Context: an optimization exercise on an open-source flow, tuned for small area. The choices shown serve that exercise and are no tape-out recipe.
Only simulation tests tie the RTL to the original design; equivalence was not proved.
The series may have gaps, and a smaller design here may also do less where the tests do not look.
In runs 6 and 7 the design's own scripts or RTL, not TritonCTS, make the clock network.
The clock input has no modelled driver; a real chip could not lean on it and would need a root buffer or a full tree.

==> flow/design.v <==
module uart_tx_dynamic(
    input clk,
    input rst,
    input tx_start,
    input wire [31:0] baud_rate,
    input [7:0] tx_data,
    output reg Tx,
    output reg tx_busy     
);
    parameter clk_frq = 100000000;     
    localparam IDLE  = 3'b000;
    localparam START = 3'b001;
    localparam DATA  = 3'b010;
    localparam STOP  = 3'b011;
    reg [2:0] state;                
    reg [15:0] baud_count;          
    reg [3:0] bit_index;            
    reg [7:0] shift_reg;            
    reg [31:0] baud_tick_count;
    reg [31:0] prev_baud_rate;
    always @(posedge clk or posedge rst) begin
        if (rst) begin
            baud_tick_count <= clk_frq / 9600;   
            prev_baud_rate <= 9600;
        end else if (baud_rate != prev_baud_rate && state == IDLE) begin
            baud_tick_count <= clk_frq / baud_rate;
            prev_baud_rate <= baud_rate;
        end
    end
    always @(posedge clk or posedge rst) begin
        if (rst) begin
            state <= IDLE;
            baud_count <= 16'b0;
            bit_index <= 4'b0;
            shift_reg <= 8'b0;
            Tx <= 1'b1;             
            tx_busy <= 1'b0;
        end else begin
            case (state)
                IDLE: begin
                    Tx <= 1'b1;      
                    tx_busy <= 1'b0;
                    if (tx_start) begin
                        shift_reg <= tx_data;    
                        baud_count <= 16'b0;     
                        bit_index <= 4'b0;
                        tx_busy <= 1'b1;
                        state <= START;         
                    end
                end
                START: begin
                    Tx <= 1'b0;      
                    if (baud_count < baud_tick_count - 1) begin
                        baud_count <= baud_count + 1;
                    end else begin
                        baud_count <= 0;
                        state <= DATA;          
                    end
                end
                DATA: begin
                    Tx <= shift_reg[0];          
                    if (baud_count < baud_tick_count - 1) begin
                        baud_count <= baud_count + 1;
                    end else begin
                        baud_count <= 0;
                        shift_reg <= shift_reg >> 1;   
                        bit_index <= bit_index + 1;
                        if (bit_index == 7) begin
                            state <= STOP;        
                        end
                    end
                end
                STOP: begin
                    Tx <= 1'b1;                  
                    if (baud_count < baud_tick_count - 1) begin
                        baud_count <= baud_count + 1;
                    end else begin
                        baud_count <= 0;
                        state <= IDLE;           
                        tx_busy <= 1'b0;         
                    end
                end
                default: state <= IDLE;
            endcase
        end
    end
endmodule
module uart_rx_dynamic(
    input wire clk,                  
    input wire rst,                
    input wire rx,
    input wire [31:0] baud_rate,                       
    output reg [7:0] rx_data,            
    output reg rx_ready                  
);
    parameter clk_frq = 100000000;
    localparam IDLE   = 3'b000;
    localparam START  = 3'b001;
    localparam DATA   = 3'b010;
    localparam STOP   = 3'b011;
    reg [2:0] state;                     
    reg [3:0] bit_index;                 
    reg [7:0] shift_reg;                 
    reg [15:0] baud_counter;             
    reg [31:0] baud_tick_count;
    reg [31:0] prev_baud_rate;
      always @(posedge clk or posedge rst) begin
            if (rst) begin
                baud_tick_count <= clk_frq / 9600;   
                prev_baud_rate <= 9600;
            end else if (baud_rate != prev_baud_rate && state == IDLE) begin
                baud_tick_count <= clk_frq / baud_rate;
                prev_baud_rate <= baud_rate;
            end
      end
    always @(posedge clk or posedge rst) begin
        if (rst) begin
            state <= IDLE;
            rx_data <= 8'b0;
            bit_index <= 4'b0;
            rx_ready <= 1'b0;
            shift_reg <= 8'b0;
            baud_counter <= 16'd0;
        end else begin
            case (state)
                IDLE: begin
                    rx_ready <= 1'b0;         
                    baud_counter <= 16'd0;    
                    if (rx == 1'b0) begin     
                        state <= START;
                    end
                end
                START: begin
                    if (baud_counter == baud_tick_count / 2) begin  
                        if (rx == 1'b0) begin  
                            state <= DATA;
                            bit_index <= 4'b0;   
                            baud_counter <= 16'd0;
                        end else begin
                            state <= IDLE;       
                        end
                    end else begin
                        baud_counter <= baud_counter + 1;
                    end
                end
                DATA: begin
                    if (baud_counter == baud_tick_count - 1) begin
                        baud_counter <= 16'd0;
                        shift_reg <= {rx, shift_reg[7:1]};   
                        if (bit_index == 7) begin
                            state <= STOP;       
                        end else begin
                            bit_index <= bit_index + 1;
                        end
                    end else begin
                        baud_counter <= baud_counter + 1;
                    end
                end
                STOP: begin
                    if (baud_counter == baud_tick_count - 1) begin
                        baud_counter <= 16'd0;
                        if (rx == 1'b1) begin   
                            rx_data <= shift_reg;  
                            rx_ready <= 1'b1;      
                        end
                        state <= IDLE;           
                    end else begin
                        baud_counter <= baud_counter + 1;
                    end
                end
                default: state <= IDLE;
            endcase
        end
    end
endmodule
module uart_top_dynamic(
    input wire clk,
    input wire rst,
    input wire rx,
    input wire [31:0] baud_rate,
    output wire [7:0] rx_data,
    output wire rx_ready,
    output wire tx,
    output reg [7:0] led_output
);
    wire tx_busy;
    reg tx_start_int;
    uart_tx_dynamic tx_inst (
        .clk(clk),
        .rst(rst),
        .tx_start(tx_start_int),
        .baud_rate(baud_rate),
        .tx_data(rx_data),
        .Tx(tx),
        .tx_busy(tx_busy)
    );
    uart_rx_dynamic rx_inst (
        .clk(clk),
        .rst(rst),
        .rx(rx),
        .baud_rate(baud_rate),
        .rx_data(rx_data),
        .rx_ready(rx_ready)
    );
    always @(posedge clk or posedge rst) begin
        if (rst) begin
            led_output <= 8'b0;
            tx_start_int <= 1'b0;
        end else begin
            if (rx_ready) begin
                led_output <= rx_data;   
                if (!tx_busy) begin
                    tx_start_int <= 1'b1;   
                end
            end else begin
                tx_start_int <= 1'b0;   
            end
        end
    end
endmodule
==> flow/run.sh <==
#!/bin/bash
# synth_recipe.tcl (not shown) runs the flow's synth.tcl, then flattens the netlist and writes it again
# the make line also repeats each setting of config.mk as NAME=value (left out here)
make -C /OpenROAD-flow-scripts/flow DESIGN_CONFIG=/design/flow/config.mk WORK_HOME=/design/flow/orfs CLKGATE_MAP_FILE= SYNTH_SCRIPT=/design/flow/synth_recipe.tcl finish
==> flow/config.mk <==
export PLATFORM = sky130hd
export DESIGN_NAME = uart_top_dynamic
export DESIGN_NICKNAME = uart_top_dynamic
export VERILOG_FILES = /design/flow/design.v
export SDC_FILE = /design/flow/constraint.sdc
export NUM_CORES = 4
export LEC_CHECK = 0
export CAP_MARGIN = 20
export CORE_MARGIN = 2
export CORE_UTILIZATION = 40
export SLEW_MARGIN = 20
==> flow/constraint.sdc <==
create_clock -name core_clock -period 100.0 [get_ports {clk}]
set_input_delay 20.0000 -clock core_clock [delete_from_list [all_inputs] [get_ports {clk}]]
set_output_delay 20.0000 -clock core_clock [all_outputs]
set_load 0.01 [all_outputs]
### Zoomed window, run 1

Window x 58 to 108, y 58 to 108 um. Cells in gray, sequential cells in the stronger gray; small squares are vias.
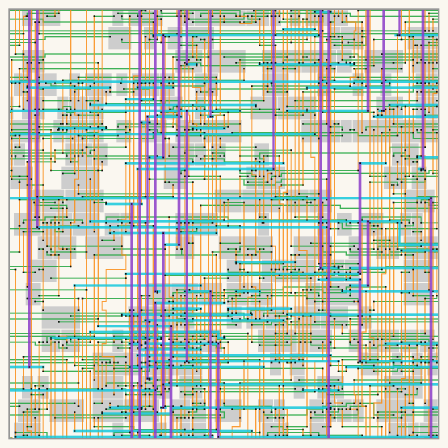
Key: cyan = M3; purple = M4; orange = M2; green = M1
Sequential cells in the window: 0. Most frequent: nand2_1 (27), nor2_1 (23), ha_1 (17). 199 logic cells have their middle in the window.

### Cell density map, run 1

Scale bar: 100 um. The die is cut into 33 by 33 equal tiles; black is low, pale yellow is high, 0 to 100% covered.
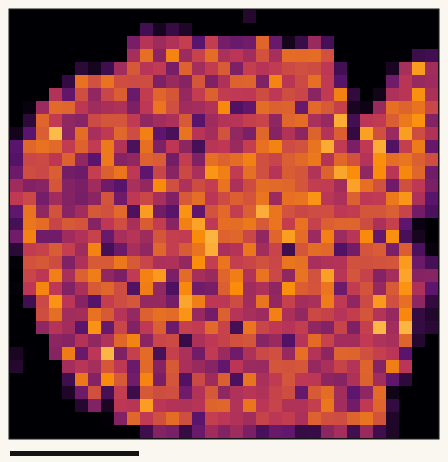
3.8% of the tiles are over 75% full. 17% of the tiles are nearly empty. The fullest tile reaches 85%. The mean over all tiles is 41%. The densest ninth of the die: middle.
Core ar.: 107000 um2
Starting Density: 40.2%
Final Util: 43.5%

### Routing congestion map, run 1

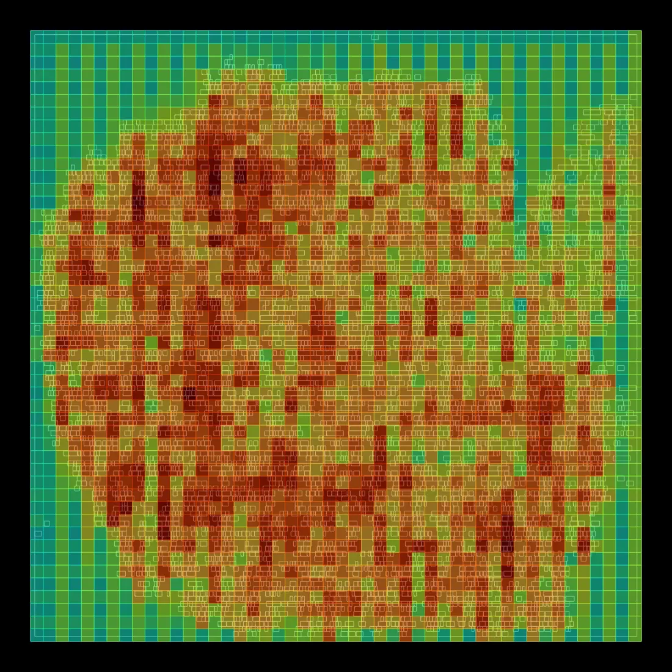
M1 GR Usage: 44.4%
GR Util met2: 48.7%
per-cell routed wire length: 24.8 um
GRT Util Overall: 31.7%

### Metal 1, run 1

Supply wires on this layer in gray. Cells faint in the background.
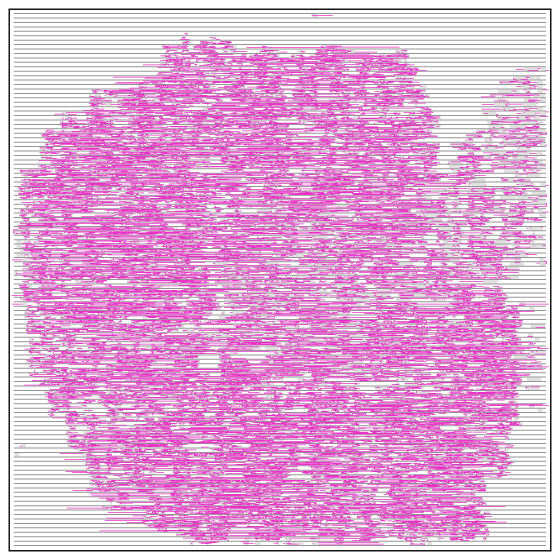
The layer holds 44% of the routed length. The longest straight run is 75.4 um. The wires run mostly horizontal.

==> flow_summary.yaml, run 1 <==
detailed_routing:
  drc: 0
  via_per_inst: 6.45
  wirelength_mm: 183
  vias: 47600
logic_synthesis:
  synth_top_family_by_area: "compound AO/OA/AOI/OAI gates"
  synth_mux_area_share_pct: 3.70
  synth_area_per_cell_um2: 7.18
  ys_seq_area_share_pct: 12.2
  ys_top_cells_by_count: "668 x nand2_1, 583 x nor2_1, 522 x ha_1, 511 x o21ai_0, 443 x a21oi_1"
  synth_top_area_share_pct: 15.2
  synth_compound_area_share_pct: 31.6
  synth_area_um2: 42900
  ys_ff_latch: 208
  yosys_most_used_dff: "dfrtp_1"
  synth_fa_ha_area_share_pct: 15.2
  synth_cells: 5971
  yosysTopAreaCell: "ha_1"
  ys_warn_count: 3
  synth.most_common_cell: "nand2_1"
global_routing:
  gr-total-overflow: 0
  grt_antenna_before_repair: 3
  grt_pass1_vias: 43500
  grt_max_degree: 140
worst_hold_path:
  worst_hold_path_type: "register to register"
run:
  drv_cap: 0
sta:
  hold_viol_final: 0
  fmax_mhz: 10.4
  finalSetupTns_ps: 0
  final.setup.worst_slack_ps: 4140
  min_period_ps: 95860
  max_slew_margin_pct: 26.8
  maxSlewViolCount: 0
  finalCritPeriodShare_pct: 95.9
cells_and_area:
  final-nonclk-buf-share_pct: 3.27
  multi_input_area_share_pct: 78.1
  seqCellArea_um2: 5230
  nFillCells: 11100
  multi_input_area_um2: 36300
  clock_buffers: 36
  n_all_buffers: 180
  synthToLayoutAreaGrowth_pct: 8.29
place:
  place_hpwl_mm: 144
  gp_congestion: 1.04
  portBuffers: 52
  post-place-cells: 7330
  dpl_worst_slack_ps: -37.6
worst_setup_path:
  worst-setup-path-type: "input pin to register"
  cp.arrival_ps: 96230
  max_stage_delay_ps: 840
  start_kind: "input pin"
  cp_common_cell: "ha_1"
status:
  status: "no timing/DRC/antenna violations"
cts:
  postCtsSetupBuffers: 0
  cts_resized: 0
  holdBufCountCts: 0
  ctsLongestPathBuffers: 3
  clock_latency_ps: 540
  clk_pin_slew_worst_paths_ps: 60
  h-tree-depth: 1
die:
  tapCellCount: 1403
  dieArea_um2: 110000
  floorplan.rows: 120
  die_h_um: 331
  die_x_um: 331
run 1: path summary, 6_finish.rpt:
check	startpoint	end	cells past startpoint	slack [ps]
max	baud_rate[25]	tx_inst.baud_tick_count[0]$_DFFE_PP0P_	276	4140
min	tx_inst.Tx$_DFFE_PP1P_	tx_inst.Tx$_DFFE_PP1P_	2	480
max reg2reg	rx_inst.baud_tick_count[22]$_DFFE_PP0P_	rx_inst.state[1]$_DFFE_PP0P_	12	95150
min reg2reg	tx_inst.Tx$_DFFE_PP1P_	tx_inst.Tx$_DFFE_PP1P_	2	480
max in group asynchronous	rst	rx_inst.baud_counter[9]$_DFFE_PP0P_	4	78330
min in group asynchronous	rst	rx_inst.baud_tick_count[24]$_DFFE_PP0P_	2	19910
run 1: cell usage in the layout, fill, tap and decap left out, types with 122 or more instances in the layout:
master   netlist  routed
xnor2_1      263     263
ha_1         522     522
o21a_1       122     122
nor2_1       583     581
a21oi_1      443     436
dfrtp_1      189     189
nor3_1       134     131
inv_1        217     208
xor2_1       226     226
buf_4          1     127
o21ai_0      511     507
nand2_1      668     666
nand3_1      170     170
a21o_1       159     158
run 1: per-layer routing:
layer	vias to the layer above	GRT usage, %	share of wire (%)
met4	2	12.6	4.8
met5	-	0	0.0071
met2	2381	48.7	42
met1	22600	44.4	44
met3	436	4.79	9.6
li1	22200	-	-
run 1: worst max-delay path: cells and delay by family:
| family | cells | cell delay, ps |
|---|---|---|
| adders and majority gates | 30 | 10060 |
| buffers and inverters | 19 | 4640 |
| AOI/OAI and AO/OA | 146 | 42180 |
| and+or+nand+nor | 80 | 19000 |
| muxes | 1 | 170 |
run 1: through the flow:
stage,util (%),cell area [um2],hold WS (ps)
2_1_floorplan,-,42900,450
3_3_place_gp,42.5,45300,467
3_5_place_dp,42.5,45300,475
4_1_cts,43.3,46100,484
5_1_grt,43.5,46400,505
6_report,43.5,46400,476
run 1: kinds of logic (layout without fill, tap and decap cells):
logic type | Yosys count | in the layout
simple gates | 2119 | 2119
compound gates | 2045 | 2045
fa+ha+maj | 522 | 522
xor+xnor | 489 | 489
buf+inv | 440 | 444
flops | 208 | 208
mux | 147 | 147
other cells | 1 | 3
### Cells colored by class, run 1

Fill, decap, tap and diode cells in gray.
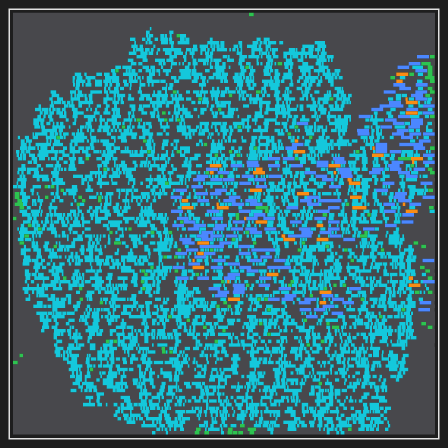

==> run 2: changes to the inputs <==
==> flow/design.v (replaced) <==
module uart_tx_dynamic(
    input wire clk,
    input wire rst,
    input wire tx_start,
    input wire [31:0] baud_rate,
    input wire [7:0] tx_data,
    output reg Tx,
    output wire tx_idle
);
    parameter clk_frq = 100000000;
    reg [3:0] st;
    reg [7:0] data;
    reg [26:0] b;
    reg [26:0] acc;
    wire idle = (st[3:1] == 3'b000);
    wire [27:0] sum = acc + b;
    wire fire = sum > clk_frq;
    wire [26:0] b_next = idle ? baud_rate[26:0] : b;
    assign tx_idle = (st == 4'd0);
    always @(posedge clk) begin
        b <= b_next;
        acc <= (idle || fire) ? b_next : sum[26:0];
        if (st == 4'd1)
            data <= tx_data;
    end
    always @(posedge clk or posedge rst) begin
        if (rst) begin
            st <= 4'd0;
            Tx <= 1'b1;
        end else begin
            Tx <= st[3] ? data[st[2:0]] : (st != 4'd2);
            if (idle) begin
                st <= st[0] ? 4'd2 : {3'b000, tx_start};
            end else if (fire) begin
                case (st)
                    4'd2: st <= 4'd8;
                    4'd3: st <= 4'd0;
                    4'd15: st <= 4'd3;
                    default: st <= st + 4'd1;
                endcase
            end
        end
    end
endmodule
module uart_rx_dynamic(
    input wire clk,
    input wire rst,
    input wire rx,
    input wire [31:0] baud_rate,
    output wire [7:0] rx_data,
    output wire rx_ready,
    output reg [7:0] led_output
);
    parameter clk_frq = 100000000;
    reg [3:0] st;
    reg [7:0] shift_reg;
    reg [26:0] b;
    reg [26:0] acc;
    wire idle = (st[3:1] == 3'b000);
    wire [27:0] sum = acc + b;
    wire fire = sum > clk_frq;
    assign rx_ready = (st == 4'd1);
    assign rx_data = rx_ready ? shift_reg : led_output;
    always @(posedge clk) begin
        if (idle) begin
            b <= baud_rate[26:0];
            acc <= clk_frq / 2;
        end else if (fire) begin
            acc <= b;
        end else begin
            acc <= sum[26:0];
        end
        if (st[3] && fire)
            shift_reg <= {rx, shift_reg[7:1]};
    end
    always @(posedge clk or posedge rst) begin
        if (rst) begin
            st <= 4'd0;
            led_output <= 8'd0;
        end else begin
            if (rx_ready)
                led_output <= shift_reg;
            if (idle) begin
                st <= rx ? 4'd0 : 4'd2;
            end else if (fire) begin
                case (st)
                    4'd2: st <= rx ? 4'd0 : 4'd8;
                    4'd3: st <= rx ? 4'd1 : 4'd0;
                    4'd15: st <= 4'd3;
                    default: st <= st + 4'd1;
                endcase
            end
        end
    end
endmodule
module uart_top_dynamic(
    input wire clk,
    input wire rst,
    input wire rx,
    input wire [31:0] baud_rate,
    output wire [7:0] rx_data,
    output wire rx_ready,
    output wire tx,
    output wire [7:0] led_output
);
    wire tx_idle;
    uart_tx_dynamic tx_inst (
        .clk(clk),
        .rst(rst),
        .tx_start(rx_ready && tx_idle),
        .baud_rate(baud_rate),
        .tx_data(led_output),
        .Tx(tx),
        .tx_idle(tx_idle)
    );
    uart_rx_dynamic rx_inst (
        .clk(clk),
        .rst(rst),
        .rx(rx),
        .baud_rate(baud_rate),
        .rx_data(rx_data),
        .rx_ready(rx_ready),
        .led_output(led_output)
    );
endmodule
### Cells colored by class, run 2

Fill, decap, tap and diode cells in gray.
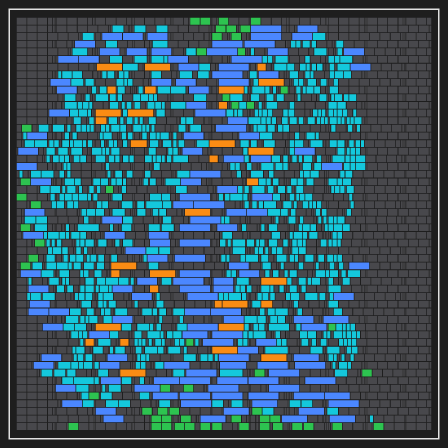
Key: blue = sequential cells [cells 141, share of their area 34%]; orange = clock drivers and dummy loads [cells 32, share of their area 6.0%]; green = remaining buffers and delay cells [cells 55, share of their area 5.4%]; cyan = remaining logic cells [cells 762, share of their area 54%]

### Metal 1, run 2

Supply wires on this layer in gray. Cells faint in the background.
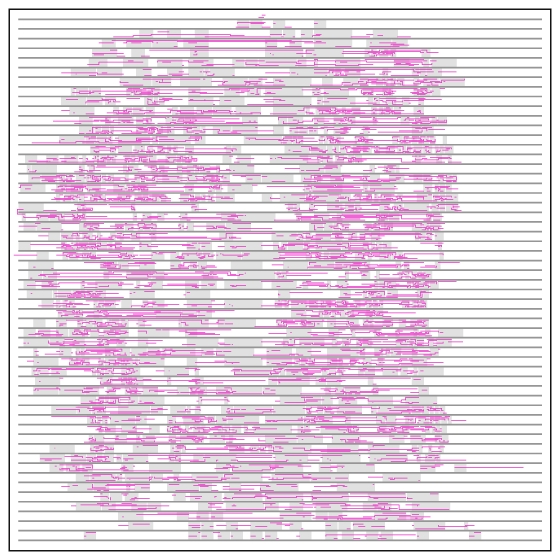
The layer holds 47% of the routed length. 1017 nets have wire on it. The layer carries 10400 um of wire. The longest straight run is 50.6 um.
final wirelength: 21.9 mm
Vias: 7382
M1 GR Usage: 25.6%

==> run 2 against run 1 <==
Against the previous run:
- first-iteration DRC count is 91% lower
- non-clock buffer count down 125
- fmax grew to 4.3 times the previous value
- count of clock-buffer cells in the layout shrank 18
- highest routed layer is now met4
- still clean on timing, DRC and antenna
==> flow_summary.yaml, run 2 <==
global_routing:
  grt_pass1_vias: 6981
  grt_max_degree: 39
  grt_pass1_wl_mm: 35.9
  gr-total-overflow: 0
  grt_antenna_before_repair: 0
  grt_usage_pct: 18.9
place:
  dpl_worst_slack_ps: 78000
  gp_congestion: 0.909
  portBuffers: 47
  place_hpwl_mm: 16.6
sta:
  hold_viol_final: 0
  max_slew_margin_pct: 44.3
  setup_viol: 0
  finalSetupTns_ps: 0
  worstMarginPinSlew_ps: 835
  rsz0062_at_grt: "false"
  fmax_mhz: 44.5
  maxSlewViolCount: 0
  skew_ps: 7.59
  min_period_ps: 22480
  finalCritPeriodShare_pct: 22.5
  final.setup.worst_slack_ps: 77520
logic_synthesis:
  async_flop_share_pct: 12.1
  synth_area_per_cell_um2: 9.31
  synth_fa_ha_area_share_pct: 9.14
  ys_top_cells_by_count: "85 x a21oi_1, 81 x dfxtp_1, 71 x nand2_1, 61 x ha_1, 57 x nor2_1"
  synth_area_leaders: "dfxtp_1 18%, edfxtp_1 15%, ha_1 8.7%"
  ys_seq_area_share_pct: 38.0
  synth_area_um2: 8790
  synth_cells: 944
  synth_compound_area_share_pct: 21.0
  ys_warn_count: 2
  synth_top_family_by_area: "compound AO/OA/AOI/OAI gates"
  ys_types: 79
  synth_mux_area_share_pct: 9.24
  yosys_most_used_dff: "dfxtp_1"
  syn-num-nets: 1042
  yosys.area_share.xor_xnor_pct: 3.09
  synth_edf_count: 43
  yosys.area_share.simple_pct: 15.9
  ys_ff_latch: 141
  synth.most_common_cell: "a21oi_1"
  yosysTopAreaCell: "dfxtp_1"
  synth_top_area_share_pct: 18.5
detailed_routing:
  ant_nets: 0
  via_per_inst: 5.81
  first_pass_iters: 7
  wl_met2_mm: 10.3
  dr_wl_met3_um: 829
  drc: 0
  m1WireLength_mm: 10.4
  initialDrtViolationCount: 499
  wl_per_cell_um: 17.2
  dr.max_layer_used: "met4"
worst_setup_path:
  max_stage_delay_ps: 500
  critPathSlowestCell: "and2_1"
  crit_chain: "nor2_1 > and2_1 > mux2_2 > clkdlybuf4s50_1"
  start_kind: "register"
  cp_num_cells: 4
  r2r_cells: 13
  end_kind: "output port"
  worst-setup-path-type: "register to output port"
  crit_buf_inv: 1
  required_ps: 80000
  worstPathMaxFanout: 10
  cp_top_family: "simple AND/OR/NAND/NOR gates"
  cp.arrival_ps: 2480
cells_and_area:
  nFillCells: 2094
  drive_gt1_share_pct: 10.2
  mostFrequentLayoutCells: "85 x a21oi_1, 81 x dfxtp_1, 71 x nand2_1, 61 x ha_1, 57 x nor2_1"
  final_common_cell: "a21oi_1"
  fin_nets: 1075
  n_antenna_cell: 0
  synthToLayoutAreaGrowth_pct: 14.9
cts:
  numCtsBuffers: 17
  ctsLongestPathBuffers: 2
  numClockSinks: 141
  clock_latency_ps: 430
  clk_pin_slew_worst_paths_ps: 70
  cts_root_buffer: "clkbuf_16"
  cts_tree: "built"
  holdBufCountCts: 0
  cts_resized: 0
  postCtsSetupBuffers: 0
  h-tree-depth: 4
status:
  status: "no timing/DRC/antenna violations"
die:
  ioPinCount: 53
  die_x_um: 152
  floorplan.rows: 54
  die_h_um: 152
  start_util_pct: 40.5
  core_area_um2: 21700
  dieArea_um2: 23200
run:
  drv_cap: 0
worst_hold_path:
  worst_hold_path_type: "register to register"
  holdPathStages: 0
run 2: cell count changes after synthesis, moves of 180 or more:
cell / change
xor2_1: -209
nor2_1: -526
inv_1: -180
a21oi_1: -358
nand2_1: -597
xnor2_1: -249
ha_1: -461
o21ai_0: -459
run 2: cells by family (layout without fill, tap and decap cells):
family / Yosys count / count (layout)
AOI/OAI and AO/OA: 279 / 279
muxes: 71 / 71
buffers and inverters: 79 / 125
xor gates and xnor gates: 31 / 31
adders and majority gates: 63 / 63
DFF: 141 / 141
and+or+nand+nor: 280 / 280
run 2: path summary, 6_finish.rpt:
kind / start / endpoint / slack, ps
setup / recovery: rx_inst.st[3]$_DFFE_PP0P_ / rx_data[2] / 77520
hold / removal: rx_inst.shift_reg[1]$_DFFE_PP_ / rx_inst.shift_reg[0]$_DFFE_PP_ / 450
setup reg to reg: tx_inst.b[0]$_DFF_P_ / tx_inst.acc[0]$_DFF_P_ / 94970
hold reg to reg: rx_inst.shift_reg[1]$_DFFE_PP_ / rx_inst.shift_reg[0]$_DFFE_PP_ / 450
max in group asynchronous: rst / tx_inst.st[2]$_DFFE_PP0P_ / 79560
min in group asynchronous: rst / rx_inst.led_output[7]$_DFF_PP0_ / 19990
run 2: area by class of cell:
class	instances	area [um2]	share of cell area (%)
multi-input cells	724	5150	51.0
repair buffers	55	531	5.25
inverters	38	143	1.41
well taps	280	350	3.47
clock buffers	18	450	4.46
clock inverters	14	139	1.37
flip-flops and latches	141	3340	33.1
run 2: metal layers:
layer / GRT usage (%) / up-vias
li1: - / 3634
met1: 25.6 / 3542
met2: 31.3 / 173
met3: 2.96 / 33
met4: 5.56 / 0
met5: 0 / -
run 2: stage by stage:
step	instances	utilization (%)	area (um2)	hold slack (ps)
detailed placement	1238	43.8	9510	430
finish	1270	46.6	10100	447
CTS	1270	46.6	10100	446
floorplan	944	-	8790	420
global placement	1238	43.8	9510	428
global route	1270	46.6	10100	464
### Cell density map, run 2

Scale bar: 50 um. The die is cut into 15 by 15 equal tiles; black is low, pale yellow is high, 0 to 100% covered.
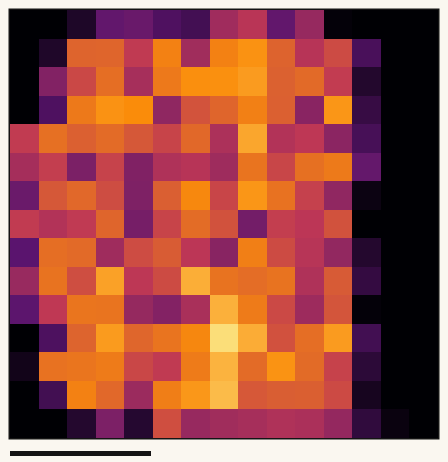

==> run 3: changes to the inputs <==
--- a/flow/design.v
+++ b/flow/design.v
@@ -8,5 +8,4 @@
     output wire tx_idle
 );
-    parameter clk_frq = 100000000;
     reg [3:0] st;
     reg [7:0] data;
@@ -14,11 +13,12 @@
     reg [26:0] acc;
     wire idle = (st[3:1] == 3'b000);
-    wire [27:0] sum = acc + b;
-    wire fire = sum > clk_frq;
+    wire [26:0] sum;
+    wire fire;
     wire [26:0] b_next = idle ? baud_rate[26:0] : b;
+    uart_step step (.acc(acc), .b(b), .sum(sum), .fire(fire));
     assign tx_idle = (st == 4'd0);
     always @(posedge clk) begin
         b <= b_next;
-        acc <= (idle || fire) ? b_next : sum[26:0];
+        acc <= (idle || fire) ? b_next : sum;
         if (st == 4'd1)
             data <= tx_data;
@@ -58,6 +58,7 @@
     reg [26:0] acc;
     wire idle = (st[3:1] == 3'b000);
-    wire [27:0] sum = acc + b;
-    wire fire = sum > clk_frq;
+    wire [26:0] sum;
+    wire fire;
+    uart_step step (.acc(acc), .b(b), .sum(sum), .fire(fire));
     assign rx_ready = (st == 4'd1);
     assign rx_data = rx_ready ? shift_reg : led_output;
@@ -69,5 +70,5 @@
             acc <= b;
         end else begin
-            acc <= sum[26:0];
+            acc <= sum;
         end
         if (st[3] && fire)
@@ -93,4 +94,33 @@
         end
     end
+endmodule
+module uart_step(
+    input wire [26:0] acc,
+    input wire [26:0] b,
+    output wire [26:0] sum,
+    output wire fire
+);
+    localparam [27:0] LIMIT = 28'd100000000;
+    wire [27:0] c;
+    wire [27:0] s;
+    wire [28:0] gt;
+    assign c[0] = 1'b0;
+    assign gt[0] = 1'b0;
+    genvar i;
+    generate
+        for (i = 0; i < 27; i = i + 1) begin : bit_
+            assign s[i] = acc[i] ^ b[i] ^ c[i];
+            assign c[i+1] = (acc[i] & b[i]) | (c[i] & (acc[i] ^ b[i]));
+        end
+        assign s[27] = c[27];
+        for (i = 0; i < 28; i = i + 1) begin : cmp_
+            if (LIMIT[i])
+                assign gt[i+1] = s[i] & gt[i];
+            else
+                assign gt[i+1] = s[i] | gt[i];
+        end
+    endgenerate
+    assign sum = s[26:0];
+    assign fire = gt[28];
 endmodule
 module uart_top_dynamic(
### Cell density map, run 3

Scale bar: 50 um. The die is cut into 13 by 13 equal tiles; black is low, pale yellow is high, 0 to 100% covered.
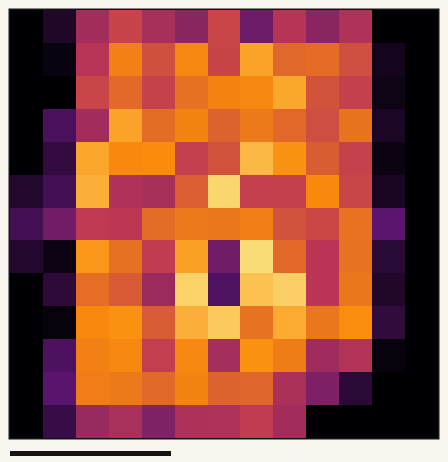
The emptiest ninth of the die: bottom right. The fullest tile reaches 92%. 12% of the tiles are over 75% full. The mean over all tiles is 43%.

### Cells colored by class, run 3

Fill, decap, tap and diode cells in gray.
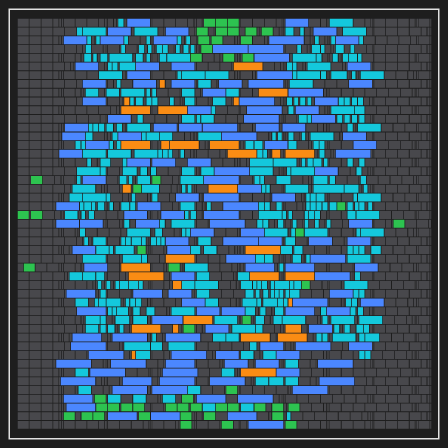
Key: orange = clock drivers and dummy loads [cells 32, share of their area 7.9%]; blue = sequential cells [cells 141, share of their area 43%]; green = remaining buffers and delay cells [cells 54, share of their area 6.8%]; cyan = remaining logic cells [cells 391, share of their area 42%]
Core ar.: 16500 um2
Final Util: 48.4%
row count: 47

==> run 3 against run 2 <==
Against the previous run:
- synthesized cell count is 41% lower
- still clean on timing, DRC and antenna
- first-iteration DRC count is 50% lower
- final cell count is 34% lower
- core utilization is 1.9 points higher
- count of clock-buffer cells in the layout is 3 higher
- fmax is 0.52% higher
- synthesized area is 24% lower
==> flow_summary.yaml, run 3 <==
logic_synthesis:
  async_flop_share_pct: 12.1
  yosysTopAreaCell: "dfxtp_1"
  ys_warn_count: 2
  ys_ff_latch: 141
  synth_area_per_cell_um2: 12.0
  synth_area_um2: 6670
  ys_seq_area_share_pct: 50.1
  synth_edf_count: 43
  ys_top_cells_by_count: "81 x dfxtp_1, 80 x inv_1, 52 x fa_1, 43 x edfxtp_1"
  synth_top_area_share_pct: 24.3
  syn-num-nets: 654
  synth.most_common_cell: "dfxtp_1"
  ys_types: 58
  synth_cells: 558
detailed_routing:
  drc: 0
  wl_per_cell_um: 16.1
  initialDrtViolationCount: 249
  wirelength_mm: 13.5
  via_per_inst: 5.01
  ant_nets: 0
  first_pass_iters: 4
global_routing:
  grt_pass1_vias: 4554
  gr-total-overflow: 0
  grt_pass1_wl_mm: 22.4
  grt_usage_pct: 16.1
cts:
  holdBufCountCts: 0
  numCtsBuffers: 17
  ctsLongestPathBuffers: 2
  cts_tree: "built"
  numClockSinks: 141
  cts_root_buffer: "clkbuf_16"
  clk_pin_slew_worst_paths_ps: 60
  h-tree-depth: 4
  postCtsSetupBuffers: 0
  clock_latency_ps: 410
sta:
  worstMarginPinSlew_ps: 873
  fmax_mhz: 44.7
  finalSetupTns_ps: 0
  min_period_ps: 22370
  hold_viol_final: 0
  setup_viol: 0
  finalCritPeriodShare_pct: 22.4
  final.setup.worst_slack_ps: 77630
  max_slew_margin_pct: 41.8
  skew_ps: 9.00
  maxSlewViolCount: 0
  rsz0062_at_grt: "false"
place:
  gp_congestion: 0.802
  place_hpwl_mm: 9.83
  portBuffers: 47
run:
  drv_cap: 0
worst_setup_path:
  cp_top_family: "buffers and inverters"
  cp.arrival_ps: 2370
  crit_buf_inv: 3
  end_kind: "output port"
  reg2reg_slack_ps: 88010
  required_ps: 80000
  worst-setup-path-type: "register to output port"
  max_stage_delay_ps: 480
  crit_chain: "inv_1 > ha_1 > nor3b_1 > buf_4 > mux2_2 > clkdlybuf4s50_1"
die:
  dieArea_um2: 17700
  die_x_um: 133
  die_h_um: 133
worst_hold_path:
  worst_hold_path_type: "register to register"
cells_and_area:
  final_common_cell: "dfxtp_1"
  mostFrequentLayoutCells: "81 x dfxtp_1, 80 x inv_1, 52 x fa_1, 47 x clkdlybuf4s50_1, 43 x edfxtp_1"
  drive_gt1_share_pct: 13.9
  n_antenna_cell: 0
  fin_area_um2: 7980
status:
  status: "no timing/DRC/antenna violations"
run 3: worst register-to-register path: cells and delay by family, from the launching register on:
family	cells	cell delay [ps]
flops	1	390
fa+ha+maj	27	9120
simple gates	3	1080
buf+inv	9	670
compound gates	1	370
run 3: layout make-up:
type	instances	area [um2]
clock buffers	21	472
clock inverters	11	140
fillers	1484	8490
inverters	80	300
multi-input cells	311	2930
flip-flops and latches	141	3340
well taps	220	275
repair buffers	54	523
run 3: final timing paths:
| path | start | endpoint | cells past startpoint |
|---|---|---|---|
| worst min register to register | rx_inst.shift_reg[3]$_DFFE_PP_ | rx_inst.shift_reg[2]$_DFFE_PP_ | 0 |
| min in group asynchronous | rst | rx_inst.st[2]$_DFFE_PP0P_ | 2 |
| worst max-delay path | rx_inst.st[1]$_DFFE_PP0P_ | rx_data[5] | 6 |
| worst min-delay path | rx_inst.shift_reg[3]$_DFFE_PP_ | rx_inst.shift_reg[2]$_DFFE_PP_ | 0 |
| worst max register to register | rx_inst.b[0]$_DFFE_PN_ | rx_inst.shift_reg[4]$_DFFE_PP_ | 40 |
| max in group asynchronous | rst | rx_inst.led_output[5]$_DFF_PP0_ | 2 |
run 3: per-stage QoR:
stage,hold WS (ps),std cells,utilization [%]
after CTS,456,838,48.4
final,452,838,48.4
after detailed placement,441,806,44.7
after global routing,466,838,48.4
after global placement,429,806,44.7
after floorplan,420,558,-
run 3: routing by layer:
| layer | global-route usage (%) | part of all wire [%] | vias up |
|---|---|---|---|
| li1 | - | - | 2024 |
| met1 | 19.7 | 44 | 2097 |
| met2 | 28.3 | 52 | 54 |
| met3 | 3.61 | 2.8 | 22 |
| met4 | 5.73 | 1.8 | 0 |
| met5 | 0 | 0 | - |
run 3: logic make-up after synthesis:
group	share of synthesized area [%]
compound gates	12.3
buf+inv	6.23
flops	50.1
simple gates	6.08
mux	8.06
fa+ha+maj	17.3
### Metal 1, run 3

Supply wires on this layer in gray. Cells faint in the background.
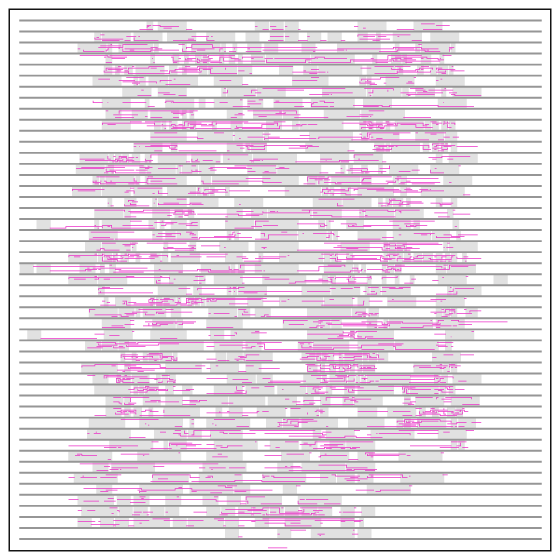

==> run 4: changes to the inputs <==
--- a/flow/design.v
+++ b/flow/design.v
@@ -21,5 +21,5 @@
         b <= b_next;
         acc <= (idle || fire) ? b_next : sum;
-        if (st == 4'd1)
+        if (idle)
             data <= tx_data;
     end
@@ -80,6 +80,5 @@
             led_output <= 8'd0;
         end else begin
-            if (rx_ready)
-                led_output <= shift_reg;
+            led_output <= rx_data;
             if (idle) begin
                 st <= rx ? 4'd0 : 4'd2;
==> flow/flow/run.sh (new file) <==
#!/bin/bash
# Own layout flow: the standard flow (standard.sh), with three changes:
# - synthesis maps logic with an area-oriented ABC script (abc_area.script)
#   instead of ORFS's delay-oriented one; the synthesis script itself
#   (synth_recipe.tcl) is unchanged, so the registers are the standard ones;
# - port buffers are buf_1 cells;
# - CTS uses clkbuf_8 and no dummy loads.
# Each step's full output goes to a log file in this folder.
set -euo pipefail
here=$(pwd)

# A copy of ORFS's scripts folder (as links) whose delay-oriented ABC script
# is replaced by the area-oriented one; used for synthesis only.
mkdir -p "$here/abc_scripts"
for f in "$FLOW_HOME"/scripts/*; do
  ln -sf "$f" "$here/abc_scripts/"
done
rm -f "$here/abc_scripts/abc_speed.script"
cp "$here/flow/abc_area.script" "$here/abc_scripts/abc_speed.script"

bash standard.sh SCRIPTS_DIR="$here/abc_scripts" synth > "$here/synth.log" 2>&1

export BUFFER_PORTS_ARGS="-buffer_cell sky130_fd_sc_hd__buf_1"
export CTS_ARGS="-sink_clustering_enable -repair_clock_nets -dont_use_dummy_load -buf_list sky130_fd_sc_hd__clkbuf_8"
bash standard.sh finish > "$here/layout.log" 2>&1
==> flow/flow/abc_area.script (new file) <==
strash
dch
amap
topo
==> flow/standard.sh (new file) <==
#!/bin/bash
# synth_recipe.tcl (not shown) runs the flow's synth.tcl, then flattens the netlist and writes it again
# the make line also repeats each setting of config.mk as NAME=value (left out here)
make -C /OpenROAD-flow-scripts/flow DESIGN_CONFIG=/design/flow/config.mk WORK_HOME=/design/flow/orfs CLKGATE_MAP_FILE= SYNTH_SCRIPT=/design/flow/synth_recipe.tcl "${@:-finish}"
removed: flow/run.sh
### Metal 1, run 4

Supply wires on this layer in gray. Cells faint in the background.
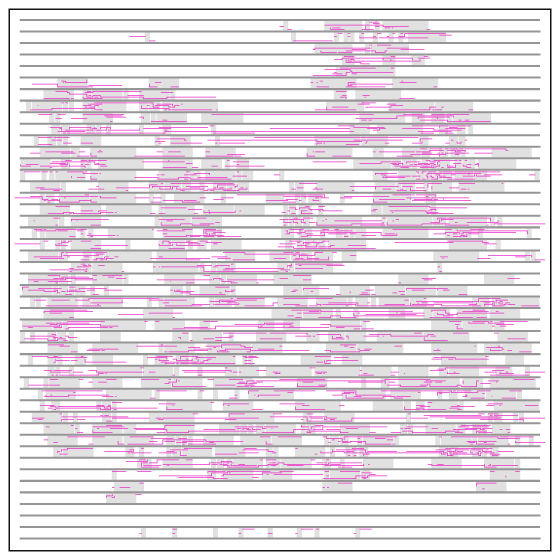
The layer carries 5370 um of wire. The longest straight run is 44.6 um. The wires run mostly horizontal.

### Routing congestion map, run 4

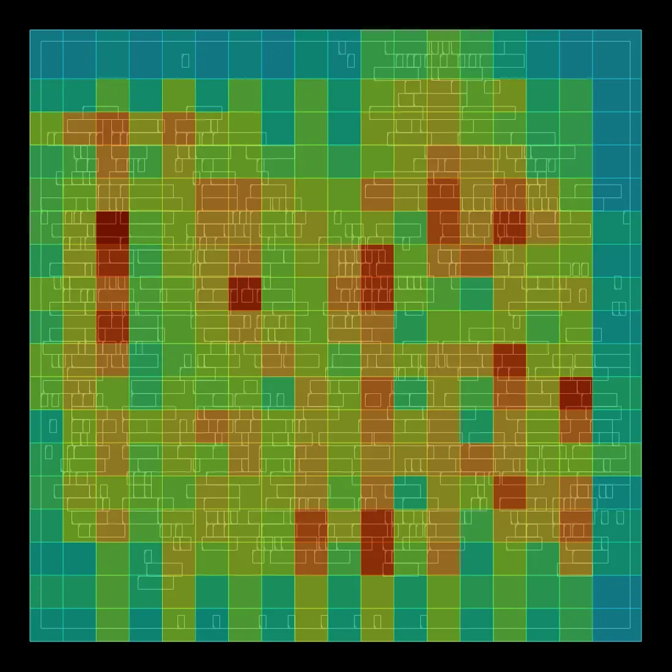
Final Util: 45.4%
per-cell routed wire length: 15.5 um
GRT Util Overall: 16.0%

==> run 4 against run 3 <==
Against the previous run:
- sequential share of layout area rose by 7.1 points
- register-to-register slack got worse by 70 ps
- via count fell by 5.4%
- core utilization fell by 3.1 points
- largest cell class unchanged
==> flow_summary.yaml, run 4 <==
status:
  status: "no timing/DRC/antenna violations"
logic_synthesis:
  ys_warn_count: 2
  ys_types: 35
  synth_area_um2: 6100
  ys_top_cells_by_count: "121 x clkinv_1, 81 x dfxtp_1, 52 x fa_1, 52 x o22ai_1, 43 x edfxtp_1"
  synth_top_area_share_pct: 26.6
  yosys_most_used_dff: "dfxtp_1"
  ys_seq_area_share_pct: 54.8
  syn-num-nets: 594
  async_flop_share_pct: 12.1
  synth_area_per_cell_um2: 12.2
  ys_ff_latch: 141
  synth.most_common_cell: "clkinv_1"
  yosysTopAreaCell: "dfxtp_1"
  synth_cells: 499
  synth_edf_count: 43
detailed_routing:
  via_per_inst: 5.25
  drc: 0
  initialDrtViolationCount: 264
  wirelength_mm: 11.8
  first_pass_iters: 4
cells_and_area:
  n_antenna_cell: 0
  fin_area_um2: 6820
  mostFrequentLayoutCells: "121 x clkinv_1, 81 x dfxtp_1, 52 x o22ai_1, 52 x fa_1, 47 x buf_1"
  drive_gt1_share_pct: 4.92
  stdcell_count: 757
  final_common_cell: "clkinv_1"
sta:
  setup_viol: 0
  finalSetupTns_ps: 0
  skew_ps: 30.1
  finalCritPeriodShare_pct: 22.4
  hold_slack_ps: 457
  final.setup.worst_slack_ps: 77620
  worstMarginPinSlew_ps: 930
  maxSlewViolCount: 0
  min_period_ps: 22380
  max_slew_margin_pct: 37.6
  rsz0062_at_grt: "false"
  hold_viol_final: 0
place:
  gp_congestion: 0.832
  place_hpwl_mm: 8.30
  portBuffers: 47
  dpl_cell_area_um2: 6560
  post-place-cells: 739
cts:
  holdBufCountCts: 0
  postCtsSetupBuffers: 0
  numClockSinks: 141
  numCtsBuffers: 17
  clock_latency_ps: 430
  clk_pin_slew_worst_paths_ps: 60
  h-tree-depth: 4
  ctsLongestPathBuffers: 2
  cts_root_buffer: "clkbuf_8"
  cts_tree: "built"
worst_setup_path:
  required_ps: 80000
  cp.arrival_ps: 2380
  worst-setup-path-type: "register to output port"
  worstPathMaxFanout: 10
  max_stage_delay_ps: 430
  end_kind: "output port"
  crit_chain: "clkinv_1 > ha_1 > nand3_1 > clkinv_1 > a22o_1 > buf_1"
die:
  core_area_um2: 15000
  dieArea_um2: 16200
  floorplan.rows: 45
  die_h_um: 127
  die_x_um: 127
global_routing:
  gr-total-overflow: 0
  grt_pass1_wl_mm: 20.3
  grt_pass1_vias: 4175
worst_hold_path:
  worst_hold_path_type: "register to register"
run:
  drv_cap: 0
[run 4: cell count changes after synthesis, sizes merged, moves of 11 or more]
cell / previous run / this run
o221a: 0 / 14
nand2: 28 / 15
nand3: 18 / 5
o22ai: 1 / 52
clkinv: 0 / 121
o21ai: 46 / 13
o221ai: 0 / 11
clkbuf: 19 / 0
mux2: 42 / 0
a21oi: 35 / 1
inv: 80 / 0
o211ai: 11 / 0
[run 4: worst max-delay path: cells and delay by family (launching register included)]
kind | cells | cell delay, ps
compound gates | 1 | 360
fa+ha+maj | 1 | 200
flops | 1 | 430
buf+inv | 3 | 690
simple gates | 1 | 290
[run 4: cells by family after synthesis]
logic type	after synthesis	share of synthesized area (%)
adder cells (fa/ha/maj)	60	18.7
buffers and inverters	121	7.45
AND/OR/NAND/NOR	56	4.39
flip-flops	141	54.8
AO/OA/AOI/OAI	121	14.7
[run 4: worst paths after layout]
path | start | to | slack, ps | cells past startpoint
hold reg to reg | rx_inst.shift_reg[6]$_DFFE_PP_ | rx_inst.shift_reg[5]$_DFFE_PP_ | 460 | 0
hold / removal | rx_inst.shift_reg[6]$_DFFE_PP_ | rx_inst.shift_reg[5]$_DFFE_PP_ | 460 | 0
setup / recovery | rx_inst.st[1]$_DFFE_PP0P_ | rx_data[7] | 77620 | 6
setup reg to reg | tx_inst.acc[0]$_DFF_P_ | tx_inst.st[2]$_DFFE_PP0P_ | 87940 | 45
max in group asynchronous | rst | tx_inst.Tx$_DFF_PP1_ | 80090 | 2
min in group asynchronous | rst | rx_inst.led_output[2]$_DFF_PP0_ | 19550 | 2
[run 4: routing by layer]
metal | track usage, % | wire length, um | up-vias | part of all wire, %
li1 | - | - | 1877 | -
met3 | 4.56 | 470 | 10 | 4.0
met4 | 4.91 | 95 | 0 | 0.81
met5 | 0 | 0 | - | 0
met2 | 25.8 | 5830 | 83 | 50
met1 | 21.1 | 5370 | 2002 | 46
[run 4: layout make-up]
class	count	area [um2]
multi-input combinational	237	2320
sequential	141	3340
tap	188	235
timing repair buffer	53	241
inverter	121	454
fill	1351	8210
clock buffer	17	234
### Zoomed window, run 4

Window x 7 to 57, y 7 to 57 um. Cells in gray, sequential cells in the stronger gray; small squares are vias.
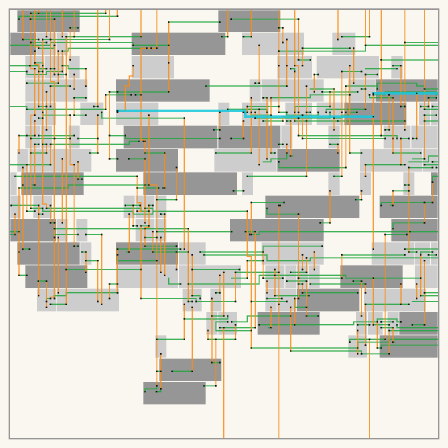

==> run 5: changes to the inputs <==
--- a/flow/design.v
+++ b/flow/design.v
@@ -101,16 +101,10 @@
 );
     localparam [27:0] LIMIT = 28'd100000000;
-    wire [27:0] c;
     wire [27:0] s;
     wire [28:0] gt;
-    assign c[0] = 1'b0;
     assign gt[0] = 1'b0;
+    uart_add add (.a(acc), .b(b), .s(s));
     genvar i;
     generate
-        for (i = 0; i < 27; i = i + 1) begin : bit_
-            assign s[i] = acc[i] ^ b[i] ^ c[i];
-            assign c[i+1] = (acc[i] & b[i]) | (c[i] & (acc[i] ^ b[i]));
-        end
-        assign s[27] = c[27];
         for (i = 0; i < 28; i = i + 1) begin : cmp_
             if (LIMIT[i])
@@ -122,4 +116,20 @@
     assign sum = s[26:0];
     assign fire = gt[28];
+endmodule
+module uart_add(
+    input wire [26:0] a,
+    input wire [26:0] b,
+    output wire [27:0] s
+);
+    wire [27:0] c;
+    assign c[0] = 1'b0;
+    genvar i;
+    generate
+        for (i = 0; i < 27; i = i + 1) begin : bit_
+            assign s[i] = a[i] ^ b[i] ^ c[i];
+            assign c[i+1] = (a[i] & b[i]) | (a[i] & c[i]) | (b[i] & c[i]);
+        end
+    endgenerate
+    assign s[27] = c[27];
 endmodule
 module uart_top_dynamic(
--- a/flow/flow/run.sh
+++ b/flow/flow/run.sh
@@ -5,5 +5,5 @@
 #   (synth_recipe.tcl) is unchanged, so the registers are the standard ones;
 # - port buffers are buf_1 cells;
-# - CTS uses clkbuf_8 and no dummy loads.
+# - CTS picks from clkbuf_4 and clkbuf_8 and adds no dummy loads.
 # Each step's full output goes to a log file in this folder.
 set -euo pipefail
@@ -22,4 +22,4 @@
 
 export BUFFER_PORTS_ARGS="-buffer_cell sky130_fd_sc_hd__buf_1"
-export CTS_ARGS="-sink_clustering_enable -repair_clock_nets -dont_use_dummy_load -buf_list sky130_fd_sc_hd__clkbuf_8"
+export CTS_ARGS="-sink_clustering_enable -repair_clock_nets -dont_use_dummy_load -buf_list {sky130_fd_sc_hd__clkbuf_4 sky130_fd_sc_hd__clkbuf_8}"
 bash standard.sh finish > "$here/layout.log" 2>&1
==> flow/flow/abc_area.script (replaced) <==
strash
dch -f
amap
topo
--- a/flow/config.mk
+++ b/flow/config.mk
@@ -8,4 +8,6 @@
 export CAP_MARGIN = 20
 export CORE_MARGIN = 2
-export CORE_UTILIZATION = 40
+export CORE_UTILIZATION = 65
 export SLEW_MARGIN = 20
+export SYNTH_HIERARCHICAL = 1
+export SYNTH_MINIMUM_KEEP_SIZE = 0
### Zoomed window, run 5

Window x 0 to 50, y 0 to 50 um. Cells in gray, sequential cells in the stronger gray; small squares are vias.
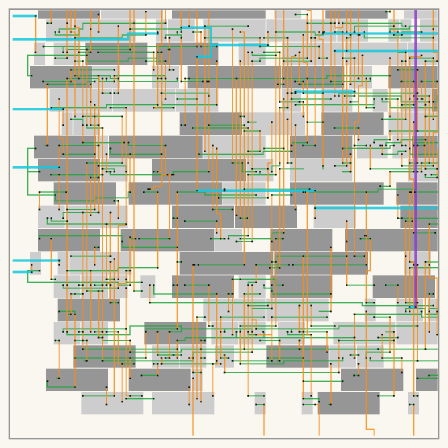
Key: cyan = M3; orange = M2; purple = M4; green = M1
Netlist names of flops here include `tx_inst.acc` (10), `tx_inst.b` (10), `rx_inst.b` (9). Sequential cells in the window: 36. Most frequent: dfxtp_1 (27), o22a_1 (26), fa_1 (18). 111 logic cells have their middle in the window.

### Cell density map, run 5

Scale bar: 20 um. The die is cut into 10 by 10 equal tiles; black is low, pale yellow is high, 0 to 100% covered.
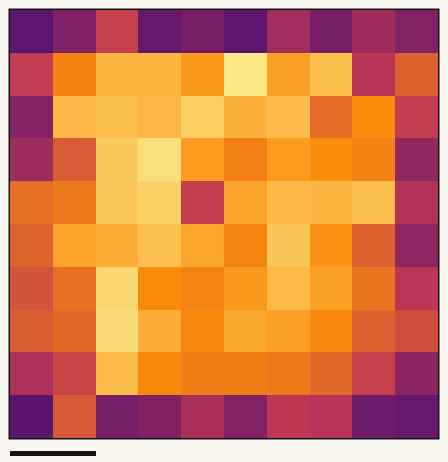
The mean over all tiles is 65%. 39% of the tiles are over 75% full. The fullest tile reaches 95%.
Final Util: 74.3%
Core ar.: 8720 um2
Starting Density: 67.3%

==> run 5 against run 4 <==
Against the previous run:
- routed wire length is 7.0% lower
- clock skew is 3.3 ps lower
- synthesized cell count is 19% lower
- core utilization is 29 points higher
- global-route usage is 9.1 points higher
- fmax is 0.67% higher
- register-to-register slack worse by 430 ps
- count of clock-buffer cells in the layout stayed put
- critical path type unchanged
==> flow_summary.yaml, run 5 <==
status:
  status: "no timing/DRC/antenna violations"
worst_setup_path:
  worstPathMaxFanout: 10
  end_kind: "output port"
  required_ps: 80000
  reg2reg_slack_ps: 87510
  cp.arrival_ps: 2240
  worst-setup-path-type: "register to output port"
  start_kind: "register"
logic_synthesis:
  ys_top_cells_by_count: "81 x dfxtp_1, 79 x o22a_1, 52 x fa_1, 43 x edfxtp_1, 31 x clkinv_1"
  synth_area_leaders: "dfxtp_1 28%, edfxtp_1 22%, fa_1 18%"
  ys_types: 32
  synth_area_um2: 5870
  ys_warn_count: 8
  synth_area_per_cell_um2: 14.6
  synth.most_common_cell: "dfxtp_1"
  yosysTopAreaCell: "dfxtp_1"
  synth_edf_count: 43
  yosys_most_used_dff: "dfxtp_1"
  ys_seq_area_share_pct: 56.9
  synth_top_area_share_pct: 27.6
  ys_ff_latch: 141
  async_flop_share_pct: 12.1
  synth_cells: 403
  syn-num-nets: 498
global_routing:
  met1_usage_pct: 33.2
  grt_pass1_vias: 3875
  grt_max_degree: 41
  use_met2_pct: 39.7
  busiest_layer: "met2"
  grt_antenna_before_repair: 0
  grt_pass1_wl_mm: 18.9
  grtUsageMet3_pct: 7.38
  gr-total-overflow: 0
  grt_usage_pct: 25.1
cts:
  cts_resized: 0
  cts_tree: "built"
  numClockSinks: 141
  numCtsBuffers: 17
  clk_pin_slew_worst_paths_ps: 60
  clock_latency_ps: 420
  ctsLongestPathBuffers: 2
  holdBufCountCts: 0
  h-tree-depth: 4
  postCtsSetupBuffers: 0
  cts_root_buffer: "clkbuf_8"
detailed_routing:
  vias: 3594
  first_pass_iters: 4
  m1WireLength_mm: 4.61
  wirelength_mm: 10.9
  initialDrtViolationCount: 178
  wl_per_cell_um: 18.8
  dr_wl_met3_um: 488
  ant_nets: 0
  drc: 0
  dr.max_layer_used: "met4"
  via_per_inst: 6.19
  wl_met2_mm: 5.66
cells_and_area:
  drive_gt1_share_pct: 5.71
  n_antenna_cell: 0
  nFillCells: 596
  mostFrequentLayoutCells: "81 x dfxtp_1, 79 x o22a_1, 52 x fa_1, 47 x buf_1, 43 x edfxtp_1"
  stdcell_count: 581
  final_common_cell: "dfxtp_1"
  synthToLayoutAreaGrowth_pct: 10.4
  fin_nets: 570
sta:
  max_slew_margin_pct: 34.8
  min_period_ps: 22240
  worstMarginPinSlew_ps: 971
  finalCritPeriodShare_pct: 22.2
  rsz0062_at_grt: "false"
  fmax_mhz: 45.0
  setup_viol: 0
  skew_ps: 26.8
  hold_viol_final: 0
  maxSlewViolCount: 0
  finalSetupTns_ps: 0
place:
  portBuffers: 47
  gp_congestion: 0.883
  post-place-cells: 563
  place_hpwl_mm: 7.63
worst_hold_path:
  worst_hold_path_type: "register to register"
run:
  drv_cap: 0
die:
  ioPinCount: 53
  floorplan.rows: 34
  die_h_um: 99.0
  dieArea_um2: 9800
  die_x_um: 99.0
==> run 5: changes by cell type after synthesis, moves of 8 or more <==
cell	previous run	this run
a32o_1	0	15
o22ai_1	52	6
o22a_1	0	79
o21ai_0	13	3
o221a_1	14	0
a22o_1	8	0
o221ai_1	11	1
clkinv_1	121	31
==> run 5: critical path: stages (launching register included) <==
cell and delay [ps]:
dfrtp_1 410, clkinv_1 140, ha_1 190, nand3_1 270, clkinv_1 360, o22a_1 320, buf_1 140
==> run 5: final cells by class <==
type                       count  area, um2  area share (%)
multi-input combinational    231       2420            37.4
sequential                   141       3340            51.6
tap                          108        135            2.09
timing repair buffer          53        229            3.53
inverter                      31        116            1.80
clock buffer                  17        234            3.61
==> run 5: cell families after synthesis <==
logic type                 synth area share, %
adders and majority gates                 19.4
buffers and inverters                     1.98
DFF                                       56.9
AOI/OAI and AO/OA                         17.9
and+or+nand+nor                           3.80
==> run 5: Yosys stat by module, one instance, submodules excluded <==
module	copies in the design	cell area [um2]	flops+latches
uart_rx_dynamic	1	2420	74
uart_tx_dynamic	1	2180	67
uart_add	2	552	0
uart_step	2	75.1	0
uart_top_dynamic	1	6.26	0
==> run 5: worst paths after layout <==
kind,to,from,cells past startpoint
max,rx_data[6],rx_inst.st[1]$_DFFE_PP0P_,6
min,rx_inst.shift_reg[2]$_DFFE_PP_,rx_inst.shift_reg[3]$_DFFE_PP_,0
max reg2reg,rx_inst.shift_reg[6]$_DFFE_PP_,rx_inst.b[0]$_DFFE_PN_,33
min reg2reg,rx_inst.shift_reg[2]$_DFFE_PP_,rx_inst.shift_reg[3]$_DFFE_PP_,0
max in group asynchronous,rx_inst.led_output[2]$_DFF_PP0_,rst,2
min in group asynchronous,tx_inst.st[3]$_DFFE_PP0N_,rst,2
==> run 5: per-stage QoR <==
step	setup slack, ps	instance area (um2)	hold slack (ps)	utilization, %
2_1_floorplan	78550	5870	427	-
3_3_place_gp	78230	6230	434	71.4
4_1_cts	77720	6460	451	74.1
3_5_place_dp	78170	6230	436	71.4
6_report	77760	6480	453	74.3
5_1_grt	77570	6480	458	74.3
### Routing congestion map, run 5

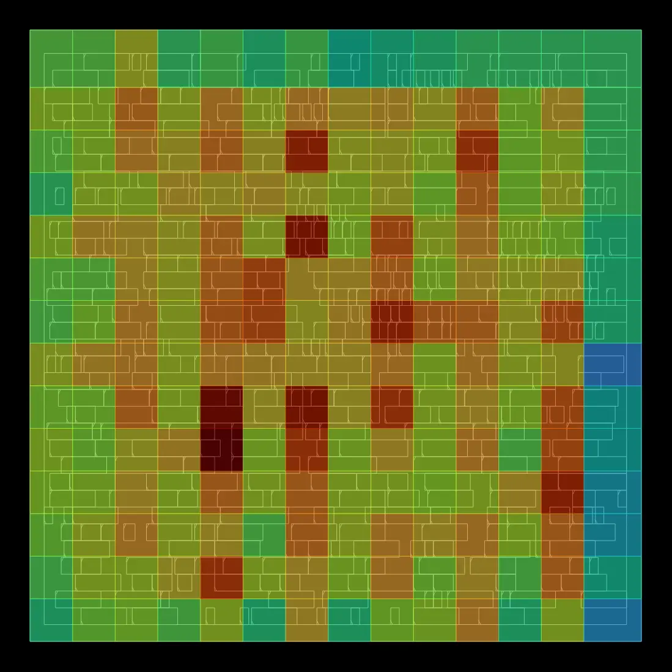

==> run 6: changes to the inputs <==
==> flow/flow/run.sh (replaced) <==
#!/bin/bash
# Own layout flow: the standard flow (standard.sh), with these changes:
# - synthesis maps logic with an area-oriented ABC script (abc_area.script)
#   instead of ORFS's delay-oriented one; the synthesis script itself
#   (synth_recipe.tcl) is unchanged, so the registers are the standard ones;
# - port buffers are buf_1 cells;
# - the CTS step builds a two-level inverter clock tree (clock_tree.tcl)
#   in place of TritonCTS, then goes on as ORFS's cts.tcl does (placement
#   legalisation, timing repair).
# Each step's full output goes to a log file in this folder.
set -euo pipefail
here=$(pwd)

# ORFS's scripts folder as links, with the ABC script replaced (synthesis)
# and cts.tcl calling clock_tree.tcl instead of clock_tree_synthesis.
scripts="$here/flow_scripts"
mkdir -p "$scripts"
for f in "$FLOW_HOME"/scripts/*; do
  ln -sf "$f" "$scripts/"
done
rm -f "$scripts/abc_speed.script" "$scripts/cts.tcl"
cp "$here/flow/abc_area.script" "$scripts/abc_speed.script"
sed 's|^log_cmd clock_tree_synthesis {\*}$cts_args$|source $::env(CLOCK_TREE_TCL)|' \
  "$FLOW_HOME/scripts/cts.tcl" > "$scripts/cts.tcl"
grep -q 'CLOCK_TREE_TCL' "$scripts/cts.tcl"

export BUFFER_PORTS_ARGS="-buffer_cell sky130_fd_sc_hd__buf_1"
export CLOCK_TREE_TCL="$here/flow/clock_tree.tcl"
export CLOCK_PORT=clk
export CLOCK_LEVELS=4
export CLOCK_ROOT_CELL=sky130_fd_sc_hd__inv_8
export CLOCK_LEAF_CELL=sky130_fd_sc_hd__inv_4

bash standard.sh SCRIPTS_DIR="$scripts" synth > "$here/synth.log" 2>&1
bash standard.sh SCRIPTS_DIR="$scripts" finish > "$here/layout.log" 2>&1
==> flow/flow/clock_tree.tcl (new file) <==
# Clock tree for a small design: the flip-flops are split into 2^CLOCK_LEVELS
# groups of nearly equal size by recursive median cuts (alternating x and y),
# each group gets one CLOCK_LEAF_CELL at its centre, and one CLOCK_ROOT_CELL
# at the centre of the leaves drives them from the clock port. With
# inverting cells at both levels the flip-flops see the clock's polarity.
set block [ord::get_db_block]
set db [ord::get_db]
set clk_net [$block findNet $::env(CLOCK_PORT)]

set sinks {}
foreach it [$clk_net getITerms] {
  set box [[$it getInst] getBBox]
  lappend sinks [list $it [expr {([$box xMin] + [$box xMax]) / 2.0}] [expr {([$box yMin] + [$box yMax]) / 2.0}]]
}

proc split_groups {sinks levels axis} {
  if {$levels == 0} { return [list $sinks] }
  set sorted [lsort -real -index [expr {$axis + 1}] $sinks]
  set half [expr {[llength $sorted] / 2}]
  set next [expr {1 - $axis}]
  return [concat [split_groups [lrange $sorted 0 [expr {$half - 1}]] [expr {$levels - 1}] $next] \
                 [split_groups [lrange $sorted $half end] [expr {$levels - 1}] $next]]
}

# Cut first across the longer side of the sinks' box.
set xs [lsort -real [lmap s $sinks {lindex $s 1}]]
set ys [lsort -real [lmap s $sinks {lindex $s 2}]]
set axis [expr {([lindex $xs end] - [lindex $xs 0]) >= ([lindex $ys end] - [lindex $ys 0]) ? 0 : 1}]
set groups [split_groups $sinks $::env(CLOCK_LEVELS) $axis]
puts "clock_tree: [llength $sinks] sinks in [llength $groups] groups"

set root [odb::dbInst_create $block [$db findMaster $::env(CLOCK_ROOT_CELL)] "clkroot"]
set root_net [odb::dbNet_create $block "clk_root"]
$root_net setSigType CLOCK

[$root findITerm A] connect $clk_net
[$root findITerm Y] connect $root_net

set leaf_master [$db findMaster $::env(CLOCK_LEAF_CELL)]
set rx 0.0; set ry 0.0
set k 0
foreach g $groups {
  set cx 0.0; set cy 0.0
  foreach s $g { set cx [expr {$cx + [lindex $s 1]}]; set cy [expr {$cy + [lindex $s 2]}] }
  set cx [expr {$cx / [llength $g]}]; set cy [expr {$cy / [llength $g]}]
  set rx [expr {$rx + $cx}]; set ry [expr {$ry + $cy}]
  set buf [odb::dbInst_create $block $leaf_master "clkleaf_$k"]
  set net [odb::dbNet_create $block "clk_leaf_$k"]
  $net setSigType CLOCK
  [$buf findITerm A] connect $root_net
  [$buf findITerm Y] connect $net
  $buf setLocation [expr {int($cx)}] [expr {int($cy)}]
  $buf setPlacementStatus PLACED
  foreach s $g {
    set it [lindex $s 0]
    $it disconnect
    $it connect $net
  }
  puts "clock_tree: leaf $k at ([expr {int($cx)}], [expr {int($cy)}]) drives [llength $g] sinks"
  incr k
}
$root setLocation [expr {int($rx / [llength $groups])}] [expr {int($ry / [llength $groups])}]
$root setPlacementStatus PLACED
set_propagated_clock [all_clocks]
### Routing congestion map, run 6

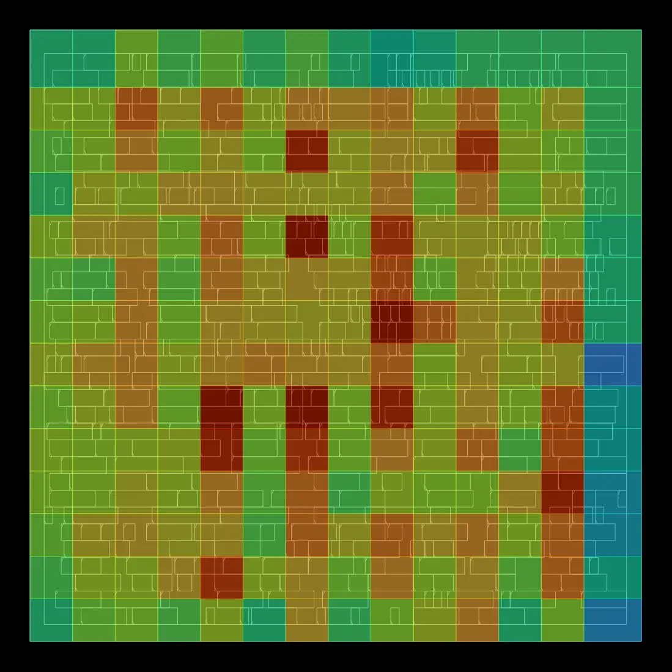
M1 GR Usage: 33.1%
Final Util: 72.9%
met3 Resource Use GR: 3.83%

==> run 6 against run 5 <==
Against the previous run:
- global-route usage shrank 1.5 points
- largest cell class unchanged
- routed wire length hardly changed
- sequential share of layout area grew 0.99 points
- die area unchanged
- final cell count unchanged
- cell area shrank 1.9%
- synthesized area is the same
==> flow_summary.yaml, run 6 <==
status:
  status: "no timing/DRC/antenna violations"
run:
  drv_cap: 0
logic_synthesis:
  synth.most_common_cell: "dfxtp_1"
  yosysTopAreaCell: "dfxtp_1"
  synth_cells: 403
  syn-num-nets: 498
  ys_seq_area_share_pct: 56.9
  yosys_most_used_dff: "dfxtp_1"
  synth_top_area_share_pct: 27.6
  synth_area_per_cell_um2: 14.6
  synth_compound_area_share_pct: 17.9
  ys_warn_count: 8
  ys_types: 32
  async_flop_share_pct: 12.1
  ys_top_cells_by_count: "81 x dfxtp_1, 79 x o22a_1, 52 x fa_1, 43 x edfxtp_1, 31 x clkinv_1"
  yosys.area_share.xor_xnor_pct: 0
  yosys.area_share.simple_pct: 3.80
  synth_mux_area_share_pct: 0
  synth_edf_count: 43
  synth_fa_ha_area_share_pct: 19.4
  synth_area_leaders: "dfxtp_1 28%, edfxtp_1 22%, fa_1 18%"
  synth_top_family_by_area: "adder cells"
  synth_area_um2: 5870
  ys_ff_latch: 141
global_routing:
  grt_max_degree: 41
  grt_pass1_wl_mm: 18.9
  grt_usage_pct: 23.6
  grt_antenna_before_repair: 0
  grt_pass1_vias: 3860
  gr-total-overflow: 0
sta:
  finalCritPeriodShare_pct: 22.1
  min_period_ps: 22080
  setup_viol: 0
  hold_slack_ps: 458
  hold_viol_final: 0
  final.setup.worst_slack_ps: 77920
  skew_ps: 15.2
  rsz0062_at_grt: "false"
  finalSetupTns_ps: 0
  worstMarginPinSlew_ps: 994
  max_slew_margin_pct: 33.3
  fmax_mhz: 45.3
  maxSlewViolCount: 0
worst_setup_path:
  cp_common_cell: "clkinv_1"
  worstPathMaxFanout: 10
  max_stage_delay_ps: 420
  startpoint: "rx_inst.st[1]$_DFFE_PP0P_"
  end_kind: "output port"
  start_kind: "register"
  reg2reg_from: "rx_inst.b[0]$_DFFE_PN_"
  required_ps: 80000
  r2r_cells: 33
  crit_end: "rx_data[6]"
  crit_chain: "clkinv_1 > ha_1 > nand3_1 > clkinv_1 > o22a_1 > buf_1"
  worst-setup-path-type: "register to output port"
  r2r-end: "rx_inst.shift_reg[0]$_DFFE_PP_"
  cp.arrival_ps: 2080
  reg2reg_slack_ps: 87510
  critPathSlowestCell: "dfrtp_1"
detailed_routing:
  via_per_inst: 6.22
  initialDrtViolationCount: 185
  first_pass_iters: 4
  vias: 3615
  wl_per_cell_um: 18.8
  wirelength_mm: 10.9
  drc: 0
  ant_nets: 0
cts:
  postCtsSetupBuffers: 0
  clock_latency_ps: 220
  clk_pin_slew_worst_paths_ps: 80
  cts_resized: 0
  holdBufCountCts: 0
cells_and_area:
  synthToLayoutAreaGrowth_pct: 8.32
  final_common_cell: "dfxtp_1"
  drive_gt1_share_pct: 5.71
  mostFrequentLayoutCells: "81 x dfxtp_1, 79 x o22a_1, 52 x fa_1, 47 x buf_1, 43 x edfxtp_1"
  n_antenna_cell: 0
  fin_nets: 570
die:
  ioPinCount: 53
  dieArea_um2: 9800
  floorplan.rows: 34
  die_x_um: 99.0
  core_area_um2: 8720
  start_util_pct: 67.3
  die_h_um: 99.0
place:
  portBuffers: 47
  place_hpwl_mm: 7.63
  dpl_worst_slack_ps: 78170
  gp_congestion: 0.883
worst_hold_path:
  holdPathStages: 0
  worst_hold_path_type: "register to register"
### Cell density map, run 6

Scale bar: 20 um. The die is cut into 10 by 10 equal tiles; black is low, pale yellow is high, 0 to 100% covered.
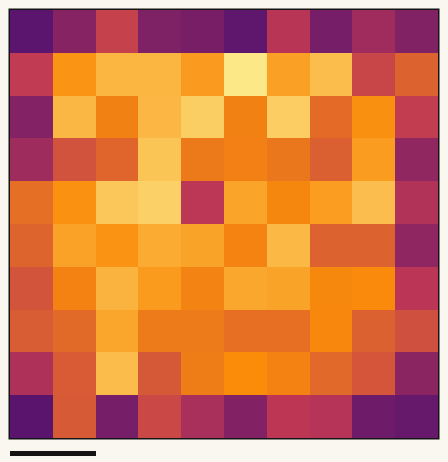
The fullest tile reaches 95%. 31% of the tiles are over 75% full. The mean over all tiles is 64%.

==> run 6: cell counts after synthesis <==
No cell type changed its count.
==> run 6: area by class of cell <==
type / instances / area (um2)
Multi-Input combinational cell: 231 / 2420
Sequential cell: 141 / 3340
Timing Repair Buffer: 53 / 229
Inverter: 48 / 228
Fill cell: 618 / 2370
Tap cell: 108 / 135
==> run 6: worst max-delay path, delay by kind of cell (launching register included) <==
family          cells  cell delay, ps
compound gates      1             320
simple gates        1             280
flops               1             420
fa+ha+maj           1             190
buf+inv             3             640
==> run 6: how the worst min path moves through the flow <==
stage / end / start
finish: rx_inst.shift_reg[2]$_DFFE_PP_ / rx_inst.shift_reg[3]$_DFFE_PP_
global route: rx_inst.shift_reg[2]$_DFFE_PP_ / rx_inst.shift_reg[3]$_DFFE_PP_
CTS: rx_inst.shift_reg[2]$_DFFE_PP_ / rx_inst.shift_reg[3]$_DFFE_PP_
detailed placement: rx_inst.shift_reg[2]$_DFFE_PP_ / rx_inst.shift_reg[3]$_DFFE_PP_
global placement: rx_inst.shift_reg[1]$_DFFE_PP_ / rx_inst.shift_reg[2]$_DFFE_PP_
floorplan: rx_inst.shift_reg[0]$_DFFE_PP_ / rx_inst.shift_reg[1]$_DFFE_PP_
==> run 6: kinds of logic after synthesis <==
| logic type | after synthesis |
|---|---|
| DFF | 141 |
| buffers and inverters | 31 |
| AOI/OAI and AO/OA | 123 |
| and+or+nand+nor | 48 |
| adders and majority gates | 60 |
==> run 6: metrics by stage <==
| stage | cells | cell area, um2 |
|---|---|---|
| 2_1_floorplan | 403 | 5870 |
| 3_3_place_gp | 563 | 6230 |
| 3_5_place_dp | 563 | 6230 |
| 4_1_cts | 580 | 6340 |
| 5_1_grt | 581 | 6350 |
| 6_report | 581 | 6350 |
==> run 6: routing by layer <==
layer	share of wire (%)	up-vias	track usage (%)
met1	41	1823	33.1
met2	51	104	39.3
met5	0	-	0
li1	-	1670	-
met4	1.8	0	6.11
met3	5.6	18	3.83
### Metal 1, run 6

Supply wires on this layer in gray. Cells faint in the background.
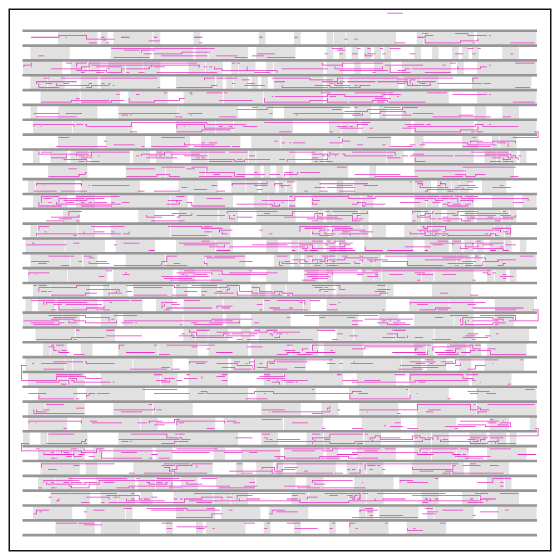

==> run 7: changes to the inputs <==
--- a/flow/design.v
+++ b/flow/design.v
@@ -12,15 +12,16 @@
     reg [26:0] b;
     reg [26:0] acc;
-    wire idle = (st[3:1] == 3'b000);
+    wire idle = ~st[3] & ~st[2];
     wire [26:0] sum;
     wire fire;
     wire [26:0] b_next = idle ? baud_rate[26:0] : b;
     uart_step step (.acc(acc), .b(b), .sum(sum), .fire(fire));
-    assign tx_idle = (st == 4'd0);
+    assign tx_idle = idle & ~st[0];
     always @(posedge clk) begin
         b <= b_next;
         acc <= (idle || fire) ? b_next : sum;
         if (idle)
-            data <= tx_data;
+            data <= {tx_data[3], tx_data[4], tx_data[5], tx_data[7],
+                     tx_data[2], tx_data[6], tx_data[1], tx_data[0]};
     end
     always @(posedge clk or posedge rst) begin
@@ -29,14 +30,15 @@
             Tx <= 1'b1;
         end else begin
-            Tx <= st[3] ? data[st[2:0]] : (st != 4'd2);
+            Tx <= st[3] ? data[st[2:0]] : ~(st[2] & ~st[0]);
             if (idle) begin
-                st <= st[0] ? 4'd2 : {3'b000, tx_start};
+                st <= st[0] ? 4'b0100 : {3'b000, tx_start};
             end else if (fire) begin
-                case (st)
-                    4'd2: st <= 4'd8;
-                    4'd3: st <= 4'd0;
-                    4'd15: st <= 4'd3;
-                    default: st <= st + 4'd1;
-                endcase
+                if (st[3])
+                    st <= (st[2:0] == 3'b100) ? 4'b0101
+                          : {1'b1, st[1:0], st[2] ^ (~st[1] | st[0])};
+                else if (st[0])
+                    st <= 4'b0000;
+                else
+                    st <= 4'b1000;
             end
         end
@@ -57,19 +59,19 @@
     reg [26:0] b;
     reg [26:0] acc;
-    wire idle = (st[3:1] == 3'b000);
+    wire idle = ~st[3] & ~st[2];
     wire [26:0] sum;
     wire fire;
     uart_step step (.acc(acc), .b(b), .sum(sum), .fire(fire));
-    assign rx_ready = (st == 4'd1);
+    assign rx_ready = idle & st[0];
     assign rx_data = rx_ready ? shift_reg : led_output;
+    wire [26:0] b_next = idle ? baud_rate[26:0] : b;
     always @(posedge clk) begin
-        if (idle) begin
-            b <= baud_rate[26:0];
+        b <= b_next;
+        if (idle)
             acc <= clk_frq / 2;
-        end else if (fire) begin
-            acc <= b;
-        end else begin
+        else if (fire)
+            acc <= b_next;
+        else
             acc <= sum;
-        end
         if (st[3] && fire)
             shift_reg <= {rx, shift_reg[7:1]};
@@ -82,12 +84,13 @@
             led_output <= rx_data;
             if (idle) begin
-                st <= rx ? 4'd0 : 4'd2;
+                st <= rx ? 4'b0000 : 4'b0100;
             end else if (fire) begin
-                case (st)
-                    4'd2: st <= rx ? 4'd0 : 4'd8;
-                    4'd3: st <= rx ? 4'd1 : 4'd0;
-                    4'd15: st <= 4'd3;
-                    default: st <= st + 4'd1;
-                endcase
+                if (st[3])
+                    st <= (st[2:0] == 3'b100) ? 4'b0101
+                          : {1'b1, st[1:0], st[2] ^ (~st[1] | st[0])};
+                else if (st[0])
+                    st <= rx ? 4'b0001 : 4'b0000;
+                else
+                    st <= rx ? 4'b0000 : 4'b1000;
             end
         end
--- a/flow/config.mk
+++ b/flow/config.mk
@@ -8,5 +8,5 @@
 export CAP_MARGIN = 20
 export CORE_MARGIN = 2
-export CORE_UTILIZATION = 65
+export CORE_UTILIZATION = 80
 export SLEW_MARGIN = 20
 export SYNTH_HIERARCHICAL = 1
### Metal 1, run 7

Supply wires on this layer in gray. Cells faint in the background.
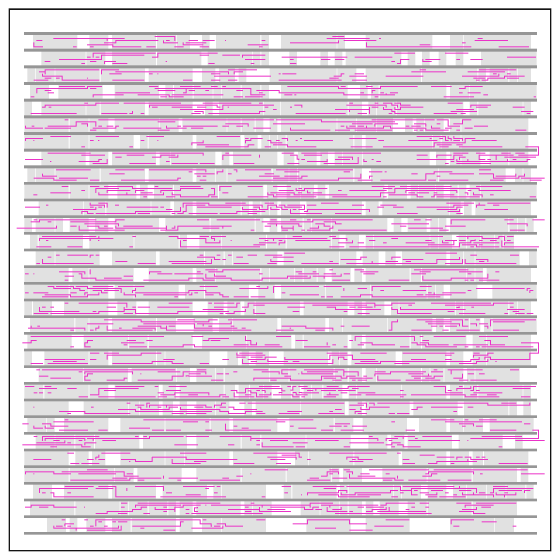
The wires run mostly horizontal. 552 nets have wire on it.
final wirelength: 12.7 mm
Vias: 4002
M1 GR Usage: 43.0%

### Zoomed window, run 7

Window x 0 to 50, y 0 to 50 um. Cells in gray, sequential cells in the stronger gray; small squares are vias.
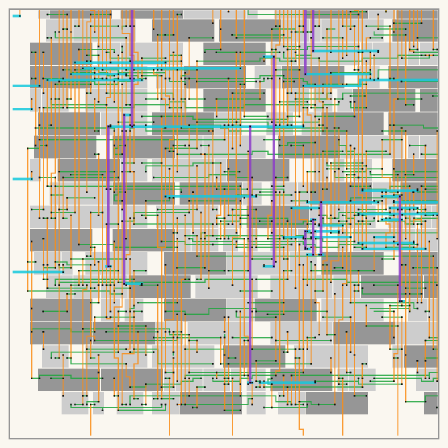
Key: green = M1; cyan = M3; purple = M4; orange = M2
Most frequent: dfxtp_1 (45), o22a_1 (37), fa_1 (23). Netlist names of flops here include `tx_inst.acc` (12), `rx_inst.acc` (11), `rx_inst.b` (11). Sequential cells in the window: 46. 152 logic cells have their middle in the window.

==> run 7 against run 6 <==
Against the previous run:
- via count is 11% higher
- first-iteration DRC count is 55% higher
- critical path type unchanged
- synthesized cell count is 7.7% higher
- core utilization is 17 points higher
- cell area is 3.8% lower
- clock skew is 1.0 ps lower
- sequential share of layout area is 2.4 points lower
- register-to-register slack worse by 180 ps
- still clean on timing, DRC and antenna
- largest cell class unchanged
==> flow_summary.yaml, run 7 <==
status:
  status: "no timing/DRC/antenna violations"
cells_and_area:
  stdcell_count: 599
  mostFrequentLayoutCells: "108 x dfxtp_1, 86 x o22a_1, 52 x fa_1, 47 x buf_1, 43 x clkinv_1"
  fin_nets: 594
  synthToLayoutAreaGrowth_pct: 8.00
  n_antenna_cell: 0
  drive_gt1_share_pct: 5.17
  multi_input_area_um2: 2440
  final_common_cell: "dfxtp_1"
  fin_util_pct: 89.5
  seqCellArea_um2: 3070
  nFillCells: 311
worst_setup_path:
  r2r-end: "rx_inst.st[2]$_DFFE_PP0P_"
  reg2reg_from: "rx_inst.b[0]$_DFF_P_"
  required_ps: 80000
  worst-setup-path-type: "register to output port"
  start_kind: "register"
  r2r_cells: 35
  cp.arrival_ps: 2660
  worstPathMaxFanout: 30
  end_kind: "output port"
  reg2reg_slack_ps: 87330
logic_synthesis:
  ys_warn_count: 8
  synth_edf_count: 16
  synth_top_area_share_pct: 38.2
  yosys_most_used_dff: "dfxtp_1"
  ys_ff_latch: 141
  synth_area_um2: 5660
  synth_area_leaders: "dfxtp_1 38%, fa_1 18%, o22a_1 13%"
  ys_seq_area_share_pct: 54.2
  syn-num-nets: 523
  synth_area_per_cell_um2: 13.0
  ys_types: 28
  ys_top_cells_by_count: "108 x dfxtp_1, 86 x o22a_1, 52 x fa_1, 43 x clkinv_1, 22 x nand2_1"
  yosysTopAreaCell: "dfxtp_1"
  synth_cells: 434
  synth.most_common_cell: "dfxtp_1"
  async_flop_share_pct: 12.1
global_routing:
  grt_pass1_wl_mm: 20.6
  gr-total-overflow: 0
  grt_usage_pct: 34.2
  grt_max_degree: 32
  grt_antenna_before_repair: 0
  grt_pass1_vias: 4296
detailed_routing:
  ant_nets: 0
  drc: 0
  wl_per_cell_um: 21.2
  initialDrtViolationCount: 287
  via_per_inst: 6.68
  first_pass_iters: 5
worst_hold_path:
  hold_end: "rx_inst.shift_reg[5]$_DFFE_PP_"
  min-delay-start: "rx_inst.shift_reg[6]$_DFFE_PP_"
  holdPathStages: 0
  worst_hold_path_type: "register to register"
sta:
  fmax_mhz: 44.1
  rsz0062_at_grt: "false"
  min_period_ps: 22660
  setup_viol: 0
  maxSlewViolCount: 0
  finalCritPeriodShare_pct: 22.7
  max_slew_margin_pct: 29.1
  hold_viol_final: 0
  finalSetupTns_ps: 0
  hold_slack_ps: 465
  worstMarginPinSlew_ps: 1060
  skew_ps: 14.2
run:
  drv_cap: 0
place:
  place_hpwl_mm: 8.66
  portBuffers: 47
  post-place-cells: 582
  gp_congestion: 0.886
die:
  start_util_pct: 82.9
  dieArea_um2: 7770
  core_area_um2: 6830
  ioPinCount: 53
  die_x_um: 88.1
  floorplan.rows: 30
  die_h_um: 88.1
cts:
  cts_resized: 0
  postCtsSetupBuffers: 0
  clock_latency_ps: 220
  holdBufCountCts: 0
  clk_pin_slew_worst_paths_ps: 90
run 7: worst max-delay path by stage:
| stage | slack, ps | depth (start not counted) | to | from |
|---|---|---|---|---|
| detailed placement | 77680 | 7 | rx_data[5] | rx_inst.st[2]$_DFFE_PP0P_ |
| finish | 77340 | 7 | rx_data[6] | rx_inst.st[2]$_DFFE_PP0P_ |
| CTS | 77390 | 7 | rx_data[5] | rx_inst.st[2]$_DFFE_PP0P_ |
| floorplan | 76400 | 5 | rx_data[0] | rx_inst.st[2]$_DFFE_PP0P_ |
| global route | 77180 | 7 | rx_data[6] | rx_inst.st[2]$_DFFE_PP0P_ |
| global placement | 77650 | 7 | rx_data[5] | rx_inst.st[2]$_DFFE_PP0P_ |
run 7: worst max-delay path: stages, from the launching register on:
cell and delay [ps]:
dfrtp_1 450, nor2_2 150, clkinv_1 90, buf_4 260, nor2_1 590, clkinv_1 440
o22a_1 300, buf_1 150
run 7: through the flow:
step           area (um2)  setup WS [ps]
4_1_cts              6120          77390
3_3_place_gp         6000          77650
6_report             6120          77340
3_5_place_dp         6000          77680
2_1_floorplan        5660          76400
5_1_grt              6120          77180
run 7: kinds of logic after synthesis:
kind of cell / synth area share, %
AOI/OAI and AO/OA: 20.4
DFF: 54.2
adders and majority gates: 18.8
and+or+nand+nor: 3.69
buffers and inverters: 2.85
run 7: cell type report:
type | instances | share of cell area (%)
inverter | 60 | 4.46
multi-input combinational | 250 | 39.9
sequential | 141 | 50.2
tap | 96 | 1.96
timing repair buffer | 52 | 3.50
run 7: metal layers:
metal / track usage (%) / up-vias / part of all wire (%)
met3: 3.96 / 61 / 6.6
met1: 43.0 / 1968 / 37
met4: 12.1 / 0 / 3.7
li1: - / 1747 / -
met2: 61.7 / 226 / 53
met5: 0 / - / 0
run 7: Yosys stat by module (local to each module, per instance):
module | flip-flops and latches | area [um2]
uart_rx_dynamic | 74 | 2310
uart_tx_dynamic | 67 | 2090
uart_add | 0 | 552
uart_step | 0 | 75.1
uart_top_dynamic | 0 | 6.26

==> layout pictures side by side <==
Zoomed window.
Plate I
Window x 0 to 50, y 0 to 50 um. Cells in gray, sequential cells in the stronger gray; small squares are vias.
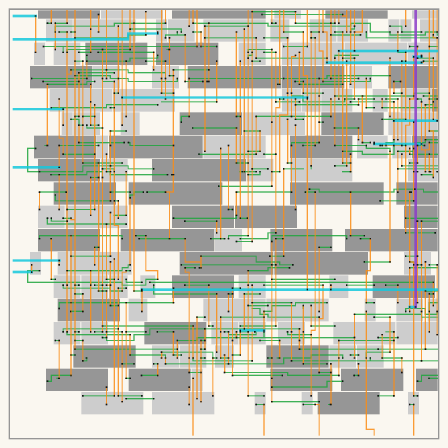
Plate II
Window x 13 to 63, y 13 to 63 um. Cells in gray, sequential cells in the stronger gray; small squares are vias.
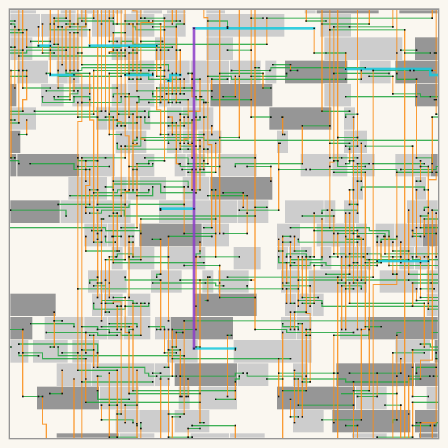
Plate III
Window x 8 to 58, y 8 to 58 um. Cells in gray, sequential cells in the stronger gray; small squares are vias.
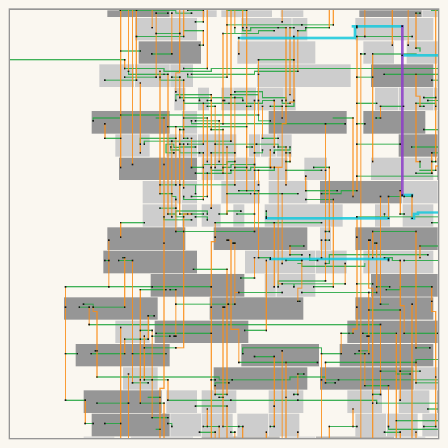
- Plate I = run 6
- Plate III = run 3
- Plate II = run 2

Key to Plate I:
Key: cyan = M3; purple = M4; green = M1; orange = M2
Most frequent: dfxtp_1 (27), o22a_1 (26), fa_1 (18). Netlist names of flops here include `tx_inst.acc` (10), `tx_inst.b` (10), `rx_inst.b` (9). 112 logic cells have their middle in the window. Sequential cells in the window: 36.


==> screenshots <==
Cells colored by class.
Fill, decap, tap and diode cells in gray.
image #1
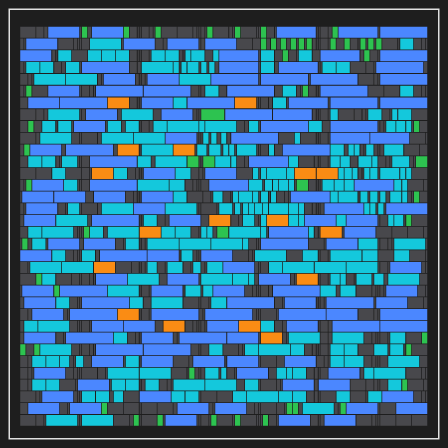
image #2
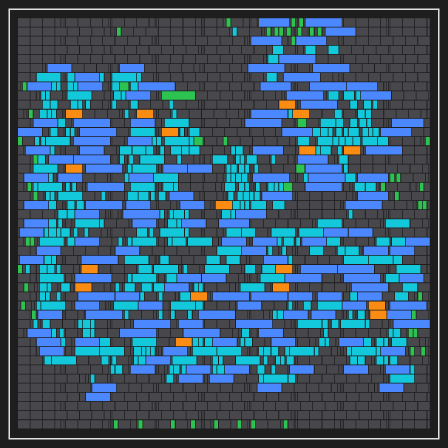
image #3
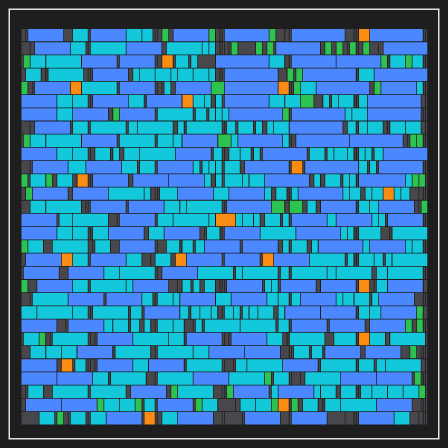
The one with the most cells is image #2.
The one with the highest utilization is image #3.
- run 5 = image #1
- run 7 = image #3
- run 4 = image #2

Key to image #2:
Key: green = remaining buffers and delay cells [cells 53, share of their area 3.7%]; blue = sequential cells [cells 141, share of their area 51%]; orange = clock-net drivers [cells 17, share of their area 3.6%]; cyan = remaining logic cells [cells 358, share of their area 42%]

-- afterwards: timing with drivers on the ports --
How much do the figures lean on ideal ports? The routed layouts below were timed once more, with nothing changed but the port constraints. Step 1 (the two cells are an assumption about what drives the block):
set clk [get_ports {clk}]
set_driving_cell -lib_cell sky130_fd_sc_hd__clkbuf_16 $clk
set_driving_cell -lib_cell sky130_fd_sc_hd__buf_2 [delete_from_list [all_inputs] $clk]
Step 2 also shifts input and output timing later by t, the mid clock arrival at the registers, as if the neighbouring blocks saw the same clock. a / b / c = ideal / step 1 / step 2; a / b = the first two.
| run | t (ns) | setup slack, ns | slew at the worst register clock pin (ns) |
|---|---|---|---|
| run 1 | 0.592 | 4.143 / 4.183 / 3.591 | 0.06 / 0.06 |
| run 2 | 0.465 | 77.515 / 77.473 / 77.938 | 0.07 / 0.07 |
| run 3 | 0.441 | 77.632 / 77.593 / 78.034 | 0.06 / 0.06 |
| run 4 | 0.454 | 77.617 / 77.581 / 78.035 | 0.08 / 0.08 |
| run 5 | 0.438 | 77.765 / 77.732 / 78.170 | 0.08 / 0.08 |
| run 6 | 0.264 | 77.921 / 77.872 / 78.136 | 0.09 / 0.09 |
| run 7 | 0.263 | 77.344 / 77.295 / 77.558 | 0.09 / 0.09 |
After both steps setup and hold are still met in every run listed. For run 1, which loses most, drivers alone change the setup slack by +0.040 ns; drivers and shift together by -0.552 ns.
